This is an optimization exercise on Yosys and OpenROAD, whose aim is small area, not a production implementation.
At most, simulation tests tie the RTL to the original design; equivalence was not proved.
Not every run is shown, and edits may drop behaviour that the tests do not exercise.
Only the layout flow was run in runs 5 and 6; the RTL was not checked for function there.
Power is estimated from default activity; no workload was simulated.

File: flow/run.sh
#!/bin/bash
# synth_recipe.tcl (not shown) runs the flow's synth.tcl, then flattens the netlist and writes it again
# the make line also repeats each setting of config.mk as NAME=value (left out here)
make -C /OpenROAD-flow-scripts/flow DESIGN_CONFIG=/design/flow/config.mk WORK_HOME=/design/flow/orfs CLKGATE_MAP_FILE= SYNTH_SCRIPT=/design/flow/synth_recipe.tcl finish
File: flow/config.mk
export PLATFORM = sky130hd
export DESIGN_NAME = zigbee_rx_back
export DESIGN_NICKNAME = zigbee_rx_back
export VERILOG_FILES = /design/flow/design.v
export SDC_FILE = /design/flow/constraint.sdc
export NUM_CORES = 4
export LEC_CHECK = 0
export ABC_AREA = 1
export CAP_MARGIN = 20
export CORE_MARGIN = 2
export CORE_UTILIZATION = 40
export SLEW_MARGIN = 20
File: flow/constraint.sdc
create_clock -name core_clock -period 10.0 [get_ports {clk_i}]
set_input_delay 2.0000 -clock core_clock [delete_from_list [all_inputs] [get_ports {clk_i}]]
set_output_delay 2.0000 -clock core_clock [all_outputs]
set_load 0.01 [all_outputs]
File: flow/design.v
module zigbee_cordic_stage_comb 
	#(parameter integer NUM_STAGE = 1, XY_SIZE = 1, W_SIZE = 0,
	  parameter signed [W_SIZE-1:0] CONST_TAN = 4) 
        (
	xin,
	yin,
	win,
	validIn,
	xout,
	yout,
	wout,
	validOut
	);
	input wire signed [XY_SIZE-1:0] xin, yin;  
	input wire signed [W_SIZE-1:0] win;  
	input wire validIn;
	output wire signed [XY_SIZE-1:0] xout, yout;  
	output wire signed [W_SIZE-1:0] wout;  
	output wire validOut;
	wire signed [XY_SIZE-1:0] xin_shifted, yin_shifted;  
	assign xin_shifted = xin >>> NUM_STAGE;
	assign yin_shifted = yin >>> NUM_STAGE;
	assign xout = !yin[XY_SIZE-1] ? xin + yin_shifted :
									xin - yin_shifted;
	assign yout = !yin[XY_SIZE-1] ? yin - xin_shifted :
									yin + xin_shifted;
	assign wout = !yin[XY_SIZE-1] ? win + CONST_TAN :
									win - CONST_TAN;
	assign validOut = validIn;
endmodule
module zigbee_cordic_top (
	reset_n,
	clk,
	ibb,
	qbb,
	iValid,
	wout,
	oValid
	);
	parameter integer NUM_STAGES = 4;  
	parameter integer IQ_SIZE = 5;  
	parameter integer W_SIZE = 6;  
	input wire signed [IQ_SIZE-1:0] ibb, qbb;
	output wire signed [W_SIZE-1:0] wout;
	input wire clk, reset_n, iValid;
	output wire oValid;
	reg signed [IQ_SIZE-1:0] ibb_ibuff, qbb_ibuff;
	reg signed [W_SIZE-1:0] wout_obuff;
	reg iValid_ibuff;
	reg oValid_obuff;
	logic signed [IQ_SIZE+1-1:0] cor_x_s0 [2-1+1:0];
	logic signed [IQ_SIZE+1-1:0] cor_y_s0 [2-1+1:0];
	logic signed [W_SIZE-1:0] cor_w_s0 [2-1+1:0];
	logic signed [IQ_SIZE+1-1:0] cor_x_s1 [NUM_STAGES-1:2];
	logic signed [IQ_SIZE+1-1:0] cor_y_s1 [NUM_STAGES-1:2];
	logic signed [W_SIZE-1:0] cor_w_s1 [NUM_STAGES-1+1:2];
	logic valid_s0 [2-1+1:0];
	logic valid_s1 [NUM_STAGES-1+1:2];
	logic signed [IQ_SIZE+1-1:0] cor_x_s1_r2;
	logic signed [IQ_SIZE+1-1:0] cor_y_s1_r2;
	logic signed [W_SIZE-1:0] cor_w_s1_r2;
	logic valid_s1_r2;
	assign cor_x_s1[2] = cor_x_s1_r2;
	assign cor_y_s1[2] = cor_y_s1_r2;
	assign cor_w_s1[2] = cor_w_s1_r2;
	assign valid_s1[2] = valid_s1_r2;
	zigbee_cordic_stage_comb #(
				.NUM_STAGE(0),
				.XY_SIZE(IQ_SIZE + 1),
				.W_SIZE(W_SIZE),
				.CONST_TAN(1 << (NUM_STAGES - 1))
				) S0 (
				.xin(cor_x_s0[0]),
				.yin(cor_y_s0[0]),
				.win(cor_w_s0[0]),
				.validIn(valid_s0[0]),
				.xout(cor_x_s0[1]),
				.yout(cor_y_s0[1]),
				.wout(cor_w_s0[1]),
				.validOut(valid_s0[1])
				);
	zigbee_cordic_stage_comb #(
				.NUM_STAGE(1),
				.XY_SIZE(IQ_SIZE + 1),
				.W_SIZE(W_SIZE),
				.CONST_TAN(1 << (NUM_STAGES - 2))
				) S1 (
				.xin(cor_x_s0[1]),
				.yin(cor_y_s0[1]),
				.win(cor_w_s0[1]),
				.validIn(valid_s0[1]),
				.xout(cor_x_s0[2]),
				.yout(cor_y_s0[2]),
				.wout(cor_w_s0[2]),
				.validOut(valid_s0[2])
				);
	zigbee_cordic_stage_comb #(
				.NUM_STAGE(2),
				.XY_SIZE(IQ_SIZE + 1),
				.W_SIZE(W_SIZE),
				.CONST_TAN(1 << (NUM_STAGES - 3))
				) S2 (
				.xin(cor_x_s1[2]),
				.yin(cor_y_s1[2]),
				.win(cor_w_s1[2]),
				.validIn(valid_s1[2]),
				.xout(cor_x_s1[3]),
				.yout(cor_y_s1[3]),
				.wout(cor_w_s1[3]),
				.validOut(valid_s1[3])
				);
	zigbee_cordic_stage_comb #(
				.NUM_STAGE(3),
				.XY_SIZE(IQ_SIZE + 1),
				.W_SIZE(W_SIZE),
				.CONST_TAN(1 << (NUM_STAGES - 4))
				) S3 (
				.xin(cor_x_s1[3]),
				.yin(cor_y_s1[3]),
				.win(cor_w_s1[3]),
				.validIn(valid_s1[3]),
				.xout(),
				.yout(),
				.wout(cor_w_s1[4]),
				.validOut(valid_s1[4])
				);
	always @(posedge clk, negedge reset_n)
	begin
		if (!reset_n) begin  
			iValid_ibuff <= 0;
			ibb_ibuff <= 0;
			qbb_ibuff <= 0;
			wout_obuff <= 0;
			oValid_obuff <= 0;
			cor_x_s1_r2 <= 0;
			cor_y_s1_r2 <= 0;
			cor_w_s1_r2 <= 0;
			valid_s1_r2 <= 0;
		end
		else begin
			iValid_ibuff <= iValid;
			ibb_ibuff <= ibb;
			qbb_ibuff <= qbb;
			wout_obuff <= cor_w_s1[NUM_STAGES];
			oValid_obuff <= valid_s1[NUM_STAGES];
			cor_x_s1_r2 <= cor_x_s0[2];
			cor_y_s1_r2 <= cor_y_s0[2];
			cor_w_s1_r2 <= cor_w_s0[2];
			valid_s1_r2 <= valid_s0[2];
		end
	end
	assign valid_s0[0] = iValid_ibuff;
	assign cor_y_s0[0] = ibb_ibuff[IQ_SIZE-1] ? $signed({(!qbb_ibuff[IQ_SIZE-1]) && (qbb_ibuff != 0), -qbb_ibuff}) :
								  				$signed({qbb_ibuff[IQ_SIZE-1], qbb_ibuff});
	assign cor_x_s0[0] = $signed({1'b0, (ibb_ibuff[IQ_SIZE-1]) ? -ibb_ibuff : ibb_ibuff});
	assign cor_w_s0[0] = $signed({ibb_ibuff[IQ_SIZE-1], {W_SIZE-1{1'b0}}});
	assign wout = wout_obuff;
	assign oValid = oValid_obuff;
endmodule
module bit_recovery(
                    input logic clk,
                    input logic resetn,
                    input logic signed [5:0] phase,
                    input logic ph_valid,
                    output logic data_bits
                    );
logic signed [5:0] phase_q;
logic signed [5:0] phase_r;
logic signed [5:0] phase_diff;
logic overflow;
typedef enum {IDLE, ENABLE, WAIT} state_t;
state_t curr_state, next_state;
always_ff @(posedge clk, negedge resetn) begin
  if(~resetn)
    curr_state <= IDLE;
  else
    curr_state <= next_state;
end
always_comb begin
  case(curr_state)
    IDLE: begin
      if(ph_valid)
        next_state = ENABLE;
      else
        next_state = IDLE;
    end
    ENABLE: begin
      if(~ph_valid)
        next_state = IDLE;
      else
        next_state = WAIT;
    end
    WAIT: begin
      if(~ph_valid)
        next_state = IDLE;
      else
        next_state = WAIT;
    end
    default : begin
	next_state = IDLE;
	end
  endcase
end
always_ff @(posedge clk, negedge resetn) begin
  if(~resetn) begin
    phase_q <= 0;
    phase_r <= 0;
  end else begin
    if(curr_state == ENABLE) begin
      phase_q <= phase;
      phase_r <= phase_q;
    end else begin
      phase_q <= phase_q;
      phase_r <= phase_r;
    end
  end
end
logic data_hold;
always_ff @(posedge clk, negedge resetn) begin
  if(~resetn)
    data_hold <= 0;
  else
    data_hold <= data_bits;
end
assign overflow = (phase_q[5]^phase_r[5]) ? 0:(phase_diff[5]^phase_q[5]);
always_comb begin  
  phase_diff = phase_q - phase_r;
  if(phase_q == 'b0 && phase_r == 'b0)
    data_bits = 0;
  else if(overflow)
    data_bits = data_hold;
  else if(phase_diff[5])
    data_bits = 0;
  else
    data_bits = 1;
end
endmodule
module cdr(
           input logic clk,
           input logic resetn_i,
           input logic data_i,
           output logic data_en_o,
           output logic data_o
           );
logic data_en_w;
logic T_w;
logic E_w;
logic q1, q2, q3, q4;
logic [4:0] count;
logic [4:0] cycles;
typedef enum {IDLE, UP, DOWN} state_t;
state_t curr_state, next_state;
logic en_toggle_w, en_rise_w, en_fall_w;
assign en_toggle_w = (count == cycles) || (count == 12);
assign en_rise_w = en_toggle_w && ~data_en_w;
assign en_fall_w = en_toggle_w && data_en_w;
always_ff @(posedge clk, negedge resetn_i) begin
  if(~resetn_i) begin
    q1 <= 0;
    q2 <= 0;
    q4 <= 0;
  end else if(en_rise_w) begin
    q1 <= data_i;
    q2 <= q1;
    q4 <= q3;
  end
end
always_ff @(posedge clk, negedge resetn_i) begin
  if(~resetn_i) begin
    q3 <= 0;
  end else if(en_fall_w) begin
    q3 <= data_i;
  end
end
assign T_w = q1 ^ q2;
assign E_w = q2 ^ q4;
always_ff @(posedge clk, negedge resetn_i) begin
  if(~resetn_i)
    curr_state <= IDLE;
  else
    curr_state <= next_state;
end
always_comb begin
  case(curr_state)
    IDLE: begin
      if(T_w && E_w)
        next_state = DOWN;
      else if(T_w && ~E_w)
        next_state = UP;
      else
        next_state = IDLE;
    end
    UP: begin
      if(~T_w)
        next_state = IDLE;
      else if(E_w)
        next_state = DOWN;
      else
        next_state = UP;
    end
    DOWN: begin
      if(~T_w)
        next_state = IDLE;
      else if(~E_w)
        next_state = UP;
      else
        next_state = DOWN;
    end
    default : begin
	next_state = IDLE;
    end
  endcase
end
always_comb begin
  case(curr_state)
    IDLE: begin
      cycles = 24;
    end
    UP: begin
      cycles = 23;
    end
    DOWN: begin
      cycles = 25;
    end
    default : begin
      cycles = 24;
    end
  endcase
end
always_ff @(posedge clk, negedge resetn_i) begin
  if(~resetn_i) begin
    data_en_w <= 1;
    count <= 24;
  end else begin
    if(count == cycles) begin
      count <= 0;
      data_en_w <= ~data_en_w;
    end else
      count <= count + 1;
      if(count == 12)
        data_en_w <= ~data_en_w;
  end  
end
logic data_en_w_q;
always_ff @(posedge clk, negedge resetn_i) begin
  if(~resetn_i) begin
    data_en_w_q <= 'b0;
    data_en_o <= 'b0;
    data_o <= 'b0;
  end
  else begin
    data_en_w_q <= data_en_w;
    if(~data_en_w && data_en_w_q) begin
      data_o <= data_i;
      data_en_o <= 1'b1;
    end
    else begin
      data_o <= data_o;
      data_en_o <= 'b0;
    end
  end
end
endmodule
module bit_recovery_CDR(
			input logic clk,
      input logic resetn,
			input logic signed [5:0] phase_i,
			input logic ph_valid_i,
			output logic data_en_o,
           		output logic data_o
			);
logic data_w, clk_w, resetn_w;
assign clk_w = clk;
  assign resetn_w = resetn;
bit_recovery i_bit_recovery(
			  .clk(clk_w),
                    	  .resetn(resetn_w),
                    	  .phase(phase_i),
                    	  .ph_valid(ph_valid_i),
                    	  .data_bits(data_w)
			);
cdr i_cdr(
	.clk(clk_w),
        .resetn_i(resetn_w),
        .data_i(data_w),
        .data_en_o(data_en_o),
        .data_o(data_o)
        );
endmodule
module fifo_rx				
#(
					parameter WIDTH = 8,
					parameter DEPTH = 64
)		
(
					input logic clk,  
					input logic reset_n,
					input logic en_cdr,
					input logic data_in,
					input logic psel,
					input logic pwrite,
					input logic penable,
					output logic pready,
					output logic pslverr,
					output logic [WIDTH-1:0] prdata
);
parameter PTR_WIDTH = $clog2(DEPTH);
logic [WIDTH-1:0] mem [DEPTH-1:0];
logic [PTR_WIDTH:0] wr_ptr, rd_ptr;
logic full;  
logic empty; 
logic wr_en;
logic rd_en;
reg [7:0] shift_register;
logic [2:0] i;
reg en_cdr_prec;
assign pready = 1'b1;
always_comb begin
	if((wr_ptr[PTR_WIDTH-1:0]) == (rd_ptr[PTR_WIDTH-1:0])) begin
		full = (wr_ptr[PTR_WIDTH]) ^ (rd_ptr[PTR_WIDTH]);  
		empty = wr_ptr[PTR_WIDTH] ~^ rd_ptr[PTR_WIDTH];  
	end
	else begin
		full = 0;
		empty = 0;
	end
end
assign pslverr = empty;
assign wr_en = ~en_cdr_prec && en_cdr && (i == 0);
always @(posedge clk, negedge reset_n) begin
	if (~reset_n) begin
		shift_register <= 'b0;
    en_cdr_prec <= 'b0;
		i <=0;
	end
	else begin
    en_cdr_prec <= en_cdr;
    if(~en_cdr_prec && en_cdr) begin
      shift_register <= {data_in, shift_register[7:1]};
      i <= i + 1;
    end
    else begin
      shift_register <= shift_register;
      i <= i;
    end
	end
end
always_ff @(posedge clk, negedge reset_n) begin
	if(~reset_n) begin
		for(integer i = 0; i < DEPTH; i++) begin
			mem[i] <= 0;
		end
		wr_ptr <= 0;
	end
	else begin
		if(wr_en) begin
      mem[wr_ptr[PTR_WIDTH-1:0]] <= shift_register;
      wr_ptr <= wr_ptr + 1;
		end
		else begin
      wr_ptr <= wr_ptr;
      mem[wr_ptr[PTR_WIDTH-1:0]] <= mem[wr_ptr[PTR_WIDTH-1:0]];
		end
	end
end
assign rd_en = psel && penable && !pwrite && !empty;
always_ff @(posedge clk, negedge reset_n) begin
  if(~reset_n)
    prdata <= 'b0;
  else begin
    if(rd_en)
	  	prdata <= mem[rd_ptr[PTR_WIDTH-1:0]];
	  else
	  	prdata <= 'b0;
  end
end	
always_ff @(posedge clk, negedge reset_n) begin
	if(~reset_n) begin
		rd_ptr <= 'b0;
	end
	else begin
		if (rd_en || (full && wr_en)) 
			rd_ptr <= rd_ptr + 1;
		else
      rd_ptr <= rd_ptr;
  end
end
endmodule
module zigbee_rx_back (
  input  logic       clk_i,
  input  logic       resetn_i,
  input  logic [4:0] ibb_i,
  input  logic [4:0] qbb_i,
  input  logic       iq_valid_i,
  input  logic       psel_i,
  input  logic       penable_i,
  input  logic       pwrite_i,
  output logic [7:0] prdata_o,
  output logic       pslverr_o,
  output logic       bit_o,
  output logic       bit_en_o
);
  logic [5:0] cordic_phase;
  logic       cordic_valid;
  logic       cdr_data;
  logic       cdr_valid;
  zigbee_cordic_top i_cordic (
    .reset_n(resetn_i),
    .clk(clk_i),
    .ibb(ibb_i),
    .qbb(qbb_i),
    .iValid(iq_valid_i),
    .wout(cordic_phase),
    .oValid(cordic_valid)
  );
  bit_recovery_CDR i_cdr (
    .clk(clk_i),
    .resetn(resetn_i),
    .phase_i(cordic_phase),
    .ph_valid_i(cordic_valid),
    .data_en_o(cdr_valid),
    .data_o(cdr_data)
  );
  fifo_rx i_fifo_rx (
    .clk(clk_i),
    .reset_n(resetn_i),
    .en_cdr(cdr_valid),
    .data_in(cdr_data),
    .psel(psel_i),
    .pwrite(pwrite_i),
    .penable(penable_i),
    .pready(),
    .pslverr(pslverr_o),
    .prdata(prdata_o)
  );
  assign bit_o = cdr_data;
  assign bit_en_o = cdr_valid;
endmodule
==> flow_summary_export.csv, run 1 <==
group,metric,value,unit
run_status,outcome,"timing/DRC/antenna clean",
routing,first_pass_iters,9,
routing,routed.top_layer,"met5",
routing,vias,34100,
critical_path,cp_cell_sequence,"inv_1 > ha_2 > buf_4 > inv_1 > nor2_2 > nand2_1 > inv_1 > nand2_1 > nand4_1 > nor2_1 > nand2_1 > nor2_1 > nand3_1 > nand2_1 > nand2_2 > buf_4 > nand2_1 > nand2_1",
yosys,synth_area_leaders,"dfrtp_1 (44%), nand2_1 (27%), nor2_1 (5.4%)",
worst_hold_path,min_from,"i_cordic.valid_s1_r2",
cts,cts_sinks,608,
cells_and_area,nNetsFinal,5174,
yosys,yosysSeqAreaShare,0.437,
floorplanning,dieArea,0.0894,mm^2
cts,htree_levels,3,
critical_path,crit_top_cell,"nand2_1",
cts,ctsHoldBuffers,0,
routing,wl_met3,14.6,mm
yosys,ys_warn_count,21,
global_routing,antenna_found_initial,5,
sta,fmaxAchievable,0.196,GHz
sta,fin_tns_setup,0,ns
run,maxCapViolations,0,
critical_path,worstReg2RegEnd,"i_fifo_rx.mem[16][1]",
placement,dp.cells,6173,
cells_and_area,final_cell_mix,"nand2_1 (2512), dfrtp_1 (605), nor2_1 (494)",
critical_path,reg2reg_from,"i_fifo_rx.wr_ptr[0]",
critical_path,critPathSlowestCell,"nor2_2",
-- run 1: power breakdown --
part,internal [mW],switching [mW]
clock network,1.59,1.14
registers,2.73,0.224
logic,0.682,2.88
-- run 1: registers in the layout, indices dropped and copies added (netlist names), 2 cells and up --
name and flops:
i_fifo_rx.prdata 8, i_fifo_rx.wr_ptr 7, i_cordic.ibb_ibuff 5, i_cdr.i_bit_recovery.phase_q 6, i_fifo_rx.i 3, i_cdr.i_cdr.count 5
i_cdr.i_bit_recovery.phase_r 6, i_cdr.i_cdr.curr_state 2, i_cordic.cor_x_s1_r2 4, i_fifo_rx.shift_register 8, i_cordic.wout_obuff 6, i_fifo_rx.rd_ptr 7
i_cordic.qbb_ibuff 5, i_cordic.cor_y_s1_r2 6, i_cdr.i_bit_recovery.curr_state 2, i_fifo_rx.mem 512, i_cordic.cor_w_s1_r2 3
-- run 1: Yosys cell counts, drive strengths merged --
| master | number |
|---|---|
| nor3b | 1 |
| a21boi | 1 |
| a22o | 9 |
| nand3 | 230 |
| clkinv | 8 |
| o21a | 1 |
| dfstp | 3 |
| inv | 485 |
| nand3b | 2 |
| xnor2 | 8 |
| nor4 | 9 |
| o221ai | 4 |
| nand4 | 135 |
| clkbuf | 39 |
| conb | 1 |
| and3 | 1 |
| o22ai | 18 |
| a21oi | 73 |
| a211oi | 14 |
| o211ai | 31 |
| nand2 | 2525 |
| a31oi | 2 |
| buf | 135 |
| xor2 | 28 |
| mux2 | 5 |
| ha | 60 |
| a22oi | 13 |
| or2 | 8 |
| nor3 | 15 |
| o21bai | 9 |
| o2bb2ai | 3 |
| fa | 5 |
| o31ai | 2 |
| o21ai | 82 |
| o2111a | 1 |
| nor2 | 528 |
| and2 | 1 |
| o2111ai | 14 |
| dfrtp | 605 |
-- run 1: worst max path at each step --
stage	start	end	slack (ns)	cells after the start
after floorplan	i_cordic.ibb_ibuff[0]	i_cordic.cor_y_s1_r2[5]	6.40	21
after global placement	i_fifo_rx.wr_ptr[0]	i_fifo_rx.mem[54][1]	4.65	18
after detailed placement	i_fifo_rx.wr_ptr[0]	i_fifo_rx.mem[54][1]	5.11	18
after CTS	i_fifo_rx.wr_ptr[0]	i_fifo_rx.mem[13][1]	5.09	18
after global routing	i_fifo_rx.wr_ptr[0]	i_fifo_rx.mem[11][1]	4.72	18
final	i_fifo_rx.wr_ptr[0]	i_fifo_rx.mem[16][1]	4.90	18
-- run 1: worst max-delay path: cells and delay by family, from the launching register on --
kind	cells	cell delay, ns
fa+ha+maj	1	0.19
buf+inv	5	1.92
flops	1	0.42
simple gates	12	2.46
-- run 1: layer usage --
layer  track usage  vias up
met5             0        -
met4         0.178        6
met3        0.0667      391
met2         0.458     1794
met1         0.430    16200
li1              -    15800
-- run 1: metrics by stage --
stage          setup WS (ns)  area (um^2)  utilization
2_1_floorplan           6.40        34800            -
3_3_place_gp            4.65        36100        0.417
3_5_place_dp            5.11        36100        0.417
4_1_cts                 5.09        38500        0.445
5_1_grt                 4.72        38500        0.445
6_report                4.90        38500        0.445
-- run 1: layout make-up --
type / count / area [um^2]
Timing Repair Buffer: 78 / 681
Fill cell: 9054 / 48000
Multi-Input combinational cell: 3839 / 16900
Clock buffer: 110 / 2140
Sequential cell: 608 / 15200
Clock inverter: 21 / 251
Tap cell: 1155 / 1450
Inverter: 493 / 1850
Antenna cell: 1 / 2.50
-- run 1: logic make-up after synthesis --
group	after synthesis	synth area share
AND/OR/NAND/NOR	3455	0.399
buffers and inverters	667	0.0796
flip-flops	608	0.437
AO/OA/AOI/OAI	277	0.0491
adder cells (fa/ha/maj)	65	0.0244
XOR/XNOR	36	0.00906
multiplexers	5	0.00162
other	1	0.000108
Fig. 1: run 1, ports around the boundary
Pins as bars across the die edge, other pins in grey.
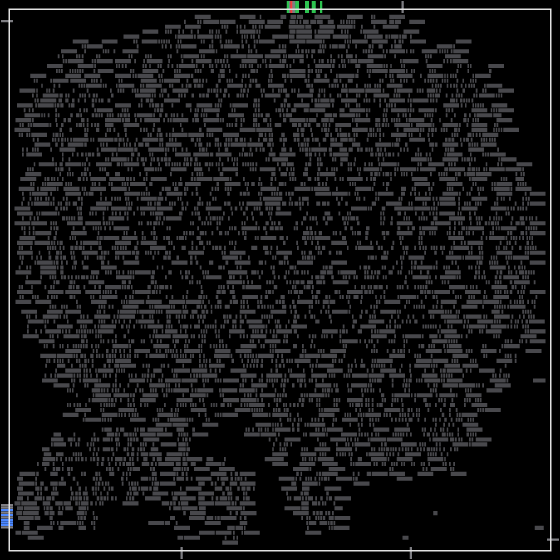
`qbb_i`: drawn in blue, pins 5, direction input, edge left. `pslverr_o`: drawn in red, pins 1, direction output, edge top. `prdata_o`: drawn in green, pins 8, direction output, edge top.
PortBufs: 26
die height: 299 um
Die X: 299 um

Fig. 2: run 1, clock wiring as the flow saved it
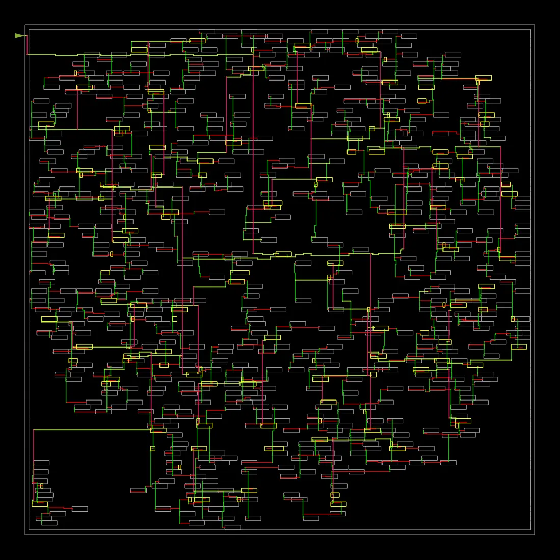
CTS buffer count: 73
Fin Clk Skew: 0.0320 ns

Fig. 3: run 1, path with the least slack
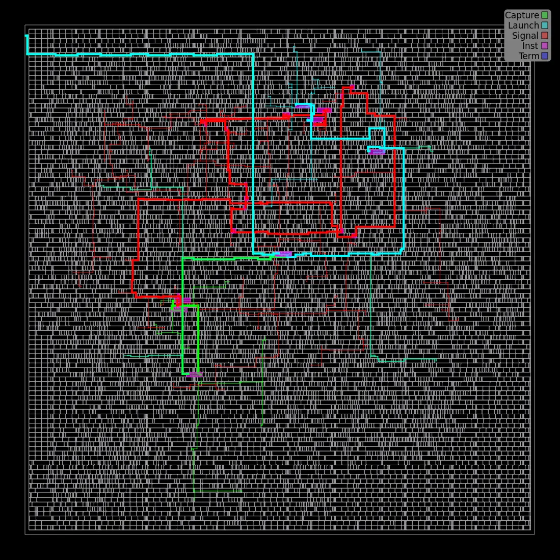
worst setup margin: 4.90 ns
Final Non-Filler Cells: 6305
final worst path period need: 5.10 ns

Fig. 4: run 1, wiring by layer
Only two layers are drawn.
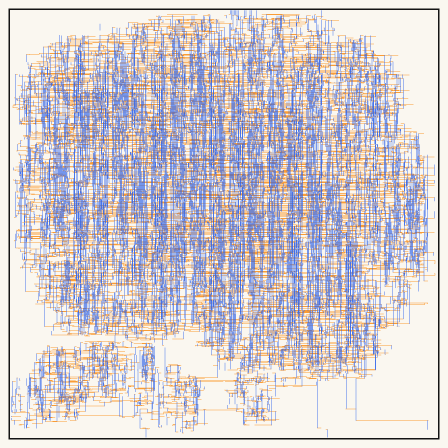
metal 2: drawn in blue, wire length 59.6 mm. metal 1: drawn in orange, wire length 58.3 mm.
wire per inst: 22.5 um
Overall Global Routing Usage: 0.314
DRT Wirelength: 142 mm

## Run 2: files that changed since run 1, shown whole
==> flow/design.v <==
module zigbee_cordic_stage_comb 
	#(parameter integer NUM_STAGE = 1, XY_SIZE = 1, W_SIZE = 0,
	  parameter signed [W_SIZE-1:0] CONST_TAN = 4) 
        (
	xin,
	yin,
	win,
	validIn,
	xout,
	yout,
	wout,
	validOut
	);
	input wire signed [XY_SIZE-1:0] xin, yin;  
	input wire signed [W_SIZE-1:0] win;  
	input wire validIn;
	output wire signed [XY_SIZE-1:0] xout, yout;  
	output wire signed [W_SIZE-1:0] wout;  
	output wire validOut;
	wire signed [XY_SIZE-1:0] xin_shifted, yin_shifted;  
	assign xin_shifted = xin >>> NUM_STAGE;
	assign yin_shifted = yin >>> NUM_STAGE;
	assign xout = !yin[XY_SIZE-1] ? xin + yin_shifted :
									xin - yin_shifted;
	assign yout = !yin[XY_SIZE-1] ? yin - xin_shifted :
									yin + xin_shifted;
	assign wout = !yin[XY_SIZE-1] ? win + CONST_TAN :
									win - CONST_TAN;
	assign validOut = validIn;
endmodule
module zigbee_cordic_top (
	input  wire       reset_n,
	input  wire       clk,
	input  wire [4:0] ibb,
	input  wire [4:0] qbb,
	input  wire       iValid,
	output wire [4:0] wout,
	output wire       oValid
	);
	wire signed [5:0] x0, y0, x1, y1, x2, y2, x3, y3;
	wire [5:0] w_unused;
	assign y0 = ibb[4] ? $signed({(!qbb[4]) && (qbb != 0), -qbb}) : $signed({qbb[4], qbb});
	assign x0 = $signed({1'b0, ibb[4] ? -ibb : ibb});
	zigbee_cordic_stage_comb #(.NUM_STAGE(0), .XY_SIZE(6), .W_SIZE(6), .CONST_TAN(8)) S0 (
		.xin(x0), .yin(y0), .win(6'd0), .validIn(1'b0), .xout(x1), .yout(y1), .wout(), .validOut());
	zigbee_cordic_stage_comb #(.NUM_STAGE(1), .XY_SIZE(6), .W_SIZE(6), .CONST_TAN(4)) S1 (
		.xin(x1), .yin(y1), .win(6'd0), .validIn(1'b0), .xout(x2), .yout(y2), .wout(), .validOut());
	zigbee_cordic_stage_comb #(.NUM_STAGE(2), .XY_SIZE(6), .W_SIZE(6), .CONST_TAN(2)) S2 (
		.xin(x2), .yin(y2), .win(6'd0), .validIn(1'b0), .xout(x3), .yout(y3), .wout(), .validOut());
	wire [4:0] dec = {ibb[4], !y0[5], !y1[5], !y2[5], !y3[5]};
	reg [4:0] dec_s0, dec_s1, dec_s2;
	reg v_s0, v_s1, v_s2;
	always @(posedge clk) begin
		dec_s0 <= dec;
		dec_s1 <= dec_s0;
		dec_s2 <= dec_s1;
	end
	always @(posedge clk, negedge reset_n) begin
		if (!reset_n) begin
			v_s0 <= 0;
			v_s1 <= 0;
			v_s2 <= 0;
		end else begin
			v_s0 <= iValid;
			v_s1 <= v_s0;
			v_s2 <= v_s1;
		end
	end
	assign wout = {~(dec_s2[4] ^ dec_s2[3]), ~dec_s2[3], dec_s2[2:0]};
	assign oValid = v_s2;
endmodule
module bit_recovery(
	input  logic       clk,
	input  logic       resetn,
	input  logic [4:0] phase,
	input  logic       ph_valid,
	output logic       data_bits
	);
	logic [4:0] phase_q, phase_r, phase_diff;
	logic v1, v2, seen, data_hold, overflow, enable;
	assign enable = v1 & ~v2;
	always_ff @(posedge clk, negedge resetn) begin
		if (~resetn) begin
			v1 <= 0;
			v2 <= 0;
			seen <= 0;
			phase_q <= 0;
			phase_r <= 0;
			data_hold <= 0;
		end else begin
			v1 <= ph_valid;
			v2 <= v1;
			data_hold <= data_bits;
			if (enable) begin
				seen <= 1;
				phase_q <= phase;
				phase_r <= phase_q;
			end
		end
	end
	assign phase_diff = phase_q - phase_r;
	assign overflow = (phase_q[4] ^ phase_r[4]) ? 1'b0 : (phase_diff[4] ^ phase_q[4]);
	always_comb begin
		if (!seen)
			data_bits = 0;
		else if (overflow)
			data_bits = data_hold;
		else
			data_bits = ~phase_diff[4];
	end
endmodule
module cdr(
           input logic clk,
           input logic resetn_i,
           input logic data_i,
           output logic data_en_o,
           output logic data_o
           );
logic data_en_w;
logic T_w;
logic E_w;
logic q1, q2, q3, q4;
logic [4:0] count;
logic [4:0] cycles;
typedef enum {IDLE, UP, DOWN} state_t;
state_t curr_state, next_state;
logic en_toggle_w, en_rise_w, en_fall_w;
assign en_toggle_w = (count == cycles) || (count == 12);
assign en_rise_w = en_toggle_w && ~data_en_w;
assign en_fall_w = en_toggle_w && data_en_w;
always_ff @(posedge clk, negedge resetn_i) begin
  if(~resetn_i) begin
    q1 <= 0;
    q2 <= 0;
    q4 <= 0;
  end else if(en_rise_w) begin
    q1 <= data_i;
    q2 <= q1;
    q4 <= q3;
  end
end
always_ff @(posedge clk, negedge resetn_i) begin
  if(~resetn_i) begin
    q3 <= 0;
  end else if(en_fall_w) begin
    q3 <= data_i;
  end
end
assign T_w = q1 ^ q2;
assign E_w = q2 ^ q4;
always_ff @(posedge clk, negedge resetn_i) begin
  if(~resetn_i)
    curr_state <= IDLE;
  else
    curr_state <= next_state;
end
always_comb begin
  case(curr_state)
    IDLE: begin
      if(T_w && E_w)
        next_state = DOWN;
      else if(T_w && ~E_w)
        next_state = UP;
      else
        next_state = IDLE;
    end
    UP: begin
      if(~T_w)
        next_state = IDLE;
      else if(E_w)
        next_state = DOWN;
      else
        next_state = UP;
    end
    DOWN: begin
      if(~T_w)
        next_state = IDLE;
      else if(~E_w)
        next_state = UP;
      else
        next_state = DOWN;
    end
    default : begin
	next_state = IDLE;
    end
  endcase
end
always_comb begin
  case(curr_state)
    IDLE: begin
      cycles = 24;
    end
    UP: begin
      cycles = 23;
    end
    DOWN: begin
      cycles = 25;
    end
    default : begin
      cycles = 24;
    end
  endcase
end
always_ff @(posedge clk, negedge resetn_i) begin
  if(~resetn_i) begin
    data_en_w <= 1;
    count <= 24;
  end else begin
    if(count == cycles) begin
      count <= 0;
      data_en_w <= ~data_en_w;
    end else
      count <= count + 1;
      if(count == 12)
        data_en_w <= ~data_en_w;
  end  
end
logic data_en_w_q;
always_ff @(posedge clk, negedge resetn_i) begin
  if(~resetn_i) begin
    data_en_w_q <= 'b0;
    data_en_o <= 'b0;
    data_o <= 'b0;
  end
  else begin
    data_en_w_q <= data_en_w;
    if(~data_en_w && data_en_w_q) begin
      data_o <= data_i;
      data_en_o <= 1'b1;
    end
    else begin
      data_o <= data_o;
      data_en_o <= 'b0;
    end
  end
end
endmodule
module bit_recovery_CDR(
	input  logic       clk,
	input  logic       resetn,
	input  logic [4:0] phase_i,
	input  logic       ph_valid_i,
	output logic       data_en_o,
	output logic       data_o
	);
	logic data_w;
	bit_recovery i_bit_recovery(
		.clk(clk), .resetn(resetn), .phase(phase_i), .ph_valid(ph_valid_i), .data_bits(data_w));
	cdr i_cdr(
		.clk(clk), .resetn_i(resetn), .data_i(data_w), .data_en_o(data_en_o), .data_o(data_o));
endmodule
module fifo_rx (
	input  logic       clk,
	input  logic       reset_n,
	input  logic       en_cdr,
	input  logic       data_in,
	input  logic       psel,
	input  logic       pwrite,
	input  logic       penable,
	output logic       pslverr,
	output logic [7:0] prdata
	);
	logic [7:0] ring [0:63];
	logic [7:0] stage;
	logic [7:0] shift_register;
	logic [2:0] i;
	logic [6:0] wr_ptr, rd_ptr;
	logic pending;
	logic full, empty, wr_en, rd_en, ins, byp;
	assign empty = wr_ptr == rd_ptr;
	assign full = (wr_ptr[5:0] == rd_ptr[5:0]) && (wr_ptr[6] != rd_ptr[6]);
	assign pslverr = empty;
	assign wr_en = en_cdr && (i == 0);
	assign rd_en = psel && penable && !pwrite && !empty;
	assign ins = pending && (wr_ptr[5:0] == 6'd0);
	assign byp = pending && (rd_ptr[5:0] + 6'd1 == wr_ptr[5:0]);
	always_ff @(posedge clk) begin
		ring[0] <= ins ? stage : ring[63];
		for (integer k = 1; k < 64; k++)
			ring[k] <= ring[k-1];
		if (wr_en)
			stage <= shift_register;
	end
	always_ff @(posedge clk, negedge reset_n) begin
		if (~reset_n) begin
			shift_register <= 0;
			i <= 0;
			wr_ptr <= 0;
			rd_ptr <= 0;
			pending <= 0;
			prdata <= 0;
		end else begin
			if (en_cdr) begin
				shift_register <= {data_in, shift_register[7:1]};
				i <= i + 1;
			end
			wr_ptr <= wr_ptr + 7'd1 + wr_en;
			rd_ptr <= rd_ptr + 7'd1 + (rd_en || (full && wr_en));
			if (wr_en)
				pending <= 1;
			else if (ins)
				pending <= 0;
			if (rd_en)
				prdata <= byp ? stage : ring[rd_ptr[5:0]];
			else
				prdata <= 0;
		end
	end
endmodule
module zigbee_rx_back (
  input  logic       clk_i,
  input  logic       resetn_i,
  input  logic [4:0] ibb_i,
  input  logic [4:0] qbb_i,
  input  logic       iq_valid_i,
  input  logic       psel_i,
  input  logic       penable_i,
  input  logic       pwrite_i,
  output logic [7:0] prdata_o,
  output logic       pslverr_o,
  output logic       bit_o,
  output logic       bit_en_o
);
  logic [4:0] cordic_phase;
  logic       cordic_valid;
  logic       cdr_data;
  logic       cdr_valid;
  zigbee_cordic_top i_cordic (
    .reset_n(resetn_i), .clk(clk_i), .ibb(ibb_i), .qbb(qbb_i), .iValid(iq_valid_i),
    .wout(cordic_phase), .oValid(cordic_valid));
  bit_recovery_CDR i_cdr (
    .clk(clk_i), .resetn(resetn_i), .phase_i(cordic_phase), .ph_valid_i(cordic_valid),
    .data_en_o(cdr_valid), .data_o(cdr_data));
  fifo_rx i_fifo_rx (
    .clk(clk_i), .reset_n(resetn_i), .en_cdr(cdr_valid), .data_in(cdr_data),
    .psel(psel_i), .pwrite(pwrite_i), .penable(penable_i),
    .pslverr(pslverr_o), .prdata(prdata_o));
  assign bit_o = cdr_data;
  assign bit_en_o = cdr_valid;
endmodule
==> flow/config.mk <==
export PLATFORM = sky130hd
export DESIGN_NAME = zigbee_rx_back
export DESIGN_NICKNAME = zigbee_rx_back
export VERILOG_FILES = /design/flow/design.v
export SDC_FILE = /design/flow/constraint.sdc
export NUM_CORES = 4
export LEC_CHECK = 0
export ABC_AREA = 1
export CAP_MARGIN = 20
export CORE_MARGIN = 2
export CORE_UTILIZATION = 40
export CTS_BUF_LIST = sky130_fd_sc_hd__clkbuf_4 sky130_fd_sc_hd__clkbuf_8
export SLEW_MARGIN = 20
Fig. 5: run 2, supply network
Pins as bars on the die edge. Tap cells in grey.
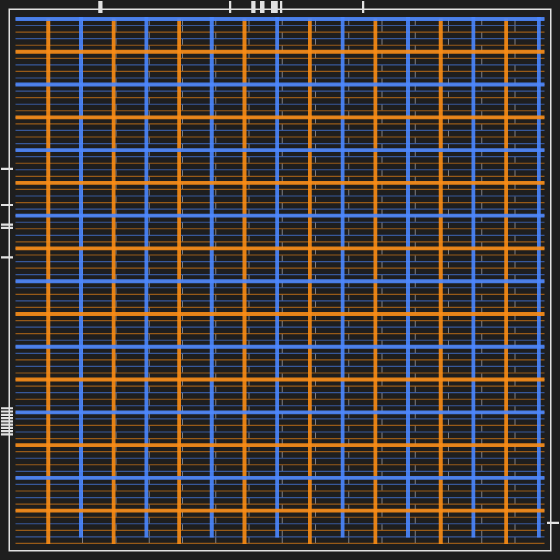
VSS: drawn in orange. VDD: drawn in blue.
27 signal pins sit on the boundary. The core has 80 rows. 615 tap cells. 81 met1 rails follow the rows.
Die X: 224 um
core area: 0.0477 mm^2

Fig. 6: run 2, path with the least slack
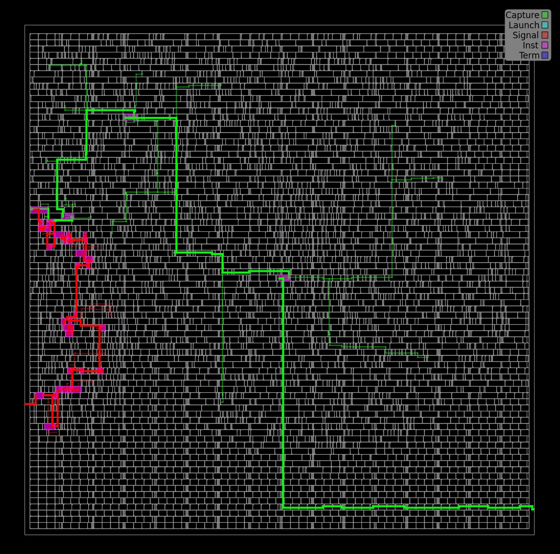
Final TNS setup: 0 ns
worst setup margin: 3.26 ns
final worst path period need: 6.74 ns
Final Non-Filler Cells: 2745

==> flow_summary_export.csv, run 2 <==
group,metric,value,unit
yosys,synth_commonest_cells,"nand2_1 (584), dfxtp_1 (527), inv_1 (113)",
critical_path,critPathSlowestCell,"clkdlybuf4s50_1",
yosys,synth-async-reset-ratio,0.110,
yosys,synth.most_common_cell,"nand2_1",
global_routing,grt_overflow,0,
routing,wire_per_inst,15.7,um
critical_path,crit_top_cell,"nand2_1",
yosys,ys_warn_count,5,
global_routing,grt_pass1_wl,70.0,mm
floorplanning,dieArea,0.0502,mm^2
routing,vias,13500,
cells_and_area,largest_register_ffs,512,
cells_and_area,final_cell_mix,"nand2_1 (584), dfxtp_1 (527), inv_1 (113)",
critical_path,cp_slowest_stage_delay,0.54,ns
yosys,synth_area_leaders,"dfxtp_1 (54%), nand2_1 (11%), dfrtp_1 (8.1%)",
yosys,synth_edf_count,8,
yosys,synth_cells,1955,
routing,wl,43.1,mm
cts,ctsHoldBuffers,0,
cells_and_area,n_fill_cell,4506,
run,maxCapViolations,0,
sta,fmaxAchievable,0.148,GHz
yosys,yosysSeqAreaShare,0.643,
run_status,outcome,"timing/DRC/antenna clean",
yosys,avgSynthCellArea,9.91,um^2
yosys,ys.flop_type,"dfxtp_1",
cts,htree_levels,3,
sta,post-route-period-util,0.674,
power,power_density,266,mW/mm^2
global_routing,antenna_found_initial,0,
cells_and_area,top_register,"i_fifo_rx.ring",
placement,hpwl,30.9,mm
routing,first_pass_iters,5,
Fig. 7: run 2, clock wiring as the flow saved it
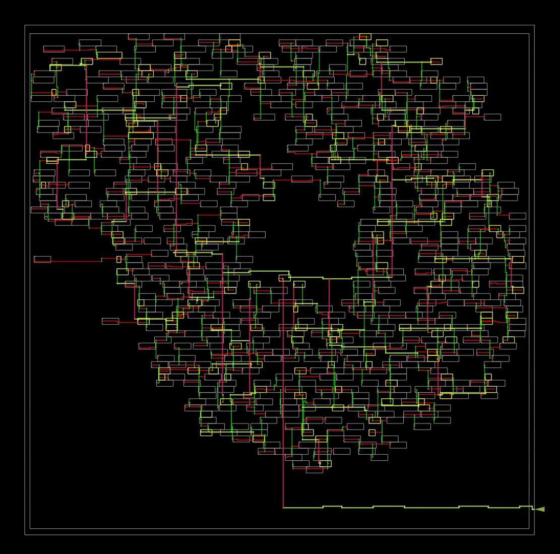
CTS buffer count: 91
sequential cells: 601
Fin Clk Skew: 0.0343 ns
CTS sink count: 601
clock latency (worst-skew pair): 0.68 ns

-- run 2: area by class of cell --
cell class                      instances  area, um^2  share of cell area
Tap cell                              615         769              0.0346
Timing Repair Buffer                   33         308              0.0138
Clock buffer                          144        1780              0.0798
Clock inverter                         16         170             0.00765
Multi-Input combinational cell       1205        6290               0.283
Antenna cell                            1        2.50            0.000112
Sequential cell                       601       12400               0.559
Inverter                              130         492              0.0221
-- run 2: worst paths after layout --
kind	to	slack [ns]	cells after the start	from
max in group asynchronous	i_fifo_rx.prdata[6]	7.93	2	resetn_i
max reg2reg	i_fifo_rx.prdata[6]	6.59	11	i_fifo_rx.rd_ptr[1]
min	i_cordic.dec_s1[4]	0.32	0	i_cordic.dec_s0[4]
max	i_cordic.dec_s0[0]	3.26	33	ibb_i[0]
min in group asynchronous	i_fifo_rx.i[0]	1.52	2	resetn_i
min reg2reg	i_cordic.dec_s1[4]	0.32	0	i_cordic.dec_s0[4]
-- run 2: logic make-up (layout without fill, tap and decap cells) --
group                      count (synthesis)  in the layout  share of synthesized area
AOI/OAI and AO/OA                        138            138                     0.0448
xor gates and xnor gates                  46             46                     0.0208
adders and majority gates                 55             55                     0.0371
buffers and inverters                    149            323                     0.0326
DFF                                      601            601                      0.643
muxes                                      2              2                    0.00116
other                                      0              1                          0
and+or+nand+nor                          964            964                      0.221
-- run 2: stage by stage --
stage / worst slack [ns] / power (mW) / util / instance area, um^2 / std cells
4_1_cts: 3.27 / 5.98 / 0.466 / 22300 / 2744
3_5_place_dp: 2.54 / 3.89 / 0.425 / 20300 / 2584
3_3_place_gp: 2.69 / 3.86 / 0.425 / 20300 / 2584
6_report: 3.26 / 5.92 / 0.466 / 22300 / 2745
5_1_grt: 2.72 / 6.28 / 0.466 / 22300 / 2744
2_1_floorplan: 3.54 / 3.61 / - / 19400 / 1955
-- run 2: power by group --
part / internal (mW) / total (mW) / leakage, nW / switching, mW
Sequential: 2.57 / 2.70 / 5.12 / 0.131
Combinational: 0.400 / 1.14 / 3.34 / 0.737
Clock: 1.18 / 2.09 / 1.03 / 0.906
-- run 2: critical path, delay by kind of cell --
family / cells / cell delay (ns)
XOR/XNOR: 2 / 0.44
AO/OA/AOI/OAI: 3 / 0.34
buffers and inverters: 6 / 0.85
adder cells (fa/ha/maj): 5 / 1.49
AND/OR/NAND/NOR: 17 / 2.19
-- run 2: metal layers --
metal / track usage / routed length, um / share of wire
met5: 0 / 0 / 0
met4: 0.0746 / 1260 / 0.029
met3: 0.0392 / 2110 / 0.049
met2: 0.280 / 19600 / 0.45
met1: 0.230 / 20100 / 0.47
Fig. 8: run 2, ports around the boundary
Pins as bars across the die edge, other pins in grey.
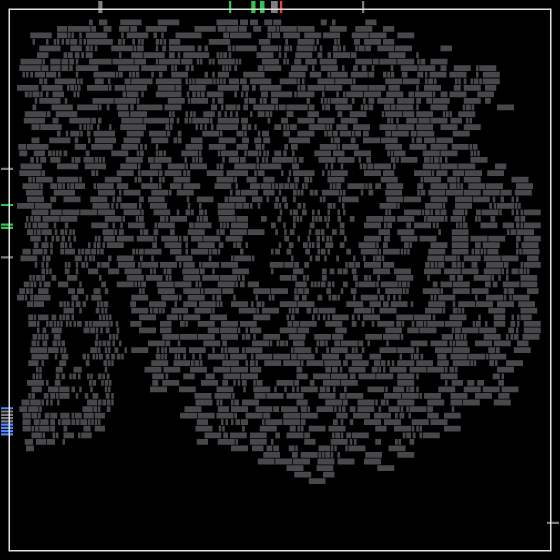

## Run 3: what changed since run 2
--- a/flow/config.mk
+++ b/flow/config.mk
@@ -11,3 +11,2 @@
 export CORE_UTILIZATION = 40
-export CTS_BUF_LIST = sky130_fd_sc_hd__clkbuf_4 sky130_fd_sc_hd__clkbuf_8
 export SLEW_MARGIN = 20
Fig. 9: run 3, ports around the boundary
Pins as bars across the die edge, other pins in grey.
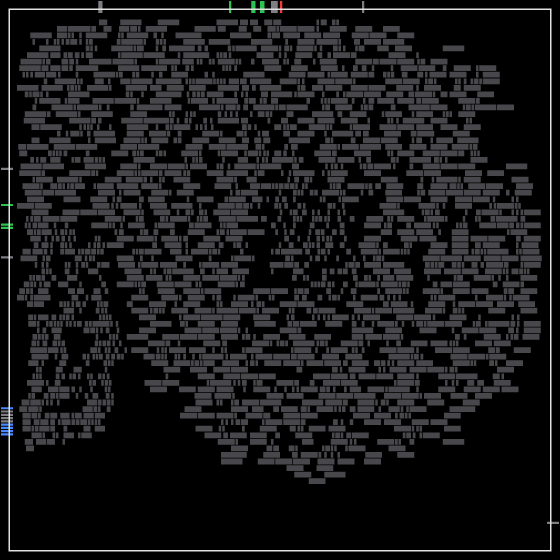
`pslverr_o`: drawn in red, pins 1, direction output, edge top. `prdata_o`: drawn in green, pins 8, direction output, edge 5 top, 3 left. `qbb_i`: drawn in blue, pins 5, direction input, edge left.
die height: 224 um

Fig. 10: run 3, logic cells by family
Bar = 50 um.
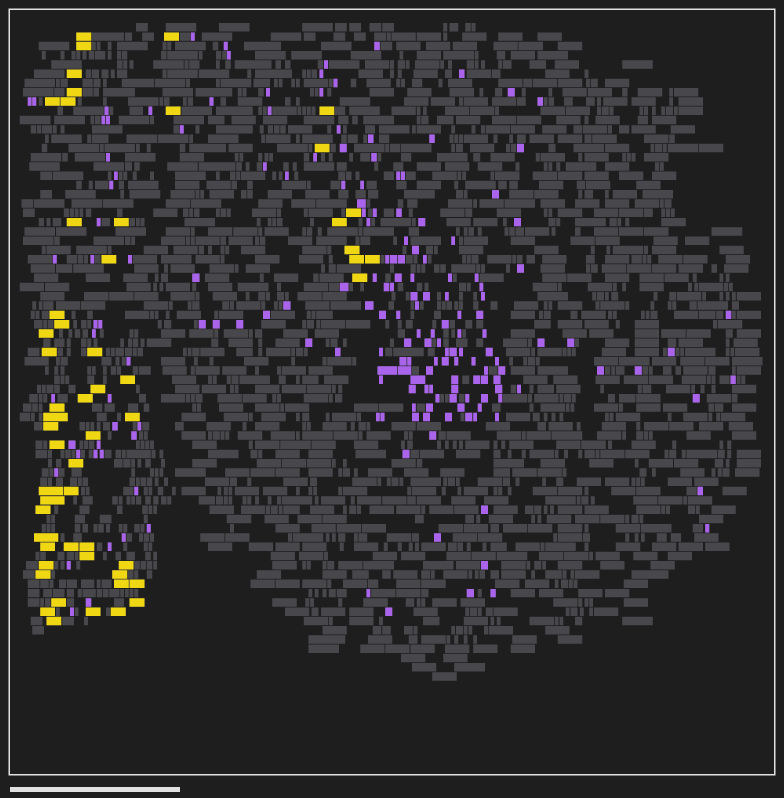
NOR gates: drawn in purple, cells 179, most used nor2_1. adder and majority cells: drawn in yellow, cells 55, most used ha_1.
Final Non-Filler Cells: 2689
most common cell after layout, fill and taps aside: nand2_1
multi-input combinational area share: 0.283

==> flow_summary_export.csv, run 3 <==
group,metric,value,unit
yosys,synth_area_leaders,"dfxtp_1 (54%), nand2_1 (11%), dfrtp_1 (8.1%)",
yosys,synth_fa_ha_area_frac,0.0371,
run_status,outcome,"timing/DRC/antenna clean",
power,power_frac_clock,0.361,
power,power_density,270,mW/mm^2
global_routing,grt_pass1_wl,69.4,mm
cells_and_area,design_area,0.0222,mm^2
power,intPower,4.25,mW
power,sw_frac_of_total,0.293,
yosys,ys_warn_count,5,
critical_path,crit_top_cell,"nand2_1",
yosys,synthMuxAreaShare,0.00116,
critical_path,crit_end,"i_cordic.dec_s0[0]",
cells_and_area,nNetsFinal,2098,
floorplanning,core-area,0.0477,mm^2
yosys,yosysSeqAreaShare,0.643,
yosys,synth_top_family_by_area,"simple AND/OR/NAND/NOR gates",
cells_and_area,largest_register_ffs,512,
floorplanning,die_w,224,um
cts,cts_buffers,56,
run,maxCapViolations,0,
power,p_comb_frac,0.189,
global_routing,grt_usage,0.173,
placement,dp.cells,2584,
placement,post-place-ws,2.54,ns
routing,wire_per_inst,15.9,um
yosys,synth-async-reset-ratio,0.110,
yosys,synthXorXnorAreaFrac,0.0208,
floorplanning,dieArea,0.0502,mm^2
critical_path,reg2reg_from,"i_fifo_rx.rd_ptr[0]",
cts,ctsHoldBuffers,0,
placement,hpwl,30.9,mm
routing,wl,42.8,mm
yosys,synth.most_common_cell,"nand2_1",
placement,io_buffer_count,26,
cts,clk_latency,0.60,ns
global_routing,antenna_found_initial,1,
Fig. 11: run 3, path with the least slack
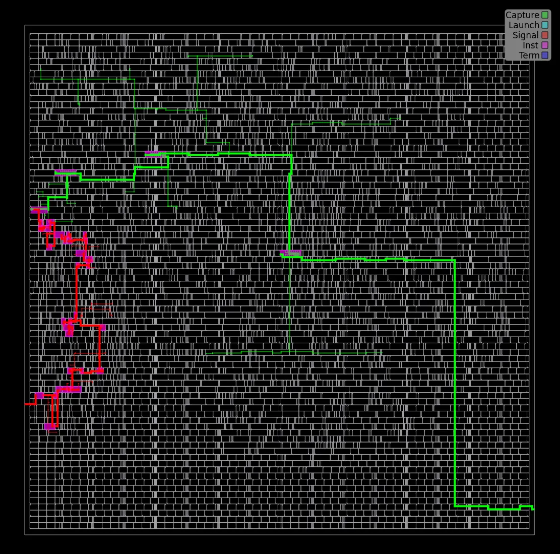
worst setup margin: 3.16 ns
final worst path period need: 6.84 ns
final core occ: 0.466

-- run 3: cell counts after synthesis --
Identical to the previous run, type by type.
-- run 3: how the worst min path moves through the flow --
stage / endpoint / depth (start not counted)
after floorplan: i_cordic.dec_s1[0] / 0
after global placement: i_cordic.dec_s2[3] / 0
after detailed placement: i_cordic.dec_s1[1] / 0
after CTS: i_fifo_rx.ring[23][5] / 0
after global routing: i_fifo_rx.ring[5][2] / 0
final: i_cordic.dec_s2[3] / 0
-- run 3: layout make-up --
class	count	area, um^2
Fill cell	4459	25500
Multi-Input combinational cell	1205	6290
Clock buffer	88	1790
Tap cell	615	769
Sequential cell	601	12400
Timing Repair Buffer	33	308
Clock inverter	17	156
Inverter	130	492
-- run 3: power by group through the flow --
stage | registers (mW) | logic, mW | clock network [mW]
2_1_floorplan | 2.70 | 0.909 | 0
3_3_place_gp | 2.75 | 1.11 | 0
3_5_place_dp | 2.75 | 1.14 | 0
4_1_cts | 2.70 | 1.14 | 2.21
5_1_grt | 2.72 | 1.30 | 2.31
6_report | 2.70 | 1.14 | 2.17
-- run 3: metal layers --
metal	GRT usage	vias up	wire, um	part of all wire
li1	-	6595	-	-
met1	0.231	6381	20300	0.48
met2	0.283	205	19700	0.46
met3	0.0324	71	1730	0.040
met4	0.0559	2	1050	0.025
met5	0	-	13	0.00030
-- run 3: critical path: cells and delay by family --
| family | cells | cell delay, ns |
|---|---|---|
| adder cells (fa/ha/maj) | 5 | 1.49 |
| AO/OA/AOI/OAI | 3 | 0.34 |
| AND/OR/NAND/NOR | 17 | 2.20 |
| buffers and inverters | 6 | 0.85 |
| XOR/XNOR | 2 | 0.44 |
-- run 3: kinds of logic (layout without fill, tap and decap cells) --
kind of cell,Yosys count,count (layout)
muxes,2,2
DFF,601,601
buffers and inverters,149,268
adders and majority gates,55,55
and+or+nand+nor,964,964
xor gates and xnor gates,46,46
AOI/OAI and AO/OA,138,138
## Run 4: what changed since run 3
--- a/flow/config.mk
+++ b/flow/config.mk
@@ -11,2 +11,5 @@
 export CORE_UTILIZATION = 40
+export CTS_BUF_LIST = sky130_fd_sc_hd__clkbuf_8
+export CTS_CLUSTER_DIAMETER = 60
+export CTS_CLUSTER_SIZE = 20
 export SLEW_MARGIN = 20
Fig. 12: run 4, path with the least slack
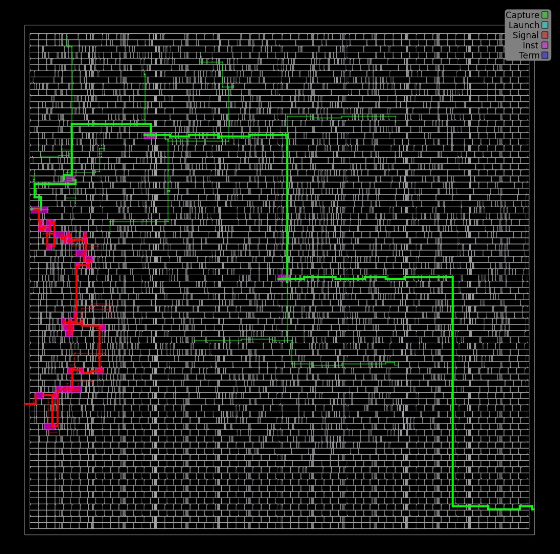
worst setup margin: 3.21 ns
final worst path period need: 6.79 ns
Final Non-Filler Cells: 2643
final core occ: 0.440

Fig. 13: run 4, logic cells by family
Bar = 50 um.
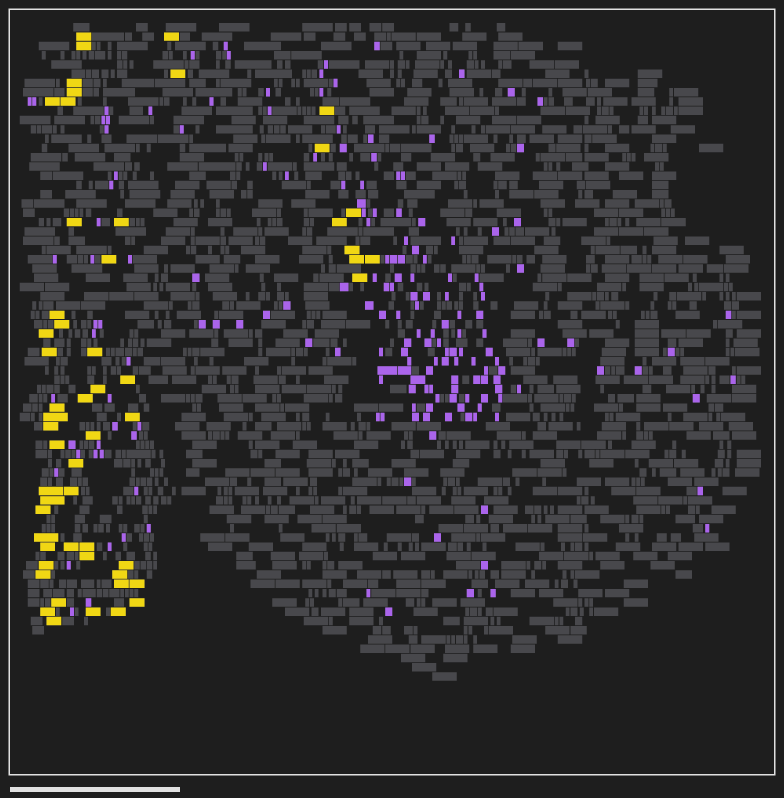
NOR gates: drawn in purple, cells 179, most used nor2_1. adder and majority cells: drawn in yellow, cells 55, most used ha_1.
multi-input combinational area share: 0.299

Fig. 14: run 4, wiring by layer
Only two layers are drawn.
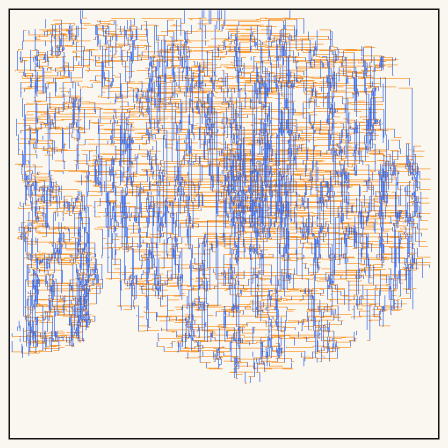
metal 1: drawn in orange, wire length 20.4 mm. metal 2: drawn in blue, wire length 19300 um.
wire per inst: 16.0 um
Overall Global Routing Usage: 0.170
routed vias: 13.1k

==> flow_summary_export.csv, run 4 <==
group,metric,value,unit
run_status,outcome,"timing/DRC/antenna clean",
critical_path,critPathSlowestCell,"clkdlybuf4s50_1",
cts,clk_latency,0.64,ns
yosys,synthMuxAreaShare,0.00116,
placement,io_buffer_count,26,
critical_path,cpLargestDelayFamily,"simple AND/OR/NAND/NOR gates",
sta,post-route-period-util,0.679,
cells_and_area,final_cell_mix,"nand2_1 (584), dfxtp_1 (527), inv_1 (119)",
yosys,synth_cells,1955,
yosys,ys_warn_count,5,
yosys,synth-async-reset-ratio,0.110,
floorplanning,die_y,224,um
critical_path,crit_top_cell,"nand2_1",
global_routing,grt_pass1_wl,68.4,mm
yosys,synthSimpleGateAreaFrac,0.221,
yosys,synth_fa_ha_area_frac,0.0371,
yosys,synth_commonest_cells,"nand2_1 (584), dfxtp_1 (527), inv_1 (113)",
sta,fin_tns_setup,0,ns
power,p_total,5.00,mW
critical_path,cp_slowest_stage_delay,0.54,ns
cells_and_area,nNetsFinal,2082,
cts,htree_levels,2,
placement,dp.cells,2584,
floorplanning,core-area,0.0477,mm^2
placement,post-place-ws,2.54,ns
yosys,yosysSeqAreaShare,0.643,
yosys,synthXorXnorAreaFrac,0.0208,
yosys,synth_top_family_by_area,"simple AND/OR/NAND/NOR gates",
placement,hpwl,30.9,mm
==> run 4: kinds of logic (layout without fill, tap and decap cells) <==
logic type	Yosys count	after routing
compound gates	138	138
xor+xnor	46	46
fa+ha+maj	55	55
buf+inv	149	222
flops	601	601
mux	2	2
simple gates	964	964
==> run 4: through the flow <==
stage / utilization / area, um^2
2_1_floorplan: - / 19400
3_5_place_dp: 0.425 / 20300
3_3_place_gp: 0.425 / 20300
4_1_cts: 0.440 / 21000
5_1_grt: 0.440 / 21000
6_report: 0.440 / 21000
==> run 4: final timing paths <==
path                                startpoint                   to  cells past startpoint
hold reg to reg             i_cordic.dec_s0[4]   i_cordic.dec_s1[4]                      0
hold / removal              i_cordic.dec_s0[4]   i_cordic.dec_s1[4]                      0
setup / recovery                      ibb_i[0]   i_cordic.dec_s0[0]                     33
max in group asynchronous             resetn_i  i_fifo_rx.prdata[6]                      2
setup reg to reg           i_fifo_rx.rd_ptr[1]  i_fifo_rx.prdata[6]                     11
min in group asynchronous             resetn_i  i_fifo_rx.rd_ptr[5]                      2
==> run 4: final cells by class <==
type / count / area (um^2)
fillers: 4597 / 26700
clock buffers: 42 / 578
inverters: 130 / 492
clock inverters: 17 / 143
well taps: 615 / 769
multi-input cells: 1205 / 6290
flip-flops and latches: 601 / 12400
repair buffers: 33 / 308
==> run 4: layer usage <==
metal	global-route usage	wire length (um)	vias up
met3	0.0292	1510	68
met2	0.278	19300	185
met4	0.0535	1080	0
met1	0.231	20400	6312
met5	0	0	-
li1	-	-	6532
==> run 4: report_power, final <==
part | internal (mW) | switching (mW) | total [mW]
clock | 0.411 | 0.758 | 1.17
sequential | 2.57 | 0.130 | 2.70
combinational | 0.400 | 0.738 | 1.14
==> run 5: a larger rewrite; changed files in full <==
==> flow/design.v <==
module zigbee_cordic_dec(input wire [4:0] ibb, input wire [4:0] qbb, output wire [3:0] d);
  wire n_new_n100;
  wire n_new_n101;
  wire n_new_n102;
  wire n_new_n103;
  wire n_new_n104;
  wire n_new_n105;
  wire n_new_n107;
  wire n_new_n108;
  wire n_new_n109;
  wire n_new_n110;
  wire n_new_n111;
  wire n_new_n112;
  wire n_new_n113;
  wire n_new_n114;
  wire n_new_n115;
  wire n_new_n116;
  wire n_new_n117;
  wire n_new_n118;
  wire n_new_n119;
  wire n_new_n120;
  wire n_new_n121;
  wire n_new_n122;
  wire n_new_n123;
  wire n_new_n124;
  wire n_new_n125;
  wire n_new_n126;
  wire n_new_n127;
  wire n_new_n128;
  wire n_new_n129;
  wire n_new_n130;
  wire n_new_n131;
  wire n_new_n132;
  wire n_new_n133;
  wire n_new_n134;
  wire n_new_n135;
  wire n_new_n136;
  wire n_new_n137;
  wire n_new_n138;
  wire n_new_n139;
  wire n_new_n140;
  wire n_new_n141;
  wire n_new_n142;
  wire n_new_n143;
  wire n_new_n144;
  wire n_new_n145;
  wire n_new_n146;
  wire n_new_n147;
  wire n_new_n148;
  wire n_new_n149;
  wire n_new_n15;
  wire n_new_n150;
  wire n_new_n151;
  wire n_new_n152;
  wire n_new_n153;
  wire n_new_n154;
  wire n_new_n155;
  wire n_new_n156;
  wire n_new_n157;
  wire n_new_n158;
  wire n_new_n159;
  wire n_new_n16;
  wire n_new_n160;
  wire n_new_n161;
  wire n_new_n162;
  wire n_new_n163;
  wire n_new_n164;
  wire n_new_n165;
  wire n_new_n166;
  wire n_new_n167;
  wire n_new_n168;
  wire n_new_n169;
  wire n_new_n17;
  wire n_new_n170;
  wire n_new_n171;
  wire n_new_n172;
  wire n_new_n173;
  wire n_new_n174;
  wire n_new_n175;
  wire n_new_n176;
  wire n_new_n177;
  wire n_new_n178;
  wire n_new_n179;
  wire n_new_n18;
  wire n_new_n180;
  wire n_new_n181;
  wire n_new_n182;
  wire n_new_n183;
  wire n_new_n184;
  wire n_new_n185;
  wire n_new_n186;
  wire n_new_n187;
  wire n_new_n188;
  wire n_new_n189;
  wire n_new_n19;
  wire n_new_n190;
  wire n_new_n191;
  wire n_new_n192;
  wire n_new_n193;
  wire n_new_n194;
  wire n_new_n195;
  wire n_new_n196;
  wire n_new_n197;
  wire n_new_n198;
  wire n_new_n199;
  wire n_new_n20;
  wire n_new_n200;
  wire n_new_n201;
  wire n_new_n202;
  wire n_new_n203;
  wire n_new_n204;
  wire n_new_n205;
  wire n_new_n206;
  wire n_new_n207;
  wire n_new_n208;
  wire n_new_n209;
  wire n_new_n21;
  wire n_new_n210;
  wire n_new_n211;
  wire n_new_n212;
  wire n_new_n213;
  wire n_new_n214;
  wire n_new_n215;
  wire n_new_n217;
  wire n_new_n218;
  wire n_new_n219;
  wire n_new_n22;
  wire n_new_n220;
  wire n_new_n221;
  wire n_new_n222;
  wire n_new_n223;
  wire n_new_n23;
  wire n_new_n24;
  wire n_new_n25;
  wire n_new_n26;
  wire n_new_n27;
  wire n_new_n28;
  wire n_new_n29;
  wire n_new_n30;
  wire n_new_n31;
  wire n_new_n32;
  wire n_new_n33;
  wire n_new_n34;
  wire n_new_n35;
  wire n_new_n36;
  wire n_new_n37;
  wire n_new_n38;
  wire n_new_n39;
  wire n_new_n40;
  wire n_new_n41;
  wire n_new_n42;
  wire n_new_n43;
  wire n_new_n44;
  wire n_new_n45;
  wire n_new_n46;
  wire n_new_n47;
  wire n_new_n48;
  wire n_new_n49;
  wire n_new_n50;
  wire n_new_n52;
  wire n_new_n53;
  wire n_new_n54;
  wire n_new_n55;
  wire n_new_n56;
  wire n_new_n57;
  wire n_new_n58;
  wire n_new_n59;
  wire n_new_n60;
  wire n_new_n61;
  wire n_new_n62;
  wire n_new_n63;
  wire n_new_n64;
  wire n_new_n65;
  wire n_new_n66;
  wire n_new_n67;
  wire n_new_n68;
  wire n_new_n69;
  wire n_new_n70;
  wire n_new_n71;
  wire n_new_n72;
  wire n_new_n73;
  wire n_new_n74;
  wire n_new_n75;
  wire n_new_n76;
  wire n_new_n77;
  wire n_new_n78;
  wire n_new_n79;
  wire n_new_n80;
  wire n_new_n81;
  wire n_new_n82;
  wire n_new_n83;
  wire n_new_n84;
  wire n_new_n85;
  wire n_new_n86;
  wire n_new_n87;
  wire n_new_n88;
  wire n_new_n89;
  wire n_new_n90;
  wire n_new_n91;
  wire n_new_n92;
  wire n_new_n93;
  wire n_new_n94;
  wire n_new_n95;
  wire n_new_n96;
  wire n_new_n97;
  wire n_new_n98;
  wire n_new_n99;
  assign n_new_n15 = (~qbb[0] & ~qbb[1]);
  assign n_new_n16 = (ibb[4] & ~n_new_n15);
  assign n_new_n17 = (qbb[2] & ~n_new_n16);
  assign n_new_n18 = (~qbb[2] & n_new_n16);
  assign n_new_n19 = (~n_new_n17 & ~n_new_n18);
  assign n_new_n20 = (~ibb[0] & ~ibb[1]);
  assign n_new_n21 = (ibb[4] & ~n_new_n20);
  assign n_new_n22 = (ibb[2] & ~n_new_n21);
  assign n_new_n23 = (~ibb[2] & n_new_n21);
  assign n_new_n24 = (~n_new_n22 & ~n_new_n23);
  assign n_new_n25 = (~n_new_n19 & n_new_n24);
  assign n_new_n26 = (n_new_n19 & ~n_new_n24);
  assign n_new_n27 = (~n_new_n25 & ~n_new_n26);
  assign n_new_n28 = (ibb[0] & qbb[0]);
  assign n_new_n29 = (ibb[4] & qbb[0]);
  assign n_new_n30 = (qbb[1] & ~n_new_n29);
  assign n_new_n31 = (~qbb[1] & n_new_n29);
  assign n_new_n32 = (~n_new_n30 & ~n_new_n31);
  assign n_new_n33 = (ibb[0] & ibb[4]);
  assign n_new_n34 = (ibb[1] & ~n_new_n33);
  assign n_new_n35 = (~ibb[1] & n_new_n33);
  assign n_new_n36 = (~n_new_n34 & ~n_new_n35);
  assign n_new_n37 = (n_new_n32 & ~n_new_n36);
  assign n_new_n38 = (~n_new_n32 & n_new_n36);
  assign n_new_n39 = (~n_new_n37 & ~n_new_n38);
  assign n_new_n40 = (n_new_n28 & ~n_new_n39);
  assign n_new_n41 = (~n_new_n32 & ~n_new_n36);
  assign n_new_n42 = (~n_new_n40 & ~n_new_n41);
  assign n_new_n43 = (~n_new_n27 & n_new_n42);
  assign n_new_n44 = (n_new_n27 & ~n_new_n42);
  assign n_new_n45 = (~n_new_n43 & ~n_new_n44);
  assign n_new_n46 = (~qbb[2] & n_new_n15);
  assign n_new_n47 = (~qbb[3] & n_new_n46);
  assign n_new_n48 = (ibb[4] & ~n_new_n47);
  assign n_new_n49 = (~qbb[4] & ~n_new_n48);
  assign n_new_n50 = (ibb[4] & qbb[4]);
  assign d[3] = ~((~n_new_n49 & ~n_new_n50));
  assign n_new_n52 = (~n_new_n45 & ~d[3]);
  assign n_new_n53 = (~n_new_n28 & n_new_n39);
  assign n_new_n54 = (ibb[0] & n_new_n53);
  assign n_new_n55 = (~n_new_n37 & ~n_new_n54);
  assign n_new_n56 = (n_new_n27 & n_new_n55);
  assign n_new_n57 = (~n_new_n27 & ~n_new_n55);
  assign n_new_n58 = (d[3] & ~n_new_n57);
  assign n_new_n59 = (~n_new_n56 & n_new_n58);
  assign n_new_n60 = (~n_new_n52 & ~n_new_n59);
  assign n_new_n61 = (~n_new_n40 & ~n_new_n53);
  assign n_new_n62 = (qbb[0] & ~d[3]);
  assign n_new_n63 = (~n_new_n61 & n_new_n62);
  assign n_new_n64 = (n_new_n61 & ~n_new_n62);
  assign n_new_n65 = (~n_new_n63 & ~n_new_n64);
  assign n_new_n66 = (~n_new_n45 & d[3]);
  assign n_new_n67 = (qbb[0] & n_new_n53);
  assign n_new_n68 = (~n_new_n38 & ~n_new_n67);
  assign n_new_n69 = (~n_new_n27 & ~n_new_n68);
  assign n_new_n70 = (n_new_n27 & n_new_n68);
  assign n_new_n71 = (~d[3] & ~n_new_n70);
  assign n_new_n72 = (~n_new_n69 & n_new_n71);
  assign n_new_n73 = (~n_new_n66 & ~n_new_n72);
  assign n_new_n74 = (n_new_n65 & n_new_n73);
  assign n_new_n75 = (qbb[4] & n_new_n47);
  assign n_new_n76 = (d[3] & ~n_new_n75);
  assign n_new_n77 = (~n_new_n25 & ~n_new_n56);
  assign n_new_n78 = (~ibb[2] & n_new_n20);
  assign n_new_n79 = (ibb[4] & ~n_new_n78);
  assign n_new_n80 = (ibb[3] & ~n_new_n79);
  assign n_new_n81 = (~ibb[3] & n_new_n79);
  assign n_new_n82 = (~n_new_n80 & ~n_new_n81);
  assign n_new_n83 = (ibb[4] & ~n_new_n46);
  assign n_new_n84 = (qbb[3] & ~n_new_n83);
  assign n_new_n85 = (~qbb[3] & n_new_n83);
  assign n_new_n86 = (~n_new_n84 & ~n_new_n85);
  assign n_new_n87 = (n_new_n82 & ~n_new_n86);
  assign n_new_n88 = (n_new_n77 & ~n_new_n87);
  assign n_new_n89 = (~n_new_n82 & n_new_n86);
  assign n_new_n90 = (~ibb[3] & ibb[4]);
  assign n_new_n91 = (n_new_n78 & n_new_n90);
  assign n_new_n92 = (n_new_n76 & ~n_new_n91);
  assign n_new_n93 = (~n_new_n76 & n_new_n91);
  assign n_new_n94 = (~n_new_n92 & ~n_new_n93);
  assign n_new_n95 = (~n_new_n89 & ~n_new_n94);
  assign n_new_n96 = (~n_new_n88 & n_new_n95);
  assign n_new_n97 = (n_new_n76 & ~n_new_n96);
  assign n_new_n98 = (n_new_n19 & n_new_n24);
  assign n_new_n99 = (~n_new_n43 & ~n_new_n98);
  assign n_new_n100 = (~n_new_n82 & n_new_n99);
  assign n_new_n101 = (n_new_n86 & ~n_new_n100);
  assign n_new_n102 = (n_new_n82 & ~n_new_n99);
  assign n_new_n103 = (~n_new_n101 & ~n_new_n102);
  assign n_new_n104 = (~d[3] & ~n_new_n91);
  assign n_new_n105 = (~n_new_n103 & n_new_n104);
  assign d[2] = (~n_new_n97 & ~n_new_n105);
  assign n_new_n107 = (~n_new_n74 & d[2]);
  assign n_new_n108 = (~n_new_n87 & ~n_new_n89);
  assign n_new_n109 = (~n_new_n26 & ~n_new_n70);
  assign n_new_n110 = (~d[3] & ~n_new_n109);
  assign n_new_n111 = (d[3] & ~n_new_n99);
  assign n_new_n112 = (~n_new_n110 & ~n_new_n111);
  assign n_new_n113 = (n_new_n108 & ~n_new_n112);
  assign n_new_n114 = (~n_new_n108 & n_new_n112);
  assign n_new_n115 = (~n_new_n113 & ~n_new_n114);
  assign n_new_n116 = (n_new_n107 & n_new_n115);
  assign n_new_n117 = (~n_new_n107 & ~n_new_n115);
  assign n_new_n118 = (~n_new_n116 & ~n_new_n117);
  assign n_new_n119 = (~n_new_n60 & n_new_n118);
  assign n_new_n120 = (n_new_n60 & ~n_new_n118);
  assign n_new_n121 = (~n_new_n119 & ~n_new_n120);
  assign n_new_n122 = (~n_new_n65 & d[2]);
  assign n_new_n123 = (n_new_n73 & ~n_new_n122);
  assign n_new_n124 = (~n_new_n73 & n_new_n122);
  assign n_new_n125 = (~n_new_n123 & ~n_new_n124);
  assign n_new_n126 = (ibb[0] & d[3]);
  assign n_new_n127 = (n_new_n61 & ~n_new_n126);
  assign n_new_n128 = (~n_new_n61 & n_new_n126);
  assign n_new_n129 = (~n_new_n127 & ~n_new_n128);
  assign n_new_n130 = (~n_new_n125 & n_new_n129);
  assign n_new_n131 = (n_new_n125 & ~n_new_n129);
  assign n_new_n132 = (~n_new_n130 & ~n_new_n131);
  assign n_new_n133 = (~ibb[0] & ~qbb[0]);
  assign n_new_n134 = (~n_new_n28 & ~n_new_n133);
  assign n_new_n135 = (~n_new_n65 & n_new_n134);
  assign n_new_n136 = (n_new_n132 & ~n_new_n135);
  assign n_new_n137 = (~n_new_n130 & ~n_new_n136);
  assign n_new_n138 = (n_new_n121 & n_new_n137);
  assign n_new_n139 = (~n_new_n121 & ~n_new_n137);
  assign n_new_n140 = (~n_new_n138 & ~n_new_n139);
  assign n_new_n141 = (~n_new_n89 & n_new_n109);
  assign n_new_n142 = (~n_new_n87 & ~n_new_n141);
  assign n_new_n143 = (~d[3] & ~n_new_n142);
  assign n_new_n144 = (d[3] & n_new_n103);
  assign n_new_n145 = (~n_new_n143 & ~n_new_n144);
  assign n_new_n146 = (n_new_n94 & ~n_new_n145);
  assign n_new_n147 = (~n_new_n94 & n_new_n145);
  assign n_new_n148 = (~n_new_n146 & ~n_new_n147);
  assign n_new_n149 = (n_new_n60 & n_new_n129);
  assign n_new_n150 = (d[2] & ~n_new_n149);
  assign n_new_n151 = (~d[3] & ~n_new_n99);
  assign n_new_n152 = (d[3] & ~n_new_n77);
  assign n_new_n153 = (~n_new_n151 & ~n_new_n152);
  assign n_new_n154 = (n_new_n108 & ~n_new_n153);
  assign n_new_n155 = (~n_new_n108 & n_new_n153);
  assign n_new_n156 = (~n_new_n154 & ~n_new_n155);
  assign n_new_n157 = (n_new_n150 & n_new_n156);
  assign n_new_n158 = (~n_new_n150 & ~n_new_n156);
  assign n_new_n159 = (~n_new_n157 & ~n_new_n158);
  assign n_new_n160 = (~n_new_n73 & ~n_new_n159);
  assign n_new_n161 = (~n_new_n65 & ~n_new_n133);
  assign n_new_n162 = (d[2] & ~n_new_n129);
  assign n_new_n163 = (n_new_n60 & n_new_n162);
  assign n_new_n164 = (~n_new_n60 & ~n_new_n162);
  assign n_new_n165 = (n_new_n65 & ~n_new_n134);
  assign n_new_n166 = (~n_new_n129 & n_new_n165);
  assign n_new_n167 = (~n_new_n164 & ~n_new_n166);
  assign n_new_n168 = (~n_new_n163 & n_new_n167);
  assign n_new_n169 = (~n_new_n161 & ~n_new_n168);
  assign n_new_n170 = (n_new_n73 & n_new_n159);
  assign n_new_n171 = (~n_new_n160 & ~n_new_n170);
  assign n_new_n172 = (~n_new_n169 & n_new_n171);
  assign n_new_n173 = (~n_new_n160 & ~n_new_n172);
  assign n_new_n174 = (n_new_n149 & ~n_new_n156);
  assign n_new_n175 = (n_new_n173 & ~n_new_n174);
  assign n_new_n176 = (~n_new_n173 & n_new_n174);
  assign n_new_n177 = (~n_new_n175 & ~n_new_n176);
  assign n_new_n178 = (n_new_n115 & n_new_n177);
  assign n_new_n179 = (~n_new_n148 & n_new_n178);
  assign n_new_n180 = (n_new_n148 & ~n_new_n178);
  assign n_new_n181 = (~n_new_n179 & ~n_new_n180);
  assign n_new_n182 = (n_new_n140 & ~n_new_n181);
  assign n_new_n183 = (~n_new_n119 & ~n_new_n138);
  assign n_new_n184 = (n_new_n74 & ~n_new_n115);
  assign n_new_n185 = (d[2] & ~n_new_n184);
  assign n_new_n186 = (~n_new_n148 & ~n_new_n185);
  assign n_new_n187 = (n_new_n148 & n_new_n185);
  assign n_new_n188 = (~n_new_n186 & ~n_new_n187);
  assign n_new_n189 = (~n_new_n156 & ~n_new_n188);
  assign n_new_n190 = (n_new_n156 & n_new_n188);
  assign n_new_n191 = (~n_new_n189 & ~n_new_n190);
  assign n_new_n192 = (n_new_n183 & ~n_new_n191);
  assign n_new_n193 = (~n_new_n183 & n_new_n191);
  assign n_new_n194 = (~n_new_n192 & ~n_new_n193);
  assign n_new_n195 = (~n_new_n140 & ~n_new_n194);
  assign n_new_n196 = (~n_new_n182 & ~n_new_n195);
  assign n_new_n197 = (n_new_n169 & ~n_new_n171);
  assign n_new_n198 = (~n_new_n172 & ~n_new_n197);
  assign n_new_n199 = (~n_new_n165 & n_new_n198);
  assign n_new_n200 = (~n_new_n135 & ~n_new_n199);
  assign n_new_n201 = (~n_new_n132 & ~n_new_n200);
  assign n_new_n202 = (~n_new_n136 & ~n_new_n201);
  assign n_new_n203 = (~n_new_n115 & ~n_new_n177);
  assign n_new_n204 = (~n_new_n178 & ~n_new_n203);
  assign n_new_n205 = (~n_new_n202 & ~n_new_n204);
  assign n_new_n206 = (n_new_n136 & n_new_n199);
  assign n_new_n207 = (n_new_n198 & ~n_new_n206);
  assign n_new_n208 = (~n_new_n205 & n_new_n207);
  assign n_new_n209 = (n_new_n202 & n_new_n204);
  assign n_new_n210 = (~n_new_n140 & ~n_new_n181);
  assign n_new_n211 = (~n_new_n209 & ~n_new_n210);
  assign n_new_n212 = (~n_new_n208 & n_new_n211);
  assign n_new_n213 = (~n_new_n196 & ~n_new_n212);
  assign n_new_n214 = (d[2] & n_new_n186);
  assign n_new_n215 = (~n_new_n190 & ~n_new_n214);
  assign d[1] = ~((~n_new_n193 & n_new_n215));
  assign n_new_n217 = (~n_new_n213 & d[1]);
  assign n_new_n218 = (~n_new_n202 & n_new_n204);
  assign n_new_n219 = (~n_new_n206 & ~n_new_n218);
  assign n_new_n220 = (~n_new_n182 & n_new_n219);
  assign n_new_n221 = (~n_new_n140 & n_new_n181);
  assign n_new_n222 = (n_new_n194 & ~n_new_n221);
  assign n_new_n223 = (~n_new_n220 & n_new_n222);
  assign d[0] = ~((~n_new_n217 & ~n_new_n223));
endmodule
module zigbee_cordic_top (
	input  wire       reset_n,
	input  wire       clk,
	input  wire [4:0] ibb,
	input  wire [4:0] qbb,
	input  wire       iValid,
	output wire [4:0] wout,
	output wire       oValid
	);
	wire [3:0] d;
	zigbee_cordic_dec i_dec (.ibb(ibb), .qbb(qbb), .d(d));
	reg [4:0] dec_s0, dec_s1, dec_s2;
	reg v_s0, v_s1, v_s2;
	always @(posedge clk) begin
		dec_s0 <= {ibb[4], d};
		dec_s1 <= dec_s0;
		dec_s2 <= dec_s1;
	end
	always @(posedge clk, negedge reset_n) begin
		if (!reset_n) begin
			v_s0 <= 0;
			v_s1 <= 0;
			v_s2 <= 0;
		end else begin
			v_s0 <= iValid;
			v_s1 <= v_s0;
			v_s2 <= v_s1;
		end
	end
	assign wout = {~(dec_s2[4] ^ dec_s2[3]), ~dec_s2[3], dec_s2[2:0]};
	assign oValid = v_s2;
endmodule
module bit_recovery(
	input  logic       clk,
	input  logic       resetn,
	input  logic [4:0] phase,
	input  logic       ph_valid,
	output logic       data_bits
	);
	logic [4:0] phase_q, phase_diff;
	logic v1, v2, overflow, enable, bit_new;
	assign enable = v1 & ~v2;
	assign phase_diff = phase - phase_q;
	assign overflow = (phase[4] ^ phase_q[4]) ? 1'b0 : (phase_diff[4] ^ phase[4]);
	assign bit_new = overflow ? data_bits : ~phase_diff[4];
	always_ff @(posedge clk, negedge resetn) begin
		if (~resetn) begin
			v1 <= 0;
			v2 <= 0;
			phase_q <= 0;
			data_bits <= 0;
		end else begin
			v1 <= ph_valid;
			v2 <= v1;
			if (enable) begin
				phase_q <= phase;
				data_bits <= bit_new;
			end
		end
	end
endmodule
module cdr(
	input  logic clk,
	input  logic resetn_i,
	input  logic data_i,
	output logic data_en_o,
	output logic take_o
	);
	logic data_en_w, data_en_w_q;
	logic T_w, E_w;
	logic q1, q2, q3, q4;
	logic [4:0] count;
	logic [4:0] cycles;
	logic en_toggle_w, en_rise_w, en_fall_w;
	assign T_w = q1 ^ q2;
	assign E_w = q2 ^ q4;
	assign cycles = ~T_w ? 5'd24 : (E_w ? 5'd25 : 5'd23);
	assign en_toggle_w = (count == cycles) || (count == 12);
	assign en_rise_w = en_toggle_w && ~data_en_w;
	assign en_fall_w = en_toggle_w && data_en_w;
	assign take_o = ~data_en_w && data_en_w_q;
	always_ff @(posedge clk, negedge resetn_i) begin
		if (~resetn_i) begin
			q1 <= 0;
			q2 <= 0;
			q3 <= 0;
			q4 <= 0;
			data_en_w <= 1;
			data_en_w_q <= 0;
			count <= 24;
			data_en_o <= 0;
		end else begin
			if (en_rise_w) begin
				q1 <= data_i;
				q2 <= q1;
				q4 <= q3;
			end
			if (en_fall_w)
				q3 <= data_i;
			if (count == cycles)
				count <= 0;
			else
				count <= count + 1;
			if (en_toggle_w)
				data_en_w <= ~data_en_w;
			data_en_w_q <= data_en_w;
			data_en_o <= take_o;
		end
	end
endmodule
module bit_recovery_CDR(
	input  logic       clk,
	input  logic       resetn,
	input  logic [4:0] phase_i,
	input  logic       ph_valid_i,
	output logic       data_en_o,
	output logic       take_o,
	output logic       data_w
	);
	bit_recovery i_bit_recovery(
		.clk(clk), .resetn(resetn), .phase(phase_i), .ph_valid(ph_valid_i), .data_bits(data_w));
	cdr i_cdr(
		.clk(clk), .resetn_i(resetn), .data_i(data_w), .data_en_o(data_en_o), .take_o(take_o));
endmodule
module fifo_rx (
	input  logic       clk,
	input  logic       reset_n,
	input  logic       en_cdr,
	input  logic       take,
	input  logic       data_in,
	input  logic       psel,
	input  logic       pwrite,
	input  logic       penable,
	output logic       pslverr,
	output logic [7:0] prdata,
	output logic       bit_o
	);
	logic [7:0] ring [0:3][0:15];
	logic [7:0] head [0:3];
	logic [8:0] sr;
	logic [2:0] i;
	logic [6:0] wr_ptr, rd_ptr, rd_next;
	logic [5:0] pw;
	logic [3:0] t;
	logic pending;
	logic full, empty, wr_en, rd_en, adv, byp;
	logic [7:0] stg;
	logic [3:0] ins;
	assign empty = wr_ptr == rd_ptr;
	assign full = (wr_ptr[5:0] == rd_ptr[5:0]) && (wr_ptr[6] != rd_ptr[6]);
	assign pslverr = empty;
	assign wr_en = en_cdr && (i == 1);
	assign bit_o = sr[8];
	assign rd_en = psel && penable && !pwrite && !empty;
	assign adv = rd_en || (full && wr_en);
	assign rd_next = rd_ptr + adv;
	assign stg = sr[7:0];
	assign pw = wr_ptr[5:0] - 6'd1;
	assign byp = pending && (rd_ptr[5:0] == pw);
	always_comb begin
		for (integer b = 0; b < 4; b++)
			ins[b] = pending && (pw[1:0] == b) && (pw[5:2] + t == 4'd15);
	end
	always_ff @(posedge clk) begin
		for (integer b = 0; b < 4; b++) begin
			logic [3:0] q;
			logic [7:0] d0;
			d0 = ins[b] ? stg : ring[b][15];
			ring[b][0] <= d0;
			for (integer k = 1; k < 16; k++)
				ring[b][k] <= ring[b][k-1];
			q = rd_next[5:2] + (b < rd_next[1:0]) + t + 4'd1;
			if (q[1:0] == 0) begin
				case (q[3:2])
					2'd0: head[b] <= d0;
					2'd1: head[b] <= ring[b][3];
					2'd2: head[b] <= ring[b][7];
					default: head[b] <= ring[b][11];
				endcase
			end
		end
	end
	always_ff @(posedge clk, negedge reset_n) begin
		if (~reset_n) begin
			sr <= 0;
			i <= 0;
			t <= 0;
			wr_ptr <= 0;
			rd_ptr <= 0;
			pending <= 0;
			prdata <= 0;
		end else begin
			if (take) begin
				sr <= {data_in, sr[8:1]};
				i <= i + 1;
			end
			t <= t + 4'd1;
			wr_ptr <= wr_ptr + wr_en;
			rd_ptr <= rd_next;
			if (wr_en)
				pending <= 1;
			else if (|ins)
				pending <= 0;
			if (rd_en)
				prdata <= byp ? stg : head[rd_ptr[1:0]];
			else
				prdata <= 0;
		end
	end
endmodule
module zigbee_rx_back (
  input  logic       clk_i,
  input  logic       resetn_i,
  input  logic [4:0] ibb_i,
  input  logic [4:0] qbb_i,
  input  logic       iq_valid_i,
  input  logic       psel_i,
  input  logic       penable_i,
  input  logic       pwrite_i,
  output logic [7:0] prdata_o,
  output logic       pslverr_o,
  output logic       bit_o,
  output logic       bit_en_o
);
  logic [4:0] cordic_phase;
  logic       cordic_valid;
  logic       cdr_bit;
  logic       cdr_take;
  logic       cdr_valid;
  zigbee_cordic_top i_cordic (
    .reset_n(resetn_i), .clk(clk_i), .ibb(ibb_i), .qbb(qbb_i), .iValid(iq_valid_i),
    .wout(cordic_phase), .oValid(cordic_valid));
  bit_recovery_CDR i_cdr (
    .clk(clk_i), .resetn(resetn_i), .phase_i(cordic_phase), .ph_valid_i(cordic_valid),
    .data_en_o(cdr_valid), .take_o(cdr_take), .data_w(cdr_bit));
  fifo_rx i_fifo_rx (
    .clk(clk_i), .reset_n(resetn_i), .en_cdr(cdr_valid), .take(cdr_take), .data_in(cdr_bit),
    .psel(psel_i), .pwrite(pwrite_i), .penable(penable_i),
    .pslverr(pslverr_o), .prdata(prdata_o), .bit_o(bit_o));
  assign bit_en_o = cdr_valid;
endmodule
==> flow/config.mk <==
export PLATFORM = sky130hd
export DESIGN_NAME = zigbee_rx_back
export DESIGN_NICKNAME = zigbee_rx_back
export VERILOG_FILES = /design/flow/design.v
export SDC_FILE = /design/flow/constraint.sdc
export NUM_CORES = 4
export LEC_CHECK = 0
export ABC_AREA = 1
export CAP_MARGIN = 20
export CORE_MARGIN = 2
export CORE_UTILIZATION = 40
export CTS_BUF_LIST = sky130_fd_sc_hd__clkbuf_16
export CTS_CLUSTER_DIAMETER = 60
export CTS_CLUSTER_SIZE = 24
export SLEW_MARGIN = 20
Fig. 15: run 5, logic cells by family
Bar = 50 um.
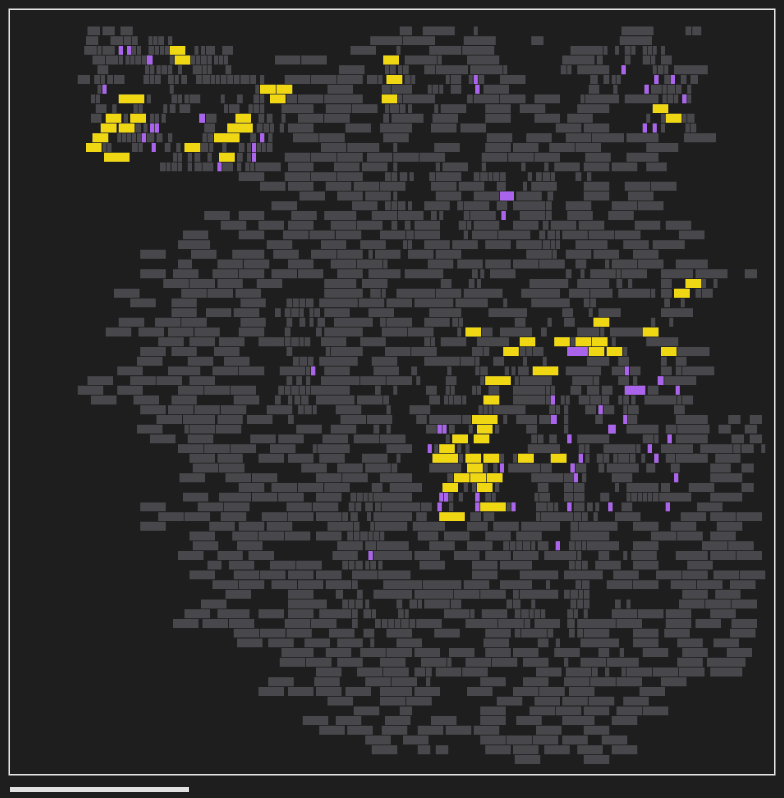
adder and majority cells: drawn in yellow, cells 57, most used ha_1. NOR gates: drawn in purple, cells 58, most used nor2_1.
multi-input combinational area share: 0.204
most common cell after layout, fill and taps aside: dfxtp_1

Fig. 16: run 5, ports around the boundary
Pins as bars across the die edge, other pins in grey.
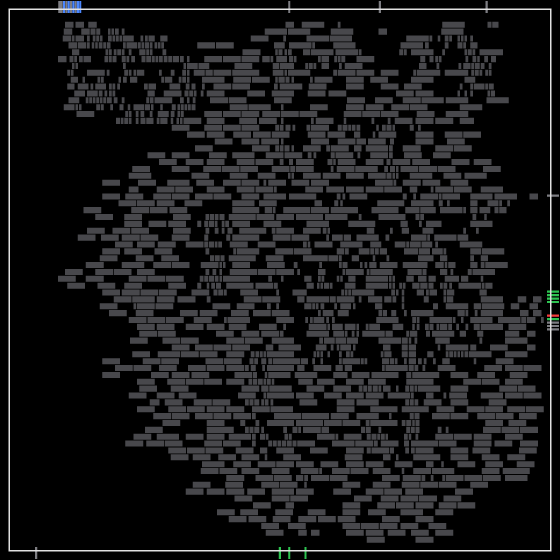
`prdata_o`: drawn in green, pins 8, direction output, edge 5 right, 3 bottom. `qbb_i`: drawn in blue, pins 5, direction input, edge top. `pslverr_o`: drawn in red, pins 1, direction output, edge right.
All pins by edge: 13 top, 10 right, 4 bottom.
die height: 214 um
Die X: 214 um

Fig. 17: run 5, clock wiring as the flow saved it
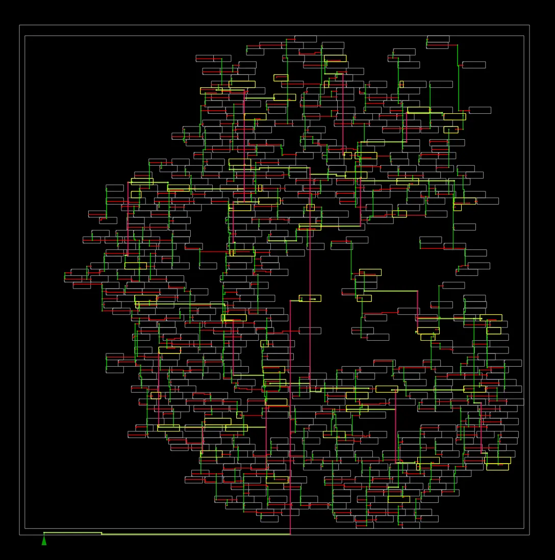
Fin Clk Skew: 0.0253 ns
clock buffers: 40
CTS sink count: 621

==> flow_summary_export.csv, run 5 <==
group,metric,value,unit
yosys,synth_edf_count,32,
floorplanning,dieArea,0.0458,mm^2
yosys,ys_warn_count,6,
cts,htree_levels,2,
power,p_comb_frac,0.215,
routing,vias,9248,
cts,cts_buffers,37,
power,power_density,293,mW/mm^2
run_status,outcome,"timing/DRC/antenna clean",
critical_path,r2r_cells,18,
sta,fin_tns_setup,0,ns
placement,io_buffer_count,26,
yosys,synth_top_area_cell,"dfxtp_1",
sta,post-route-period-util,0.669,
yosys,avgSynthCellArea,12.6,um^2
yosys,synth_area_leaders,"dfxtp_1 (60%), dfrtp_1 (8.4%), edfxtp_1 (5.5%)",
routing,wl,29.8,mm
routing,first_pass_iters,5,
yosys,synth-async-reset-ratio,0.0998,
yosys,ys.flop_type,"dfxtp_1",
global_routing,grt_pass1_wl,48.3,mm
yosys,synth_cells,1396,
sta,period_needed,6.69,ns
cells_and_area,largest_register_ffs,512,
run,maxCapViolations,0,
power,intPower,3.98,mW
power,p_sw,1.82,mW
sta,fmaxAchievable,0.149,GHz
placement,place_area,0.0185,mm^2
cells_and_area,nNetsFinal,1517,
cells_and_area,antennaDiodeCount,0,
routing,wire_per_inst,14.5,um
yosys,synth.most_common_cell,"dfxtp_1",
floorplanning,core-area,0.0433,mm^2
worst_hold_path,hold_class,"flip-flop to flip-flop",
cells_and_area,reg.largest.list,"i_fifo_rx.ring: 512 flops, i_fifo_rx.head: 32 flops, i_fifo_rx.sr: 9 flops",
cells_and_area,postLayoutCoreUtil,0.457,
placement,hpwl,20.7,mm
cells_and_area,design_area,0.0198,mm^2
global_routing,grt_overflow,0,
cts,clk_latency,0.55,ns
critical_path,r2r_slack,4.20,ns
power,sw_frac_of_total,0.314,
global_routing,grt_usage,0.132,
critical_path,critPathLaunch,"psel_i",
critical_path,worst_setup_path_start_kind,"primary input",
power,power_frac_clock,0.285,
yosys,netlist_area,0.0176,mm^2
cells_and_area,final_cell_mix,"dfxtp_1 (527), nand2_1 (184), nand3_1 (127)",
yosys,synth_commonest_cells,"dfxtp_1 (527), nand2_1 (184), nand3_1 (127)",
cells_and_area,top_register,"i_fifo_rx.ring",
global_routing,antenna_found_initial,0,
-- run 5: cell count changes in the layout (fill, tap and decap cells not counted), moves of 40 or more --
cell       delta
nand2_1     -400
nand4_1      -71
nand3_1      +65
nor2_1       -47
clkbuf_8     -42
clkbuf_16    +40
-- run 5: worst min-delay path by stage --
stage	startpoint	to	slack (ns)	cells past startpoint
after global routing	i_fifo_rx.ring[60][6]	i_fifo_rx.ring[61][6]	0.32	0
after floorplan	i_cordic.dec_s0[0]	i_cordic.dec_s1[0]	0.31	0
final	i_fifo_rx.ring[46][0]	i_fifo_rx.ring[47][0]	0.31	0
after detailed placement	i_fifo_rx.ring[10][7]	i_fifo_rx.ring[11][7]	0.31	0
after CTS	i_fifo_rx.ring[29][5]	i_fifo_rx.ring[30][5]	0.32	0
after global placement	i_fifo_rx.ring[38][4]	i_fifo_rx.ring[39][4]	0.31	0
-- run 5: critical path, cell delays in order --
cell and delay [ns]:
clkdlybuf4s50_1 0.46, nand2_1 0.05, or3_1 0.51, o21ai_0 0.16, ha_1 0.24, nand3_1 0.10, xor2_1 0.30, inv_1 0.11
ha_1 0.38, inv_1 0.15, fa_1 0.45, xnor2_1 0.71, clkinv_1 0.67, nor2_1 0.60, nand2_1 0.12, nand4_1 0.11
-- run 5: routing by layer --
metal  global-route usage  part of all wire
met5                    0                 0
met4               0.0389             0.021
met3               0.0223             0.035
met2                0.193              0.42
met1                0.199              0.52
-- run 5: power by group through the flow --
stage | sequential (mW) | combinational [mW] | clock (mW)
floorplan | 2.89 | 0.942 | 0
global placement | 2.96 | 1.22 | 0
detailed placement | 2.96 | 1.25 | 0
CTS | 2.91 | 1.25 | 1.70
global route | 2.93 | 1.42 | 1.80
finish | 2.90 | 1.25 | 1.65
-- run 5: area by class of cell --
type	instances	area [um^2]
clock inverter	23	279
inverter	108	405
fill	3826	23500
tap	585	732
clock buffer	40	1000
multi-input combinational	648	4030
timing repair buffer	28	270
sequential	621	13100
-- run 5: cells by family (layout without fill, tap and decap cells) --
family	count (synthesis)	count (layout)	share of synthesized area
buffers and inverters	127	199	0.0300
DFF	621	621	0.741
and+or+nand+nor	420	420	0.111
adders and majority gates	57	57	0.0447
AOI/OAI and AO/OA	112	112	0.0398
xor gates and xnor gates	59	59	0.0331
-- run 5: per-stage QoR --
| step | total power, mW | setup slack, ns | instances |
|---|---|---|---|
| 2_1_floorplan | 3.83 | 4.40 | 1396 |
| 3_3_place_gp | 4.18 | 3.05 | 1990 |
| 3_5_place_dp | 4.21 | 2.82 | 1990 |
| 4_1_cts | 5.86 | 3.40 | 2053 |
| 5_1_grt | 6.15 | 2.93 | 2053 |
| 6_report | 5.80 | 3.31 | 2053 |
## Run 6: what changed since run 5
--- a/flow/config.mk
+++ b/flow/config.mk
@@ -11,5 +11,5 @@
 export CORE_UTILIZATION = 40
-export CTS_BUF_LIST = sky130_fd_sc_hd__clkbuf_16
-export CTS_CLUSTER_DIAMETER = 60
-export CTS_CLUSTER_SIZE = 24
+export CTS_BUF_LIST = sky130_fd_sc_hd__clkbuf_8
+export CTS_CLUSTER_DIAMETER = 50
+export CTS_CLUSTER_SIZE = 16
 export SLEW_MARGIN = 20
==> flow_summary_export.csv, run 6 <==
group,metric,value,unit
yosys,avgSynthCellArea,12.6,um^2
sta,fin_skew,0.0321,ns
cells_and_area,largest_register_ffs,512,
routing,first_pass_iters,5,
routing,vias,9248,
yosys,ys.flop_type,"dfxtp_1",
yosys,synth.most_common_cell,"dfxtp_1",
yosys,synth_area_leaders,"dfxtp_1 (60%), dfrtp_1 (8.4%), edfxtp_1 (5.5%)",
floorplanning,dieArea,0.0458,mm^2
yosys,synth_top_area_frac,0.598,
yosys,synth-async-reset-ratio,0.0998,
routing,drtAntennaViolNets,0,
floorplanning,core-area,0.0433,mm^2
sta,post-route-period-util,0.657,
global_routing,grt_pass1_wl,48.2,mm
critical_path,cp.required,10.51,ns
sta,grt_setup_unrepaired,"no",
cells_and_area,final_cell_mix,"dfxtp_1 (527), nand2_1 (184), nand3_1 (127)",
placement,io_buffer_count,26,
cts,cts_buffers,49,
routing,wire_per_inst,14.5,um
global_routing,grt_usage,0.133,
run_status,outcome,"timing/DRC/antenna clean",
sta,fin_tns_setup,0,ns
placement,globalplace.congestion,0.824,
yosys,ys_warn_count,6,
yosys,synth_cells,1396,
power,power_density,281,mW/mm^2
placement,hpwl,20.7,mm
yosys,yosysSeqAreaShare,0.741,
worst_hold_path,hold_class,"flip-flop to flip-flop",
cts,ctsHoldBuffers,0,
cts,cts_buffer_depth,3,
cts,clk_latency,0.65,ns
routing,wl,29.9,mm
critical_path,worst-path-max-fanout,17,
cells_and_area,reg.largest.list,"i_fifo_rx.ring: 512 flops, i_fifo_rx.head: 32 flops, i_fifo_rx.sr: 9 flops",
cells_and_area,nNetsFinal,1529,
yosys,synth_edf_count,32,
global_routing,grt_overflow,0,
sta,fmaxAchievable,0.152,GHz
sta,relSlewSlack,0.401,
cells_and_area,antennaDiodeCount,0,
cts,cts_setup_buffers,0,
yosys,synth_commonest_cells,"dfxtp_1 (527), nand2_1 (184), nand3_1 (127)",
cts,htree_levels,2,
floorplanning,rows,76,
placement,post-place-ws,2.82,ns
run,maxCapViolations,0,
placement,dp.cells,1990,
cells_and_area,layout_commonest_cell,"dfxtp_1",
yosys,netlist_area,0.0176,mm^2
floorplanning,die_y,214,um
global_routing,antenna_found_initial,0,
yosys,synth_top_area_cell,"dfxtp_1",
critical_path,worst_setup_path_start_kind,"primary input",
floorplanning,die_w,214,um
cts,cts_sinks,621,
cells_and_area,top_register,"i_fifo_rx.ring",
==> run 6: area by class of cell <==
| cell class | instances | area, um^2 |
|---|---|---|
| Clock buffer | 54 | 743 |
| Inverter | 108 | 405 |
| Clock inverter | 23 | 170 |
| Fill cell | 3902 | 23800 |
| Timing Repair Buffer | 28 | 270 |
| Sequential cell | 621 | 13100 |
| Multi-Input combinational cell | 648 | 4030 |
| Tap cell | 585 | 732 |
==> run 6: through the flow <==
stage               cell area [um^2]  utilization  hold WS [ns]  power, mW
finish                         19400        0.449         0.318       5.46
floorplan                      17600            -         0.310       3.83
detailed placement             18500        0.428         0.312       4.21
global route                   19400        0.449         0.326       5.80
CTS                            19400        0.449         0.318       5.51
global placement               18500        0.428         0.310       4.18
==> run 6: report_power, final <==
group	switching [mW]	internal, mW	total, mW
Combinational	0.861	0.387	1.25
Sequential	0.140	2.76	2.90
Clock	0.771	0.536	1.31
==> run 6: final timing paths <==
| check | from | to | slack [ns] | cells after the start |
|---|---|---|---|---|
| min in group asynchronous | resetn_i | i_cordic.v_s2 | 1.55 | 2 |
| max | psel_i | i_fifo_rx.head[0][4] | 3.43 | 16 |
| max reg2reg | i_fifo_rx.rd_ptr[3] | i_fifo_rx.head[0][4] | 4.22 | 18 |
| min | i_fifo_rx.ring[4][0] | i_fifo_rx.ring[5][0] | 0.32 | 0 |
| min reg2reg | i_fifo_rx.ring[4][0] | i_fifo_rx.ring[5][0] | 0.32 | 0 |
| max in group asynchronous | resetn_i | i_fifo_rx.prdata[0] | 7.89 | 2 |
==> run 6: metal layers <==
metal / track usage / part of all wire
met5: 0 / 0
met4: 0.0448 / 0.024
met3: 0.0297 / 0.045
met2: 0.193 / 0.42
met1: 0.197 / 0.51
==> run 6: cells by family (layout without fill, tap and decap cells) <==
family	after synthesis	after routing	share of synthesized area
flops	621	621	0.741
simple gates	420	420	0.111
buf+inv	127	213	0.0300
compound gates	112	112	0.0398
xor+xnor	59	59	0.0331
fa+ha+maj	57	57	0.0447
==> run 6: critical path: stages <==
cell	delay [ns]
clkdlybuf4s50_1	0.46
nand2_1	0.05
or3_1	0.49
o21ai_0	0.16
ha_1	0.24
nand3_1	0.10
xor2_1	0.29
inv_1	0.10
ha_1	0.38
inv_1	0.15
fa_1	0.45
xnor2_1	0.71
clkinv_1	0.67
nor2_1	0.58
nand2_1	0.11
nand4_1	0.10
Fig. 18: run 6, logic cells by family
Bar = 50 um.
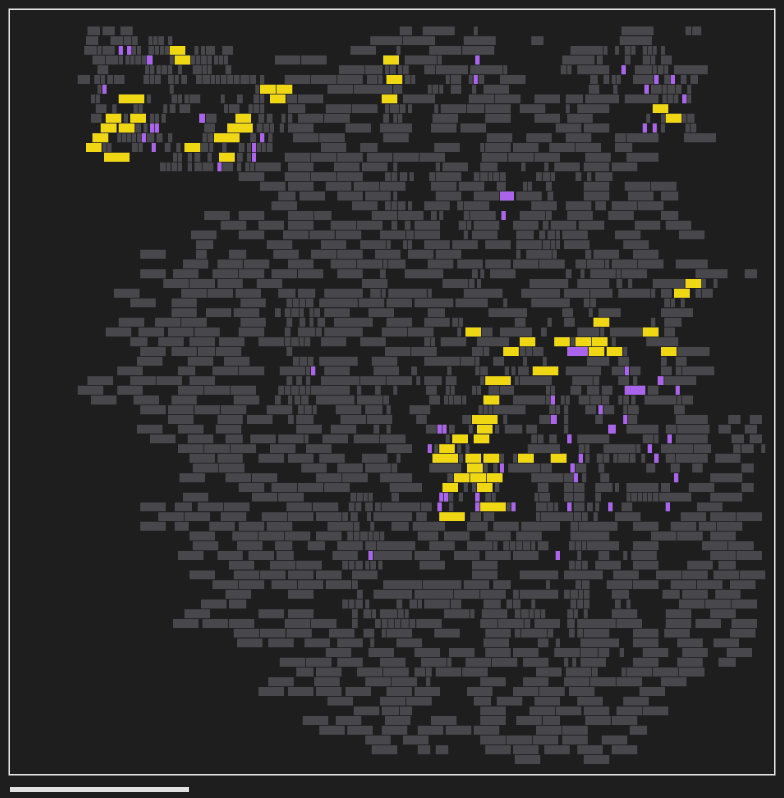
adder and majority cells: drawn in yellow, cells 57, most used ha_1. NOR gates: drawn in purple, cells 58, most used nor2_1.
multi-input combinational area share: 0.208
Final Non-Filler Cells: 2067

Fig. 19: run 6, path with the least slack
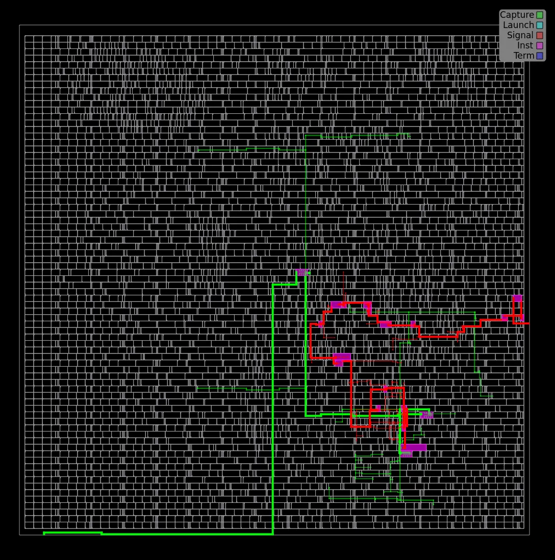
final core occ: 0.449
worst setup margin: 3.43 ns
final worst path period need: 6.57 ns

Fig. 20: run 6, ports around the boundary
Pins as bars across the die edge, other pins in grey.
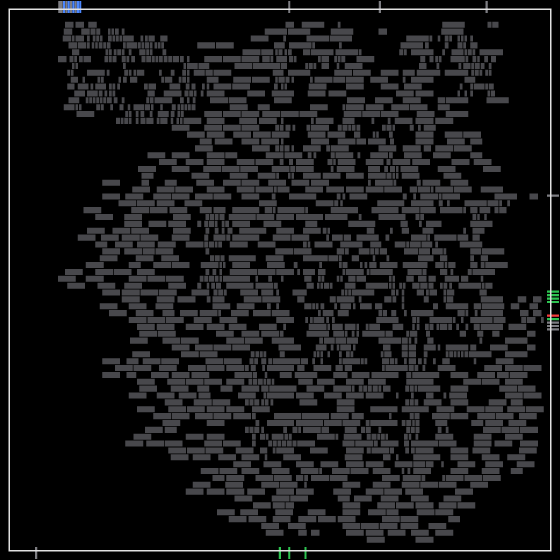
`prdata_o`: drawn in green, pins 8, direction output, edge 5 right, 3 bottom. `pslverr_o`: drawn in red, pins 1, direction output, edge right. `qbb_i`: drawn in blue, pins 5, direction input, edge top.
All pins by edge: 13 top, 10 right, 4 bottom.

Fig. 21: run 6, clock wiring as the flow saved it
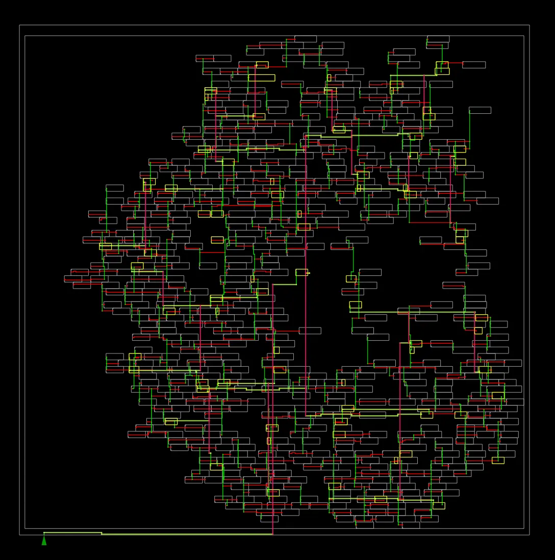

## Run 7: what changed since run 6
--- a/flow/design.v
+++ b/flow/design.v
@@ -560,4 +560,3 @@
 	logic [6:0] wr_ptr, rd_ptr, rd_next;
-	logic [5:0] pw;
-	logic [3:0] t;
+	logic [3:0] x0, x1;
 	logic pending;
@@ -573,13 +572,14 @@
 	assign adv = rd_en || (full && wr_en);
-	assign rd_next = rd_ptr + adv;
+	assign rd_next = rd_ptr + 7'd4 + adv;
 	assign stg = sr[7:0];
-	assign pw = wr_ptr[5:0] - 6'd1;
-	assign byp = pending && (rd_ptr[5:0] == pw);
+	assign byp = pending && (rd_ptr[5:0] + 6'd1 == wr_ptr[5:0]);
 	always_comb begin
 		for (integer b = 0; b < 4; b++)
-			ins[b] = pending && (pw[1:0] == b) && (pw[5:2] + t == 4'd15);
+			ins[b] = pending && (wr_ptr[5:0] == 6'(61 + b));
 	end
+	assign x0 = rd_next[5:2];
+	assign x1 = rd_next[5:2] + 4'd1;
 	always_ff @(posedge clk) begin
 		for (integer b = 0; b < 4; b++) begin
-			logic [3:0] q;
+			logic [3:0] x;
 			logic [7:0] d0;
@@ -589,5 +589,5 @@
 				ring[b][k] <= ring[b][k-1];
-			q = rd_next[5:2] + (b < rd_next[1:0]) + t + 4'd1;
-			if (q[1:0] == 0) begin
-				case (q[3:2])
+			x = (b < rd_next[1:0]) ? x1 : x0;
+			if (x[1:0] == 0) begin
+				case (x[3:2])
 					2'd0: head[b] <= d0;
@@ -604,3 +604,2 @@
 			i <= 0;
-			t <= 0;
 			wr_ptr <= 0;
@@ -614,4 +613,3 @@
 			end
-			t <= t + 4'd1;
-			wr_ptr <= wr_ptr + wr_en;
+			wr_ptr <= wr_ptr + 7'd4 + wr_en;
 			rd_ptr <= rd_next;
Fig. 22: run 7, clock wiring as the flow saved it
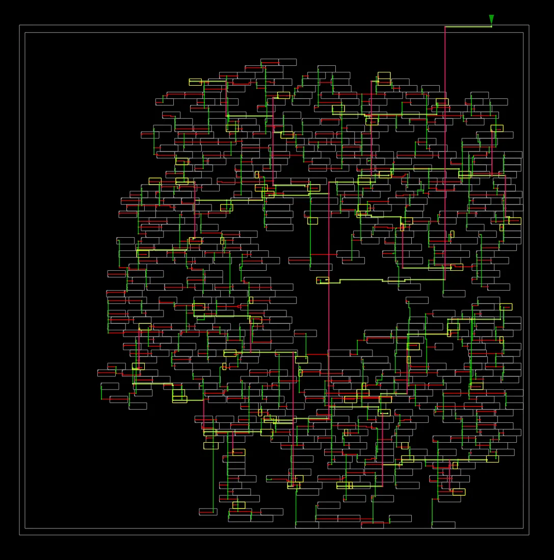
clock buffers: 52
power in the clock group: 1.22 mW

Fig. 23: run 7, logic cells by family
Bar = 50 um.
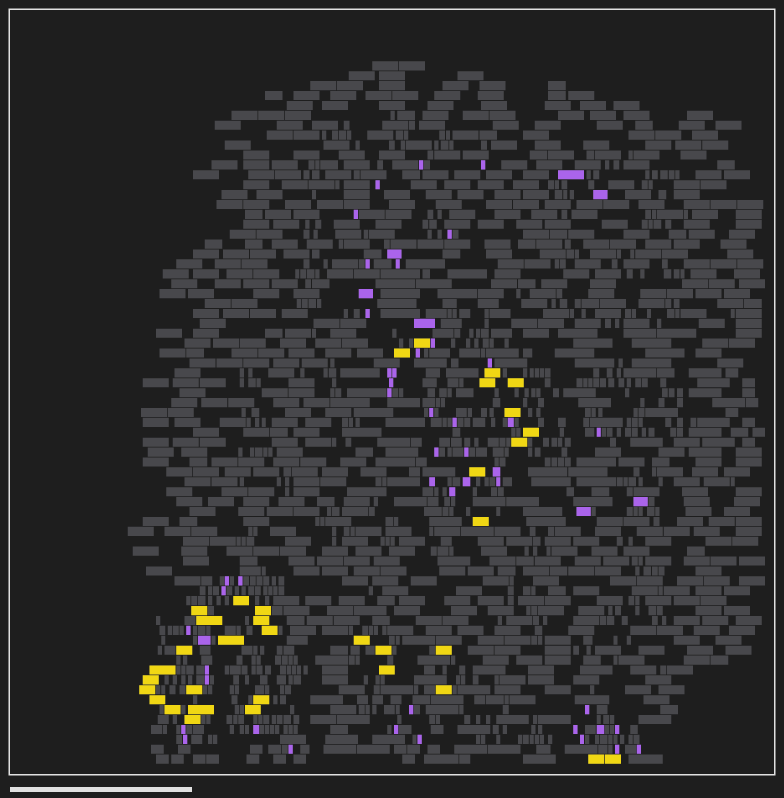
NOR gates: drawn in purple, cells 54, most used nor2_1. adder and majority cells: drawn in yellow, cells 35, most used ha_1.
Final Non-Filler Cells: 1984
multi-input combinational area share: 0.188

Fig. 24: run 7, supply network
Pins as bars on the die edge. Tap cells in grey.
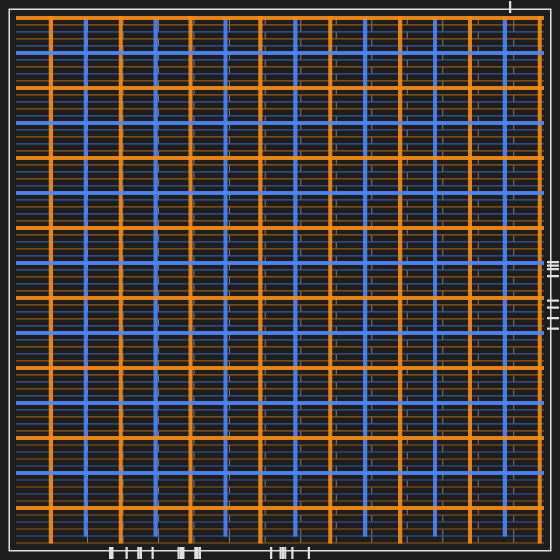
VDD: drawn in blue. VSS: drawn in orange.
27 signal pins sit on the boundary. 15 straps on met4. 15 straps on met5. The core has 75 rows. 539 tap cells.
core area: 0.0419 mm^2
Die X: 210 um
maximum VDD drop: 0.163 mV

==> flow_summary_export.csv, run 7 <==
group,metric,value,unit
routing,vias,8798,
cells_and_area,top_register,"i_fifo_rx.ring",
yosys,synth_cells,1359,
sta,post-route-period-util,0.573,
yosys,synthXorXnorAreaFrac,0.0232,
yosys,synth-async-reset-ratio,0.0940,
cells_and_area,reg.largest.list,"i_fifo_rx.ring: 512 flops, i_fifo_rx.head: 32 flops, i_fifo_rx.sr: 9 flops",
power,p_total,5.49,mW
global_routing,grt_pass1_wl,45.7,mm
sta,fmaxAchievable,0.175,GHz
critical_path,cp_cell_sequence,"clkdlybuf4s50_1 > nand2_1 > xor2_1 > inv_1 > fa_1 > fa_1 > inv_1 > nand3_1 > nand4_1 > nand2_1 > nor2_1 > xor2_1 > ha_1 > a21oi_1 > fa_1 > ha_1 > o21ai_0 > nand2_1 > nand2_1 > nand2_1",
cells_and_area,nNetsFinal,1471,
worst_hold_path,hold_class,"flip-flop to flip-flop",
global_routing,grt_overflow,0,
placement,globalplace.congestion,0.817,
global_routing,grt_usage,0.131,
yosys,synth_commonest_cells,"dfxtp_1 (527), nand2_1 (232), inv_1 (95)",
power,intPower,3.61,mW
run,maxCapViolations,0,
global_routing,antenna_found_initial,0,
run_status,outcome,"timing/DRC/antenna clean",
yosys,netlist_area,0.0169,mm^2
critical_path,worst_setup_path_start_kind,"primary input",
routing,first_pass_iters,5,
critical_path,critPathSlowestCell,"clkdlybuf4s50_1",
==> run 7: cell types whose count changed in the layout (fill, tap and decap cells not counted), moves of 11 or more <==
cell,delta
nor2_1,-11
xor2_1,-14
o21ai_1,-21
ha_1,-16
a21oi_1,+16
nand2_1,+48
o21ai_2,-11
o21ai_0,+41
nand3_1,-38
==> run 7: power by group through the flow <==
stage          Combinational, mW  Clock [mW]  Sequential [mW]
3_3_place_gp                1.42           0             2.90
3_5_place_dp                1.44           0             2.90
2_1_floorplan               1.04           0             2.85
6_report                    1.44        1.22             2.84
5_1_grt                     1.60        1.36             2.87
4_1_cts                     1.45        1.27             2.84
==> run 7: kinds of logic after synthesis <==
kind of cell	count (synthesis)
muxes	1
and+or+nand+nor	424
buffers and inverters	118
xor gates and xnor gates	41
adders and majority gates	35
AOI/OAI and AO/OA	123
DFF	617
==> run 7: per-stage QoR <==
stage / hold WS (ns) / utilization / std cells
final: 0.314 / 0.446 / 1984
after CTS: 0.314 / 0.446 / 1984
after floorplan: 0.310 / - / 1359
after detailed placement: 0.312 / 0.426 / 1910
after global placement: 0.310 / 0.426 / 1910
after global routing: 0.310 / 0.446 / 1984
==> run 7: metal layers <==
metal,share of wire,vias up,track usage,routed length (um)
li1,-,4497,-,-
met5,0,-,0,0
met1,0.50,4134,0.189,14100
met4,0.021,0,0.0408,591
met3,0.038,45,0.0241,1080
met2,0.44,122,0.203,12200
==> run 7: layout make-up <==
class | count | area (um^2)
inverter | 102 | 393
clock inverter | 22 | 125
multi-input combinational | 624 | 3520
sequential | 617 | 13000
fill | 3867 | 23200
clock buffer | 52 | 716
timing repair buffer | 28 | 270
tap | 539 | 674
==> run 7: worst paths after layout <==
check	slack, ns	to	startpoint	cells past startpoint
hold reg to reg	0.31	i_fifo_rx.ring[50][3]	i_fifo_rx.ring[49][3]	0
setup reg to reg	5.70	i_fifo_rx.head[2][5]	i_fifo_rx.rd_ptr[5]	17
setup / recovery	4.27	i_cordic.dec_s0[0]	ibb_i[4]	20
max in group asynchronous	7.90	i_fifo_rx.prdata[6]	resetn_i	2
min in group asynchronous	1.57	i_cordic.v_s2	resetn_i	2
hold / removal	0.31	i_fifo_rx.ring[50][3]	i_fifo_rx.ring[49][3]	0
## Run 8: what changed since run 7
--- a/flow/config.mk
+++ b/flow/config.mk
@@ -7,3 +7,3 @@
 export LEC_CHECK = 0
-export ABC_AREA = 1
+export ABC_AREA = 0
 export CAP_MARGIN = 20
==> flow_summary_export.csv, run 8 <==
group,metric,value,unit
cells_and_area,final_cell_mix,"dfxtp_1 (527), nand2_1 (69), dfrtp_1 (55)",
sta,fmaxAchievable,0.153,GHz
worst_hold_path,min_from,"i_fifo_rx.ring[25][6]",
critical_path,r2r_cells,13,
sta,post-route-period-util,0.652,
cells_and_area,postLayoutCoreUtil,0.446,
yosys,synth_edf_count,32,
critical_path,crit_end,"i_cordic.dec_s0[0]",
global_routing,grt_overflow,0,
cells_and_area,ff_latch_area,0.0130,mm^2
placement,hpwl,17.1,mm
placement,place_area,0.0177,mm^2
cts,cts_buffer_depth,3,
placement,io_buffer_count,26,
critical_path,cp.depth,19,
floorplanning,core-area,0.0418,mm^2
power,p_comb_frac,0.242,
yosys,synth_top_area_frac,0.627,
placement,dp.cells,1651,
critical_path,worstReg2RegEnd,"i_fifo_rx.head[2][3]",
yosys,synth_commonest_cells,"dfxtp_1 (527), nand2_1 (69), dfrtp_1 (55)",
sta,grt_setup_unrepaired,"no",
cts,ctsHoldBuffers,0,
power,power_density,298,mW/mm^2
critical_path,worst-path-max-fanout,11,
critical_path,critPathSlowestCell,"clkdlybuf4s50_1",
power,intPower,3.81,mW
critical_path,worst_setup_path_start_kind,"primary input",
placement,globalplace.congestion,0.784,
yosys,synth-async-reset-ratio,0.0940,
power,p_seq_frac,0.523,
cells_and_area,reg.largest.list,"i_fifo_rx.ring: 512 flops, i_fifo_rx.head: 32 flops, i_fifo_rx.sr: 9 flops",
yosys,synth_top_area_cell,"dfxtp_1",
critical_path,critPathLaunch,"ibb_i[4]",
cells_and_area,n_fill_cell,3682,
power,power_frac_clock,0.235,
cells_and_area,top_register,"i_fifo_rx.ring",
yosys,synth_cells,1102,
critical_path,cp.required,10.49,ns
power,irDropWorstVdd,0.139,mV
cts,cts_setup_buffers,0,
critical_path,r2r_slack,4.98,ns
cells_and_area,fin_cells,1733,
routing,first_pass_iters,5,
cells_and_area,layout_commonest_cell,"dfxtp_1",
run,maxCapViolations,0,
critical_path,cpLargestDelayFamily,"adder cells",
sta,period_needed,6.52,ns
sta,fin_tns_setup,0,ns
cells_and_area,largest_register_ffs,512,
cells_and_area,nNetsFinal,1214,
global_routing,antenna_found_initial,0,
sta,relSlewSlack,0.383,
yosys,synth_area_leaders,"dfxtp_1 (63%), dfrtp_1 (8.2%), edfxtp_1 (5.7%)",
run_status,outcome,"timing/DRC/antenna clean",
yosys,synth.most_common_cell,"dfxtp_1",
critical_path,cp_cell_sequence,"clkdlybuf4s50_1 > nand2_1 > xnor2_1 > inv_1 > fa_1 > fa_1 > maj3_1 > a21oi_2 > nand3_1 > o21a_1 > o221a_2 > fa_1 > xnor2_1 > ha_1 > inv_1 > a211oi_1 > a211oi_1 > maj3_2 > o22a_1",
critical_path,cp_num_buf_inv,3,
floorplanning,dieArea,0.0437,mm^2
critical_path,reg2reg_from,"i_fifo_rx.rd_ptr[4]",
## run 8: cell types whose count changed after synthesis, moves of 8 or more
cell,change
a21oi_1,-9
a222oi_1,+8
inv_1,-59
mux2_2,+35
mux2i_1,+11
mux4_2,+27
nand2_1,-163
nand3_1,-81
nand4_1,-33
o21ai_0,-42
xnor2_1,+20
## run 8: power groups by stage
| stage | Sequential [mW] | Clock (mW) | Combinational, mW |
|---|---|---|---|
| floorplan | 2.86 | 0 | 1.05 |
| global placement | 2.96 | 0 | 1.34 |
| detailed placement | 2.96 | 0 | 1.36 |
| CTS | 2.91 | 1.35 | 1.37 |
| global route | 2.93 | 1.44 | 1.50 |
| finish | 2.90 | 1.30 | 1.35 |
## run 8: final cells by class
cell class                 instances  area share
sequential                       617       0.696
clock buffer                      52      0.0384
multi-input combinational        429       0.196
inverter                          37     0.00746
tap                              539      0.0362
timing repair buffer              29      0.0149
clock inverter                    30      0.0110
## run 8: cell families after synthesis
logic type | share of synthesized area
AOI/OAI and AO/OA | 0.0414
muxes | 0.0676
DFF | 0.771
and+or+nand+nor | 0.0434
adders and majority gates | 0.0291
xor gates and xnor gates | 0.0345
buffers and inverters | 0.0131
## run 8: worst min-delay path by stage
stage / cells after the start / to / slack (ns)
after floorplan: 0 / i_cordic.dec_s1[0] / 0.31
after global placement: 0 / i_fifo_rx.ring[43][6] / 0.31
after detailed placement: 0 / i_fifo_rx.ring[22][1] / 0.31
after CTS: 0 / i_fifo_rx.ring[26][6] / 0.30
after global routing: 0 / i_fifo_rx.ring[26][6] / 0.31
final: 0 / i_fifo_rx.ring[26][6] / 0.31
## run 8: layer usage
metal / global-route usage / share of wire / vias up
met1: 0.179 / 0.52 / 3753
met2: 0.190 / 0.43 / 130
met4: 0.0394 / 0.021 / 0
li1: - / - / 3803
met3: 0.0219 / 0.034 / 54
met5: 0 / 0 / -
## run 8: per-stage QoR
stage | worst slack (ns) | power, mW | hold WS, ns
floorplan | 3.95 | 3.91 | 0.310
global placement | 3.02 | 4.30 | 0.310
detailed placement | 2.91 | 4.32 | 0.312
CTS | 3.56 | 5.62 | 0.305
global route | 3.16 | 5.87 | 0.306
finish | 3.48 | 5.55 | 0.305
Fig. 25: run 8, wiring by layer
Only two layers are drawn.
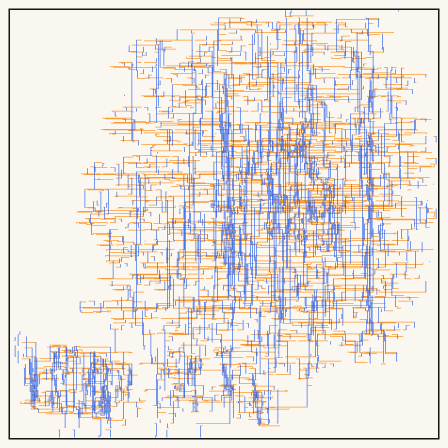
metal 2: drawn in blue, wire length 11400 um. metal 1: drawn in orange, wire length 13700 um.
wire per inst: 15.4 um
routed vias: 7740

Fig. 26: run 8, clock wiring as the flow saved it
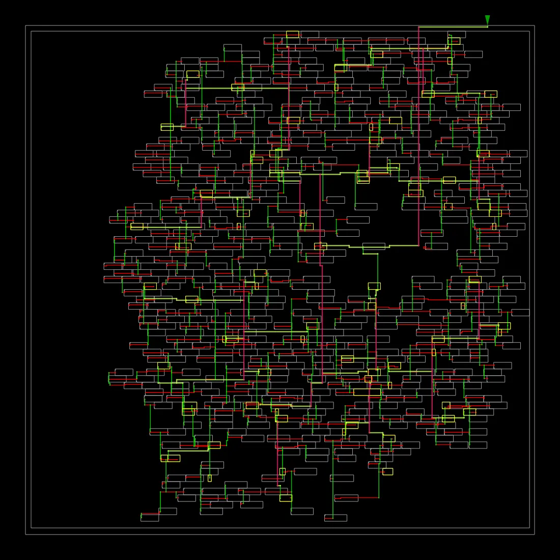
CTS sink count: 617
sequential cells: 617
Fin Clk Skew: 0.0315 ns
clock latency (worst-skew pair): 0.60 ns

Fig. 27: run 8, ports around the boundary
Pins as bars across the die edge, other pins in grey.
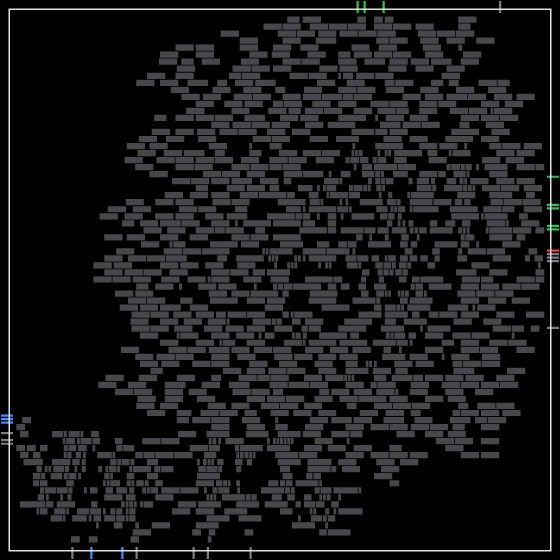
`prdata_o`: drawn in green, pins 8, direction output, edge 5 right, 3 top. `qbb_i`: drawn in blue, pins 5, direction input, edge 3 left, 2 bottom. `pslverr_o`: drawn in red, pins 1, direction output, edge right.
All pins by edge: 10 right, 7 bottom, 6 left, 4 top.
die height: 209 um
Die X: 209 um

Fig. 28: run 8, logic cells by family
Bar = 50 um.
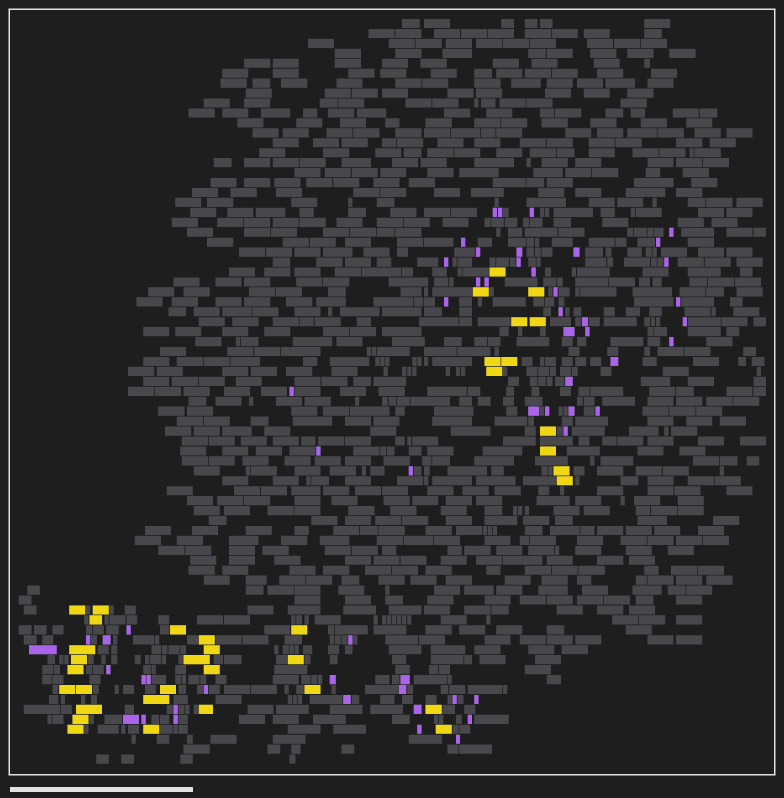

## Run 9: what changed since run 8
--- a/flow/config.mk
+++ b/flow/config.mk
@@ -12,4 +12,4 @@
 export CTS_BUF_LIST = sky130_fd_sc_hd__clkbuf_8
-export CTS_CLUSTER_DIAMETER = 50
-export CTS_CLUSTER_SIZE = 16
+export CTS_CLUSTER_DIAMETER = 40
+export CTS_CLUSTER_SIZE = 20
 export SLEW_MARGIN = 20
Fig. 29: run 9, logic cells by family
Bar = 50 um.
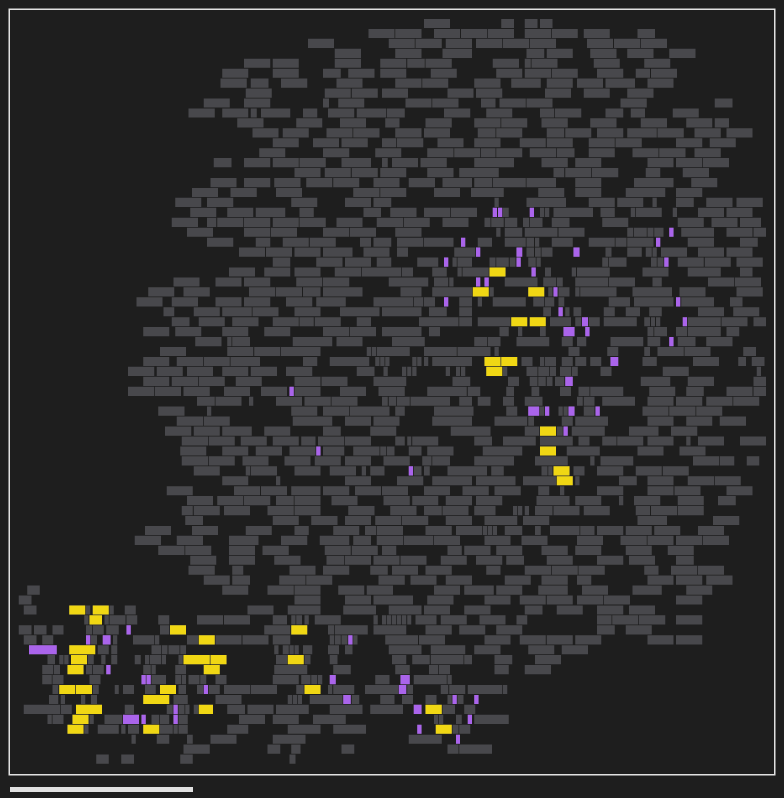
NOR gates: drawn in purple, cells 57, most used nor2_1, where all over the die. adder and majority cells: drawn in yellow, cells 37, most used ha_1.
Final Non-Filler Cells: 1745
multi-input combinational area share: 0.193

Fig. 30: run 9, ports around the boundary
Pins as bars across the die edge, other pins in grey.
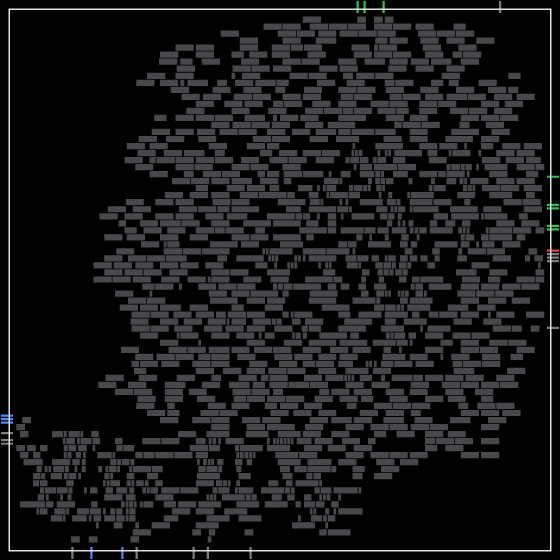
`pslverr_o`: drawn in red, pins 1, direction output, edge right. `prdata_o`: drawn in green, pins 8, direction output, edge 5 right, 3 top. `qbb_i`: drawn in blue, pins 5, direction input, edge 3 left, 2 bottom.
All pins by edge: 10 right, 7 bottom, 6 left, 4 top.

Fig. 31: run 9, wiring by layer
Only two layers are drawn.
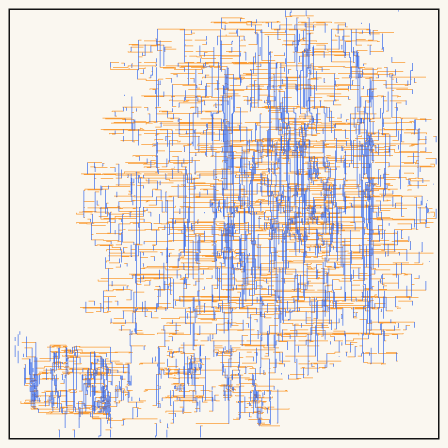
metal 1: drawn in orange, wire length 13400 um. metal 2: drawn in blue, wire length 11400 um.
Overall Global Routing Usage: 0.124
wire per inst: 15.2 um
DRT Wirelength: 26.5 mm
routed vias: 7735

==> flow_summary_export.csv, run 9 <==
group,metric,value,unit
sta,post-route-period-util,0.650,
cells_and_area,top_register,"i_fifo_rx.ring",
yosys,synth_edf_count,32,
placement,post-place-ws,2.91,ns
placement,globalplace.congestion,0.784,
yosys,yosysSeqAreaShare,0.771,
power,power_density,305,mW/mm^2
cts,cts_setup_buffers,0,
yosys,synth_top_area_frac,0.627,
critical_path,r2r_cells,13,
power,p_sw,1.84,mW
floorplanning,die_y,209,um
global_routing,grt_overflow,0,
cells_and_area,layout_commonest_cell,"dfxtp_1",
cells_and_area,largest_register_ffs,512,
placement,io_buffer_count,26,
run,maxCapViolations,0,
sta,grt_setup_unrepaired,"no",
sta,fmaxAchievable,0.154,GHz
power,intPower,3.90,mW
critical_path,crit_top_cell,"fa_1",
placement,hpwl,17.1,mm
critical_path,cp_cell_sequence,"clkdlybuf4s50_1 > nand2_1 > xnor2_1 > inv_1 > fa_1 > fa_1 > maj3_1 > a21oi_2 > nand3_1 > o21a_1 > o221a_2 > fa_1 > xnor2_1 > ha_1 > inv_1 > a211oi_1 > a211oi_1 > maj3_2 > o22a_1",
power,p_total,5.75,mW
power,sw_frac_of_total,0.321,
run_status,outcome,"timing/DRC/antenna clean",
yosys,netlist_area,0.0168,mm^2
power,irDropWorstVdd,0.137,mV
sta,fin_tns_setup,0,ns
cells_and_area,postLayoutCoreUtil,0.452,
run 9: final cells by class:
type | instances | area, um^2
tap | 539 | 674
inverter | 37 | 139
clock inverter | 39 | 414
timing repair buffer | 29 | 278
sequential | 617 | 13000
clock buffer | 55 | 757
fill | 3649 | 22900
multi-input combinational | 429 | 3640
run 9: metal layers:
| metal | GRT usage | vias up | routed length [um] |
|---|---|---|---|
| met1 | 0.178 | 3722 | 13400 |
| li1 | - | 3831 | - |
| met2 | 0.190 | 132 | 11400 |
| met5 | 0 | - | 0 |
| met4 | 0.0384 | 0 | 601 |
| met3 | 0.0222 | 50 | 1090 |
run 9: kinds of logic (layout without fill, tap and decap cells):
logic type / count (synthesis) / count (layout) / synth area share
mux: 75 / 75 / 0.0676
simple gates: 157 / 157 / 0.0434
compound gates: 101 / 101 / 0.0414
xor+xnor: 59 / 59 / 0.0345
buf+inv: 56 / 160 / 0.0131
flops: 617 / 617 / 0.771
fa+ha+maj: 37 / 37 / 0.0291
run 9: through the flow:
| stage | cell area, um^2 | cells |
|---|---|---|
| floorplan | 16800 | 1102 |
| global placement | 17700 | 1651 |
| detailed placement | 17700 | 1651 |
| CTS | 18900 | 1745 |
| global route | 18900 | 1745 |
| finish | 18900 | 1745 |
run 9: power by group through the flow:
stage,clock network (mW),logic [mW],registers [mW]
4_1_cts,1.55,1.37,2.91
6_report,1.49,1.35,2.90
3_5_place_dp,0,1.36,2.96
2_1_floorplan,0,1.05,2.86
5_1_grt,1.64,1.50,2.93
3_3_place_gp,0,1.34,2.96
run 9: worst register-to-register path, stage by stage (launching register included):
cell	delay [ns]
dfrtp_1	0.51
xor2_1	0.24
nor4_1	0.29
nand3_1	0.14
nor2b_1	0.22
or3_1	0.40
o41ai_1	0.19
ha_1	0.28
ha_1	0.24
xnor2_1	0.32
ha_1	0.30
nand3_1	0.19
xnor2_1	0.79
mux4_2	0.66
run 9: final timing paths:
kind | slack [ns] | to | start
setup reg to reg | 4.96 | i_fifo_rx.head[2][5] | i_fifo_rx.rd_ptr[4]
max in group asynchronous | 7.94 | i_fifo_rx.rd_ptr[4] | resetn_i
hold / removal | 0.32 | i_fifo_rx.ring[43][4] | i_fifo_rx.ring[42][4]
min in group asynchronous | 1.53 | i_cordic.v_s1 | resetn_i
hold reg to reg | 0.32 | i_fifo_rx.ring[43][4] | i_fifo_rx.ring[42][4]
setup / recovery | 3.50 | i_cordic.dec_s0[0] | ibb_i[4]

## static timing again, ports no longer ideal
Ports are ideal in the flow. The routed layouts listed here were re-timed in OpenROAD.
Step 1: set_driving_cell puts a clkbuf_16 on clk_i and a buf_2 on each other input, an assumption about the parent block.
Step 2 moves the port delays by t, midway between the first and last clock arrival at a register: inputs arrive t later, outputs are due t later. That takes back most of the time a late clock gives input paths.
Three values: no drivers, after step 1, after step 2; two values: the first two.
| run | shift t [ns] | setup WS [ns] | hold slack, ns | cell pins on the clock port's net |
|---|---|---|---|---|
| run 1 | 0.712 | 4.897 / 4.897 / 4.897 | 0.344 / 0.344 / 0.344 | 1 |
| run 2 | 0.710 | 3.258 / 3.282 / 2.573 | 0.322 / 0.322 / 0.322 | 1 |
| run 3 | 0.645 | 3.162 / 3.194 / 2.548 | 0.326 / 0.326 / 0.326 | 1 |
| run 4 | 0.672 | 3.213 / 3.241 / 2.569 | 0.330 / 0.330 / 0.330 | 1 |
| run 5 | 0.589 | 3.310 / 3.331 / 2.742 | 0.313 / 0.313 / 0.313 | 1 |
| run 6 | 0.671 | 3.428 / 3.444 / 2.773 | 0.318 / 0.318 / 0.318 | 1 |
| run 7 | 0.625 | 4.274 / 4.301 / 3.676 | 0.314 / 0.314 / 0.314 | 1 |
| run 8 | 0.632 | 3.483 / 3.505 / 2.873 | 0.305 / 0.305 / 0.305 | 1 |
| run 9 | 0.654 | 3.498 / 3.523 / 2.869 | 0.317 / 0.317 / 0.317 | 1 |
After both steps every run listed still meets setup and hold. For run 2, which loses most, drivers alone change the setup slack by +0.024 ns; drivers and shift together by -0.685 ns.
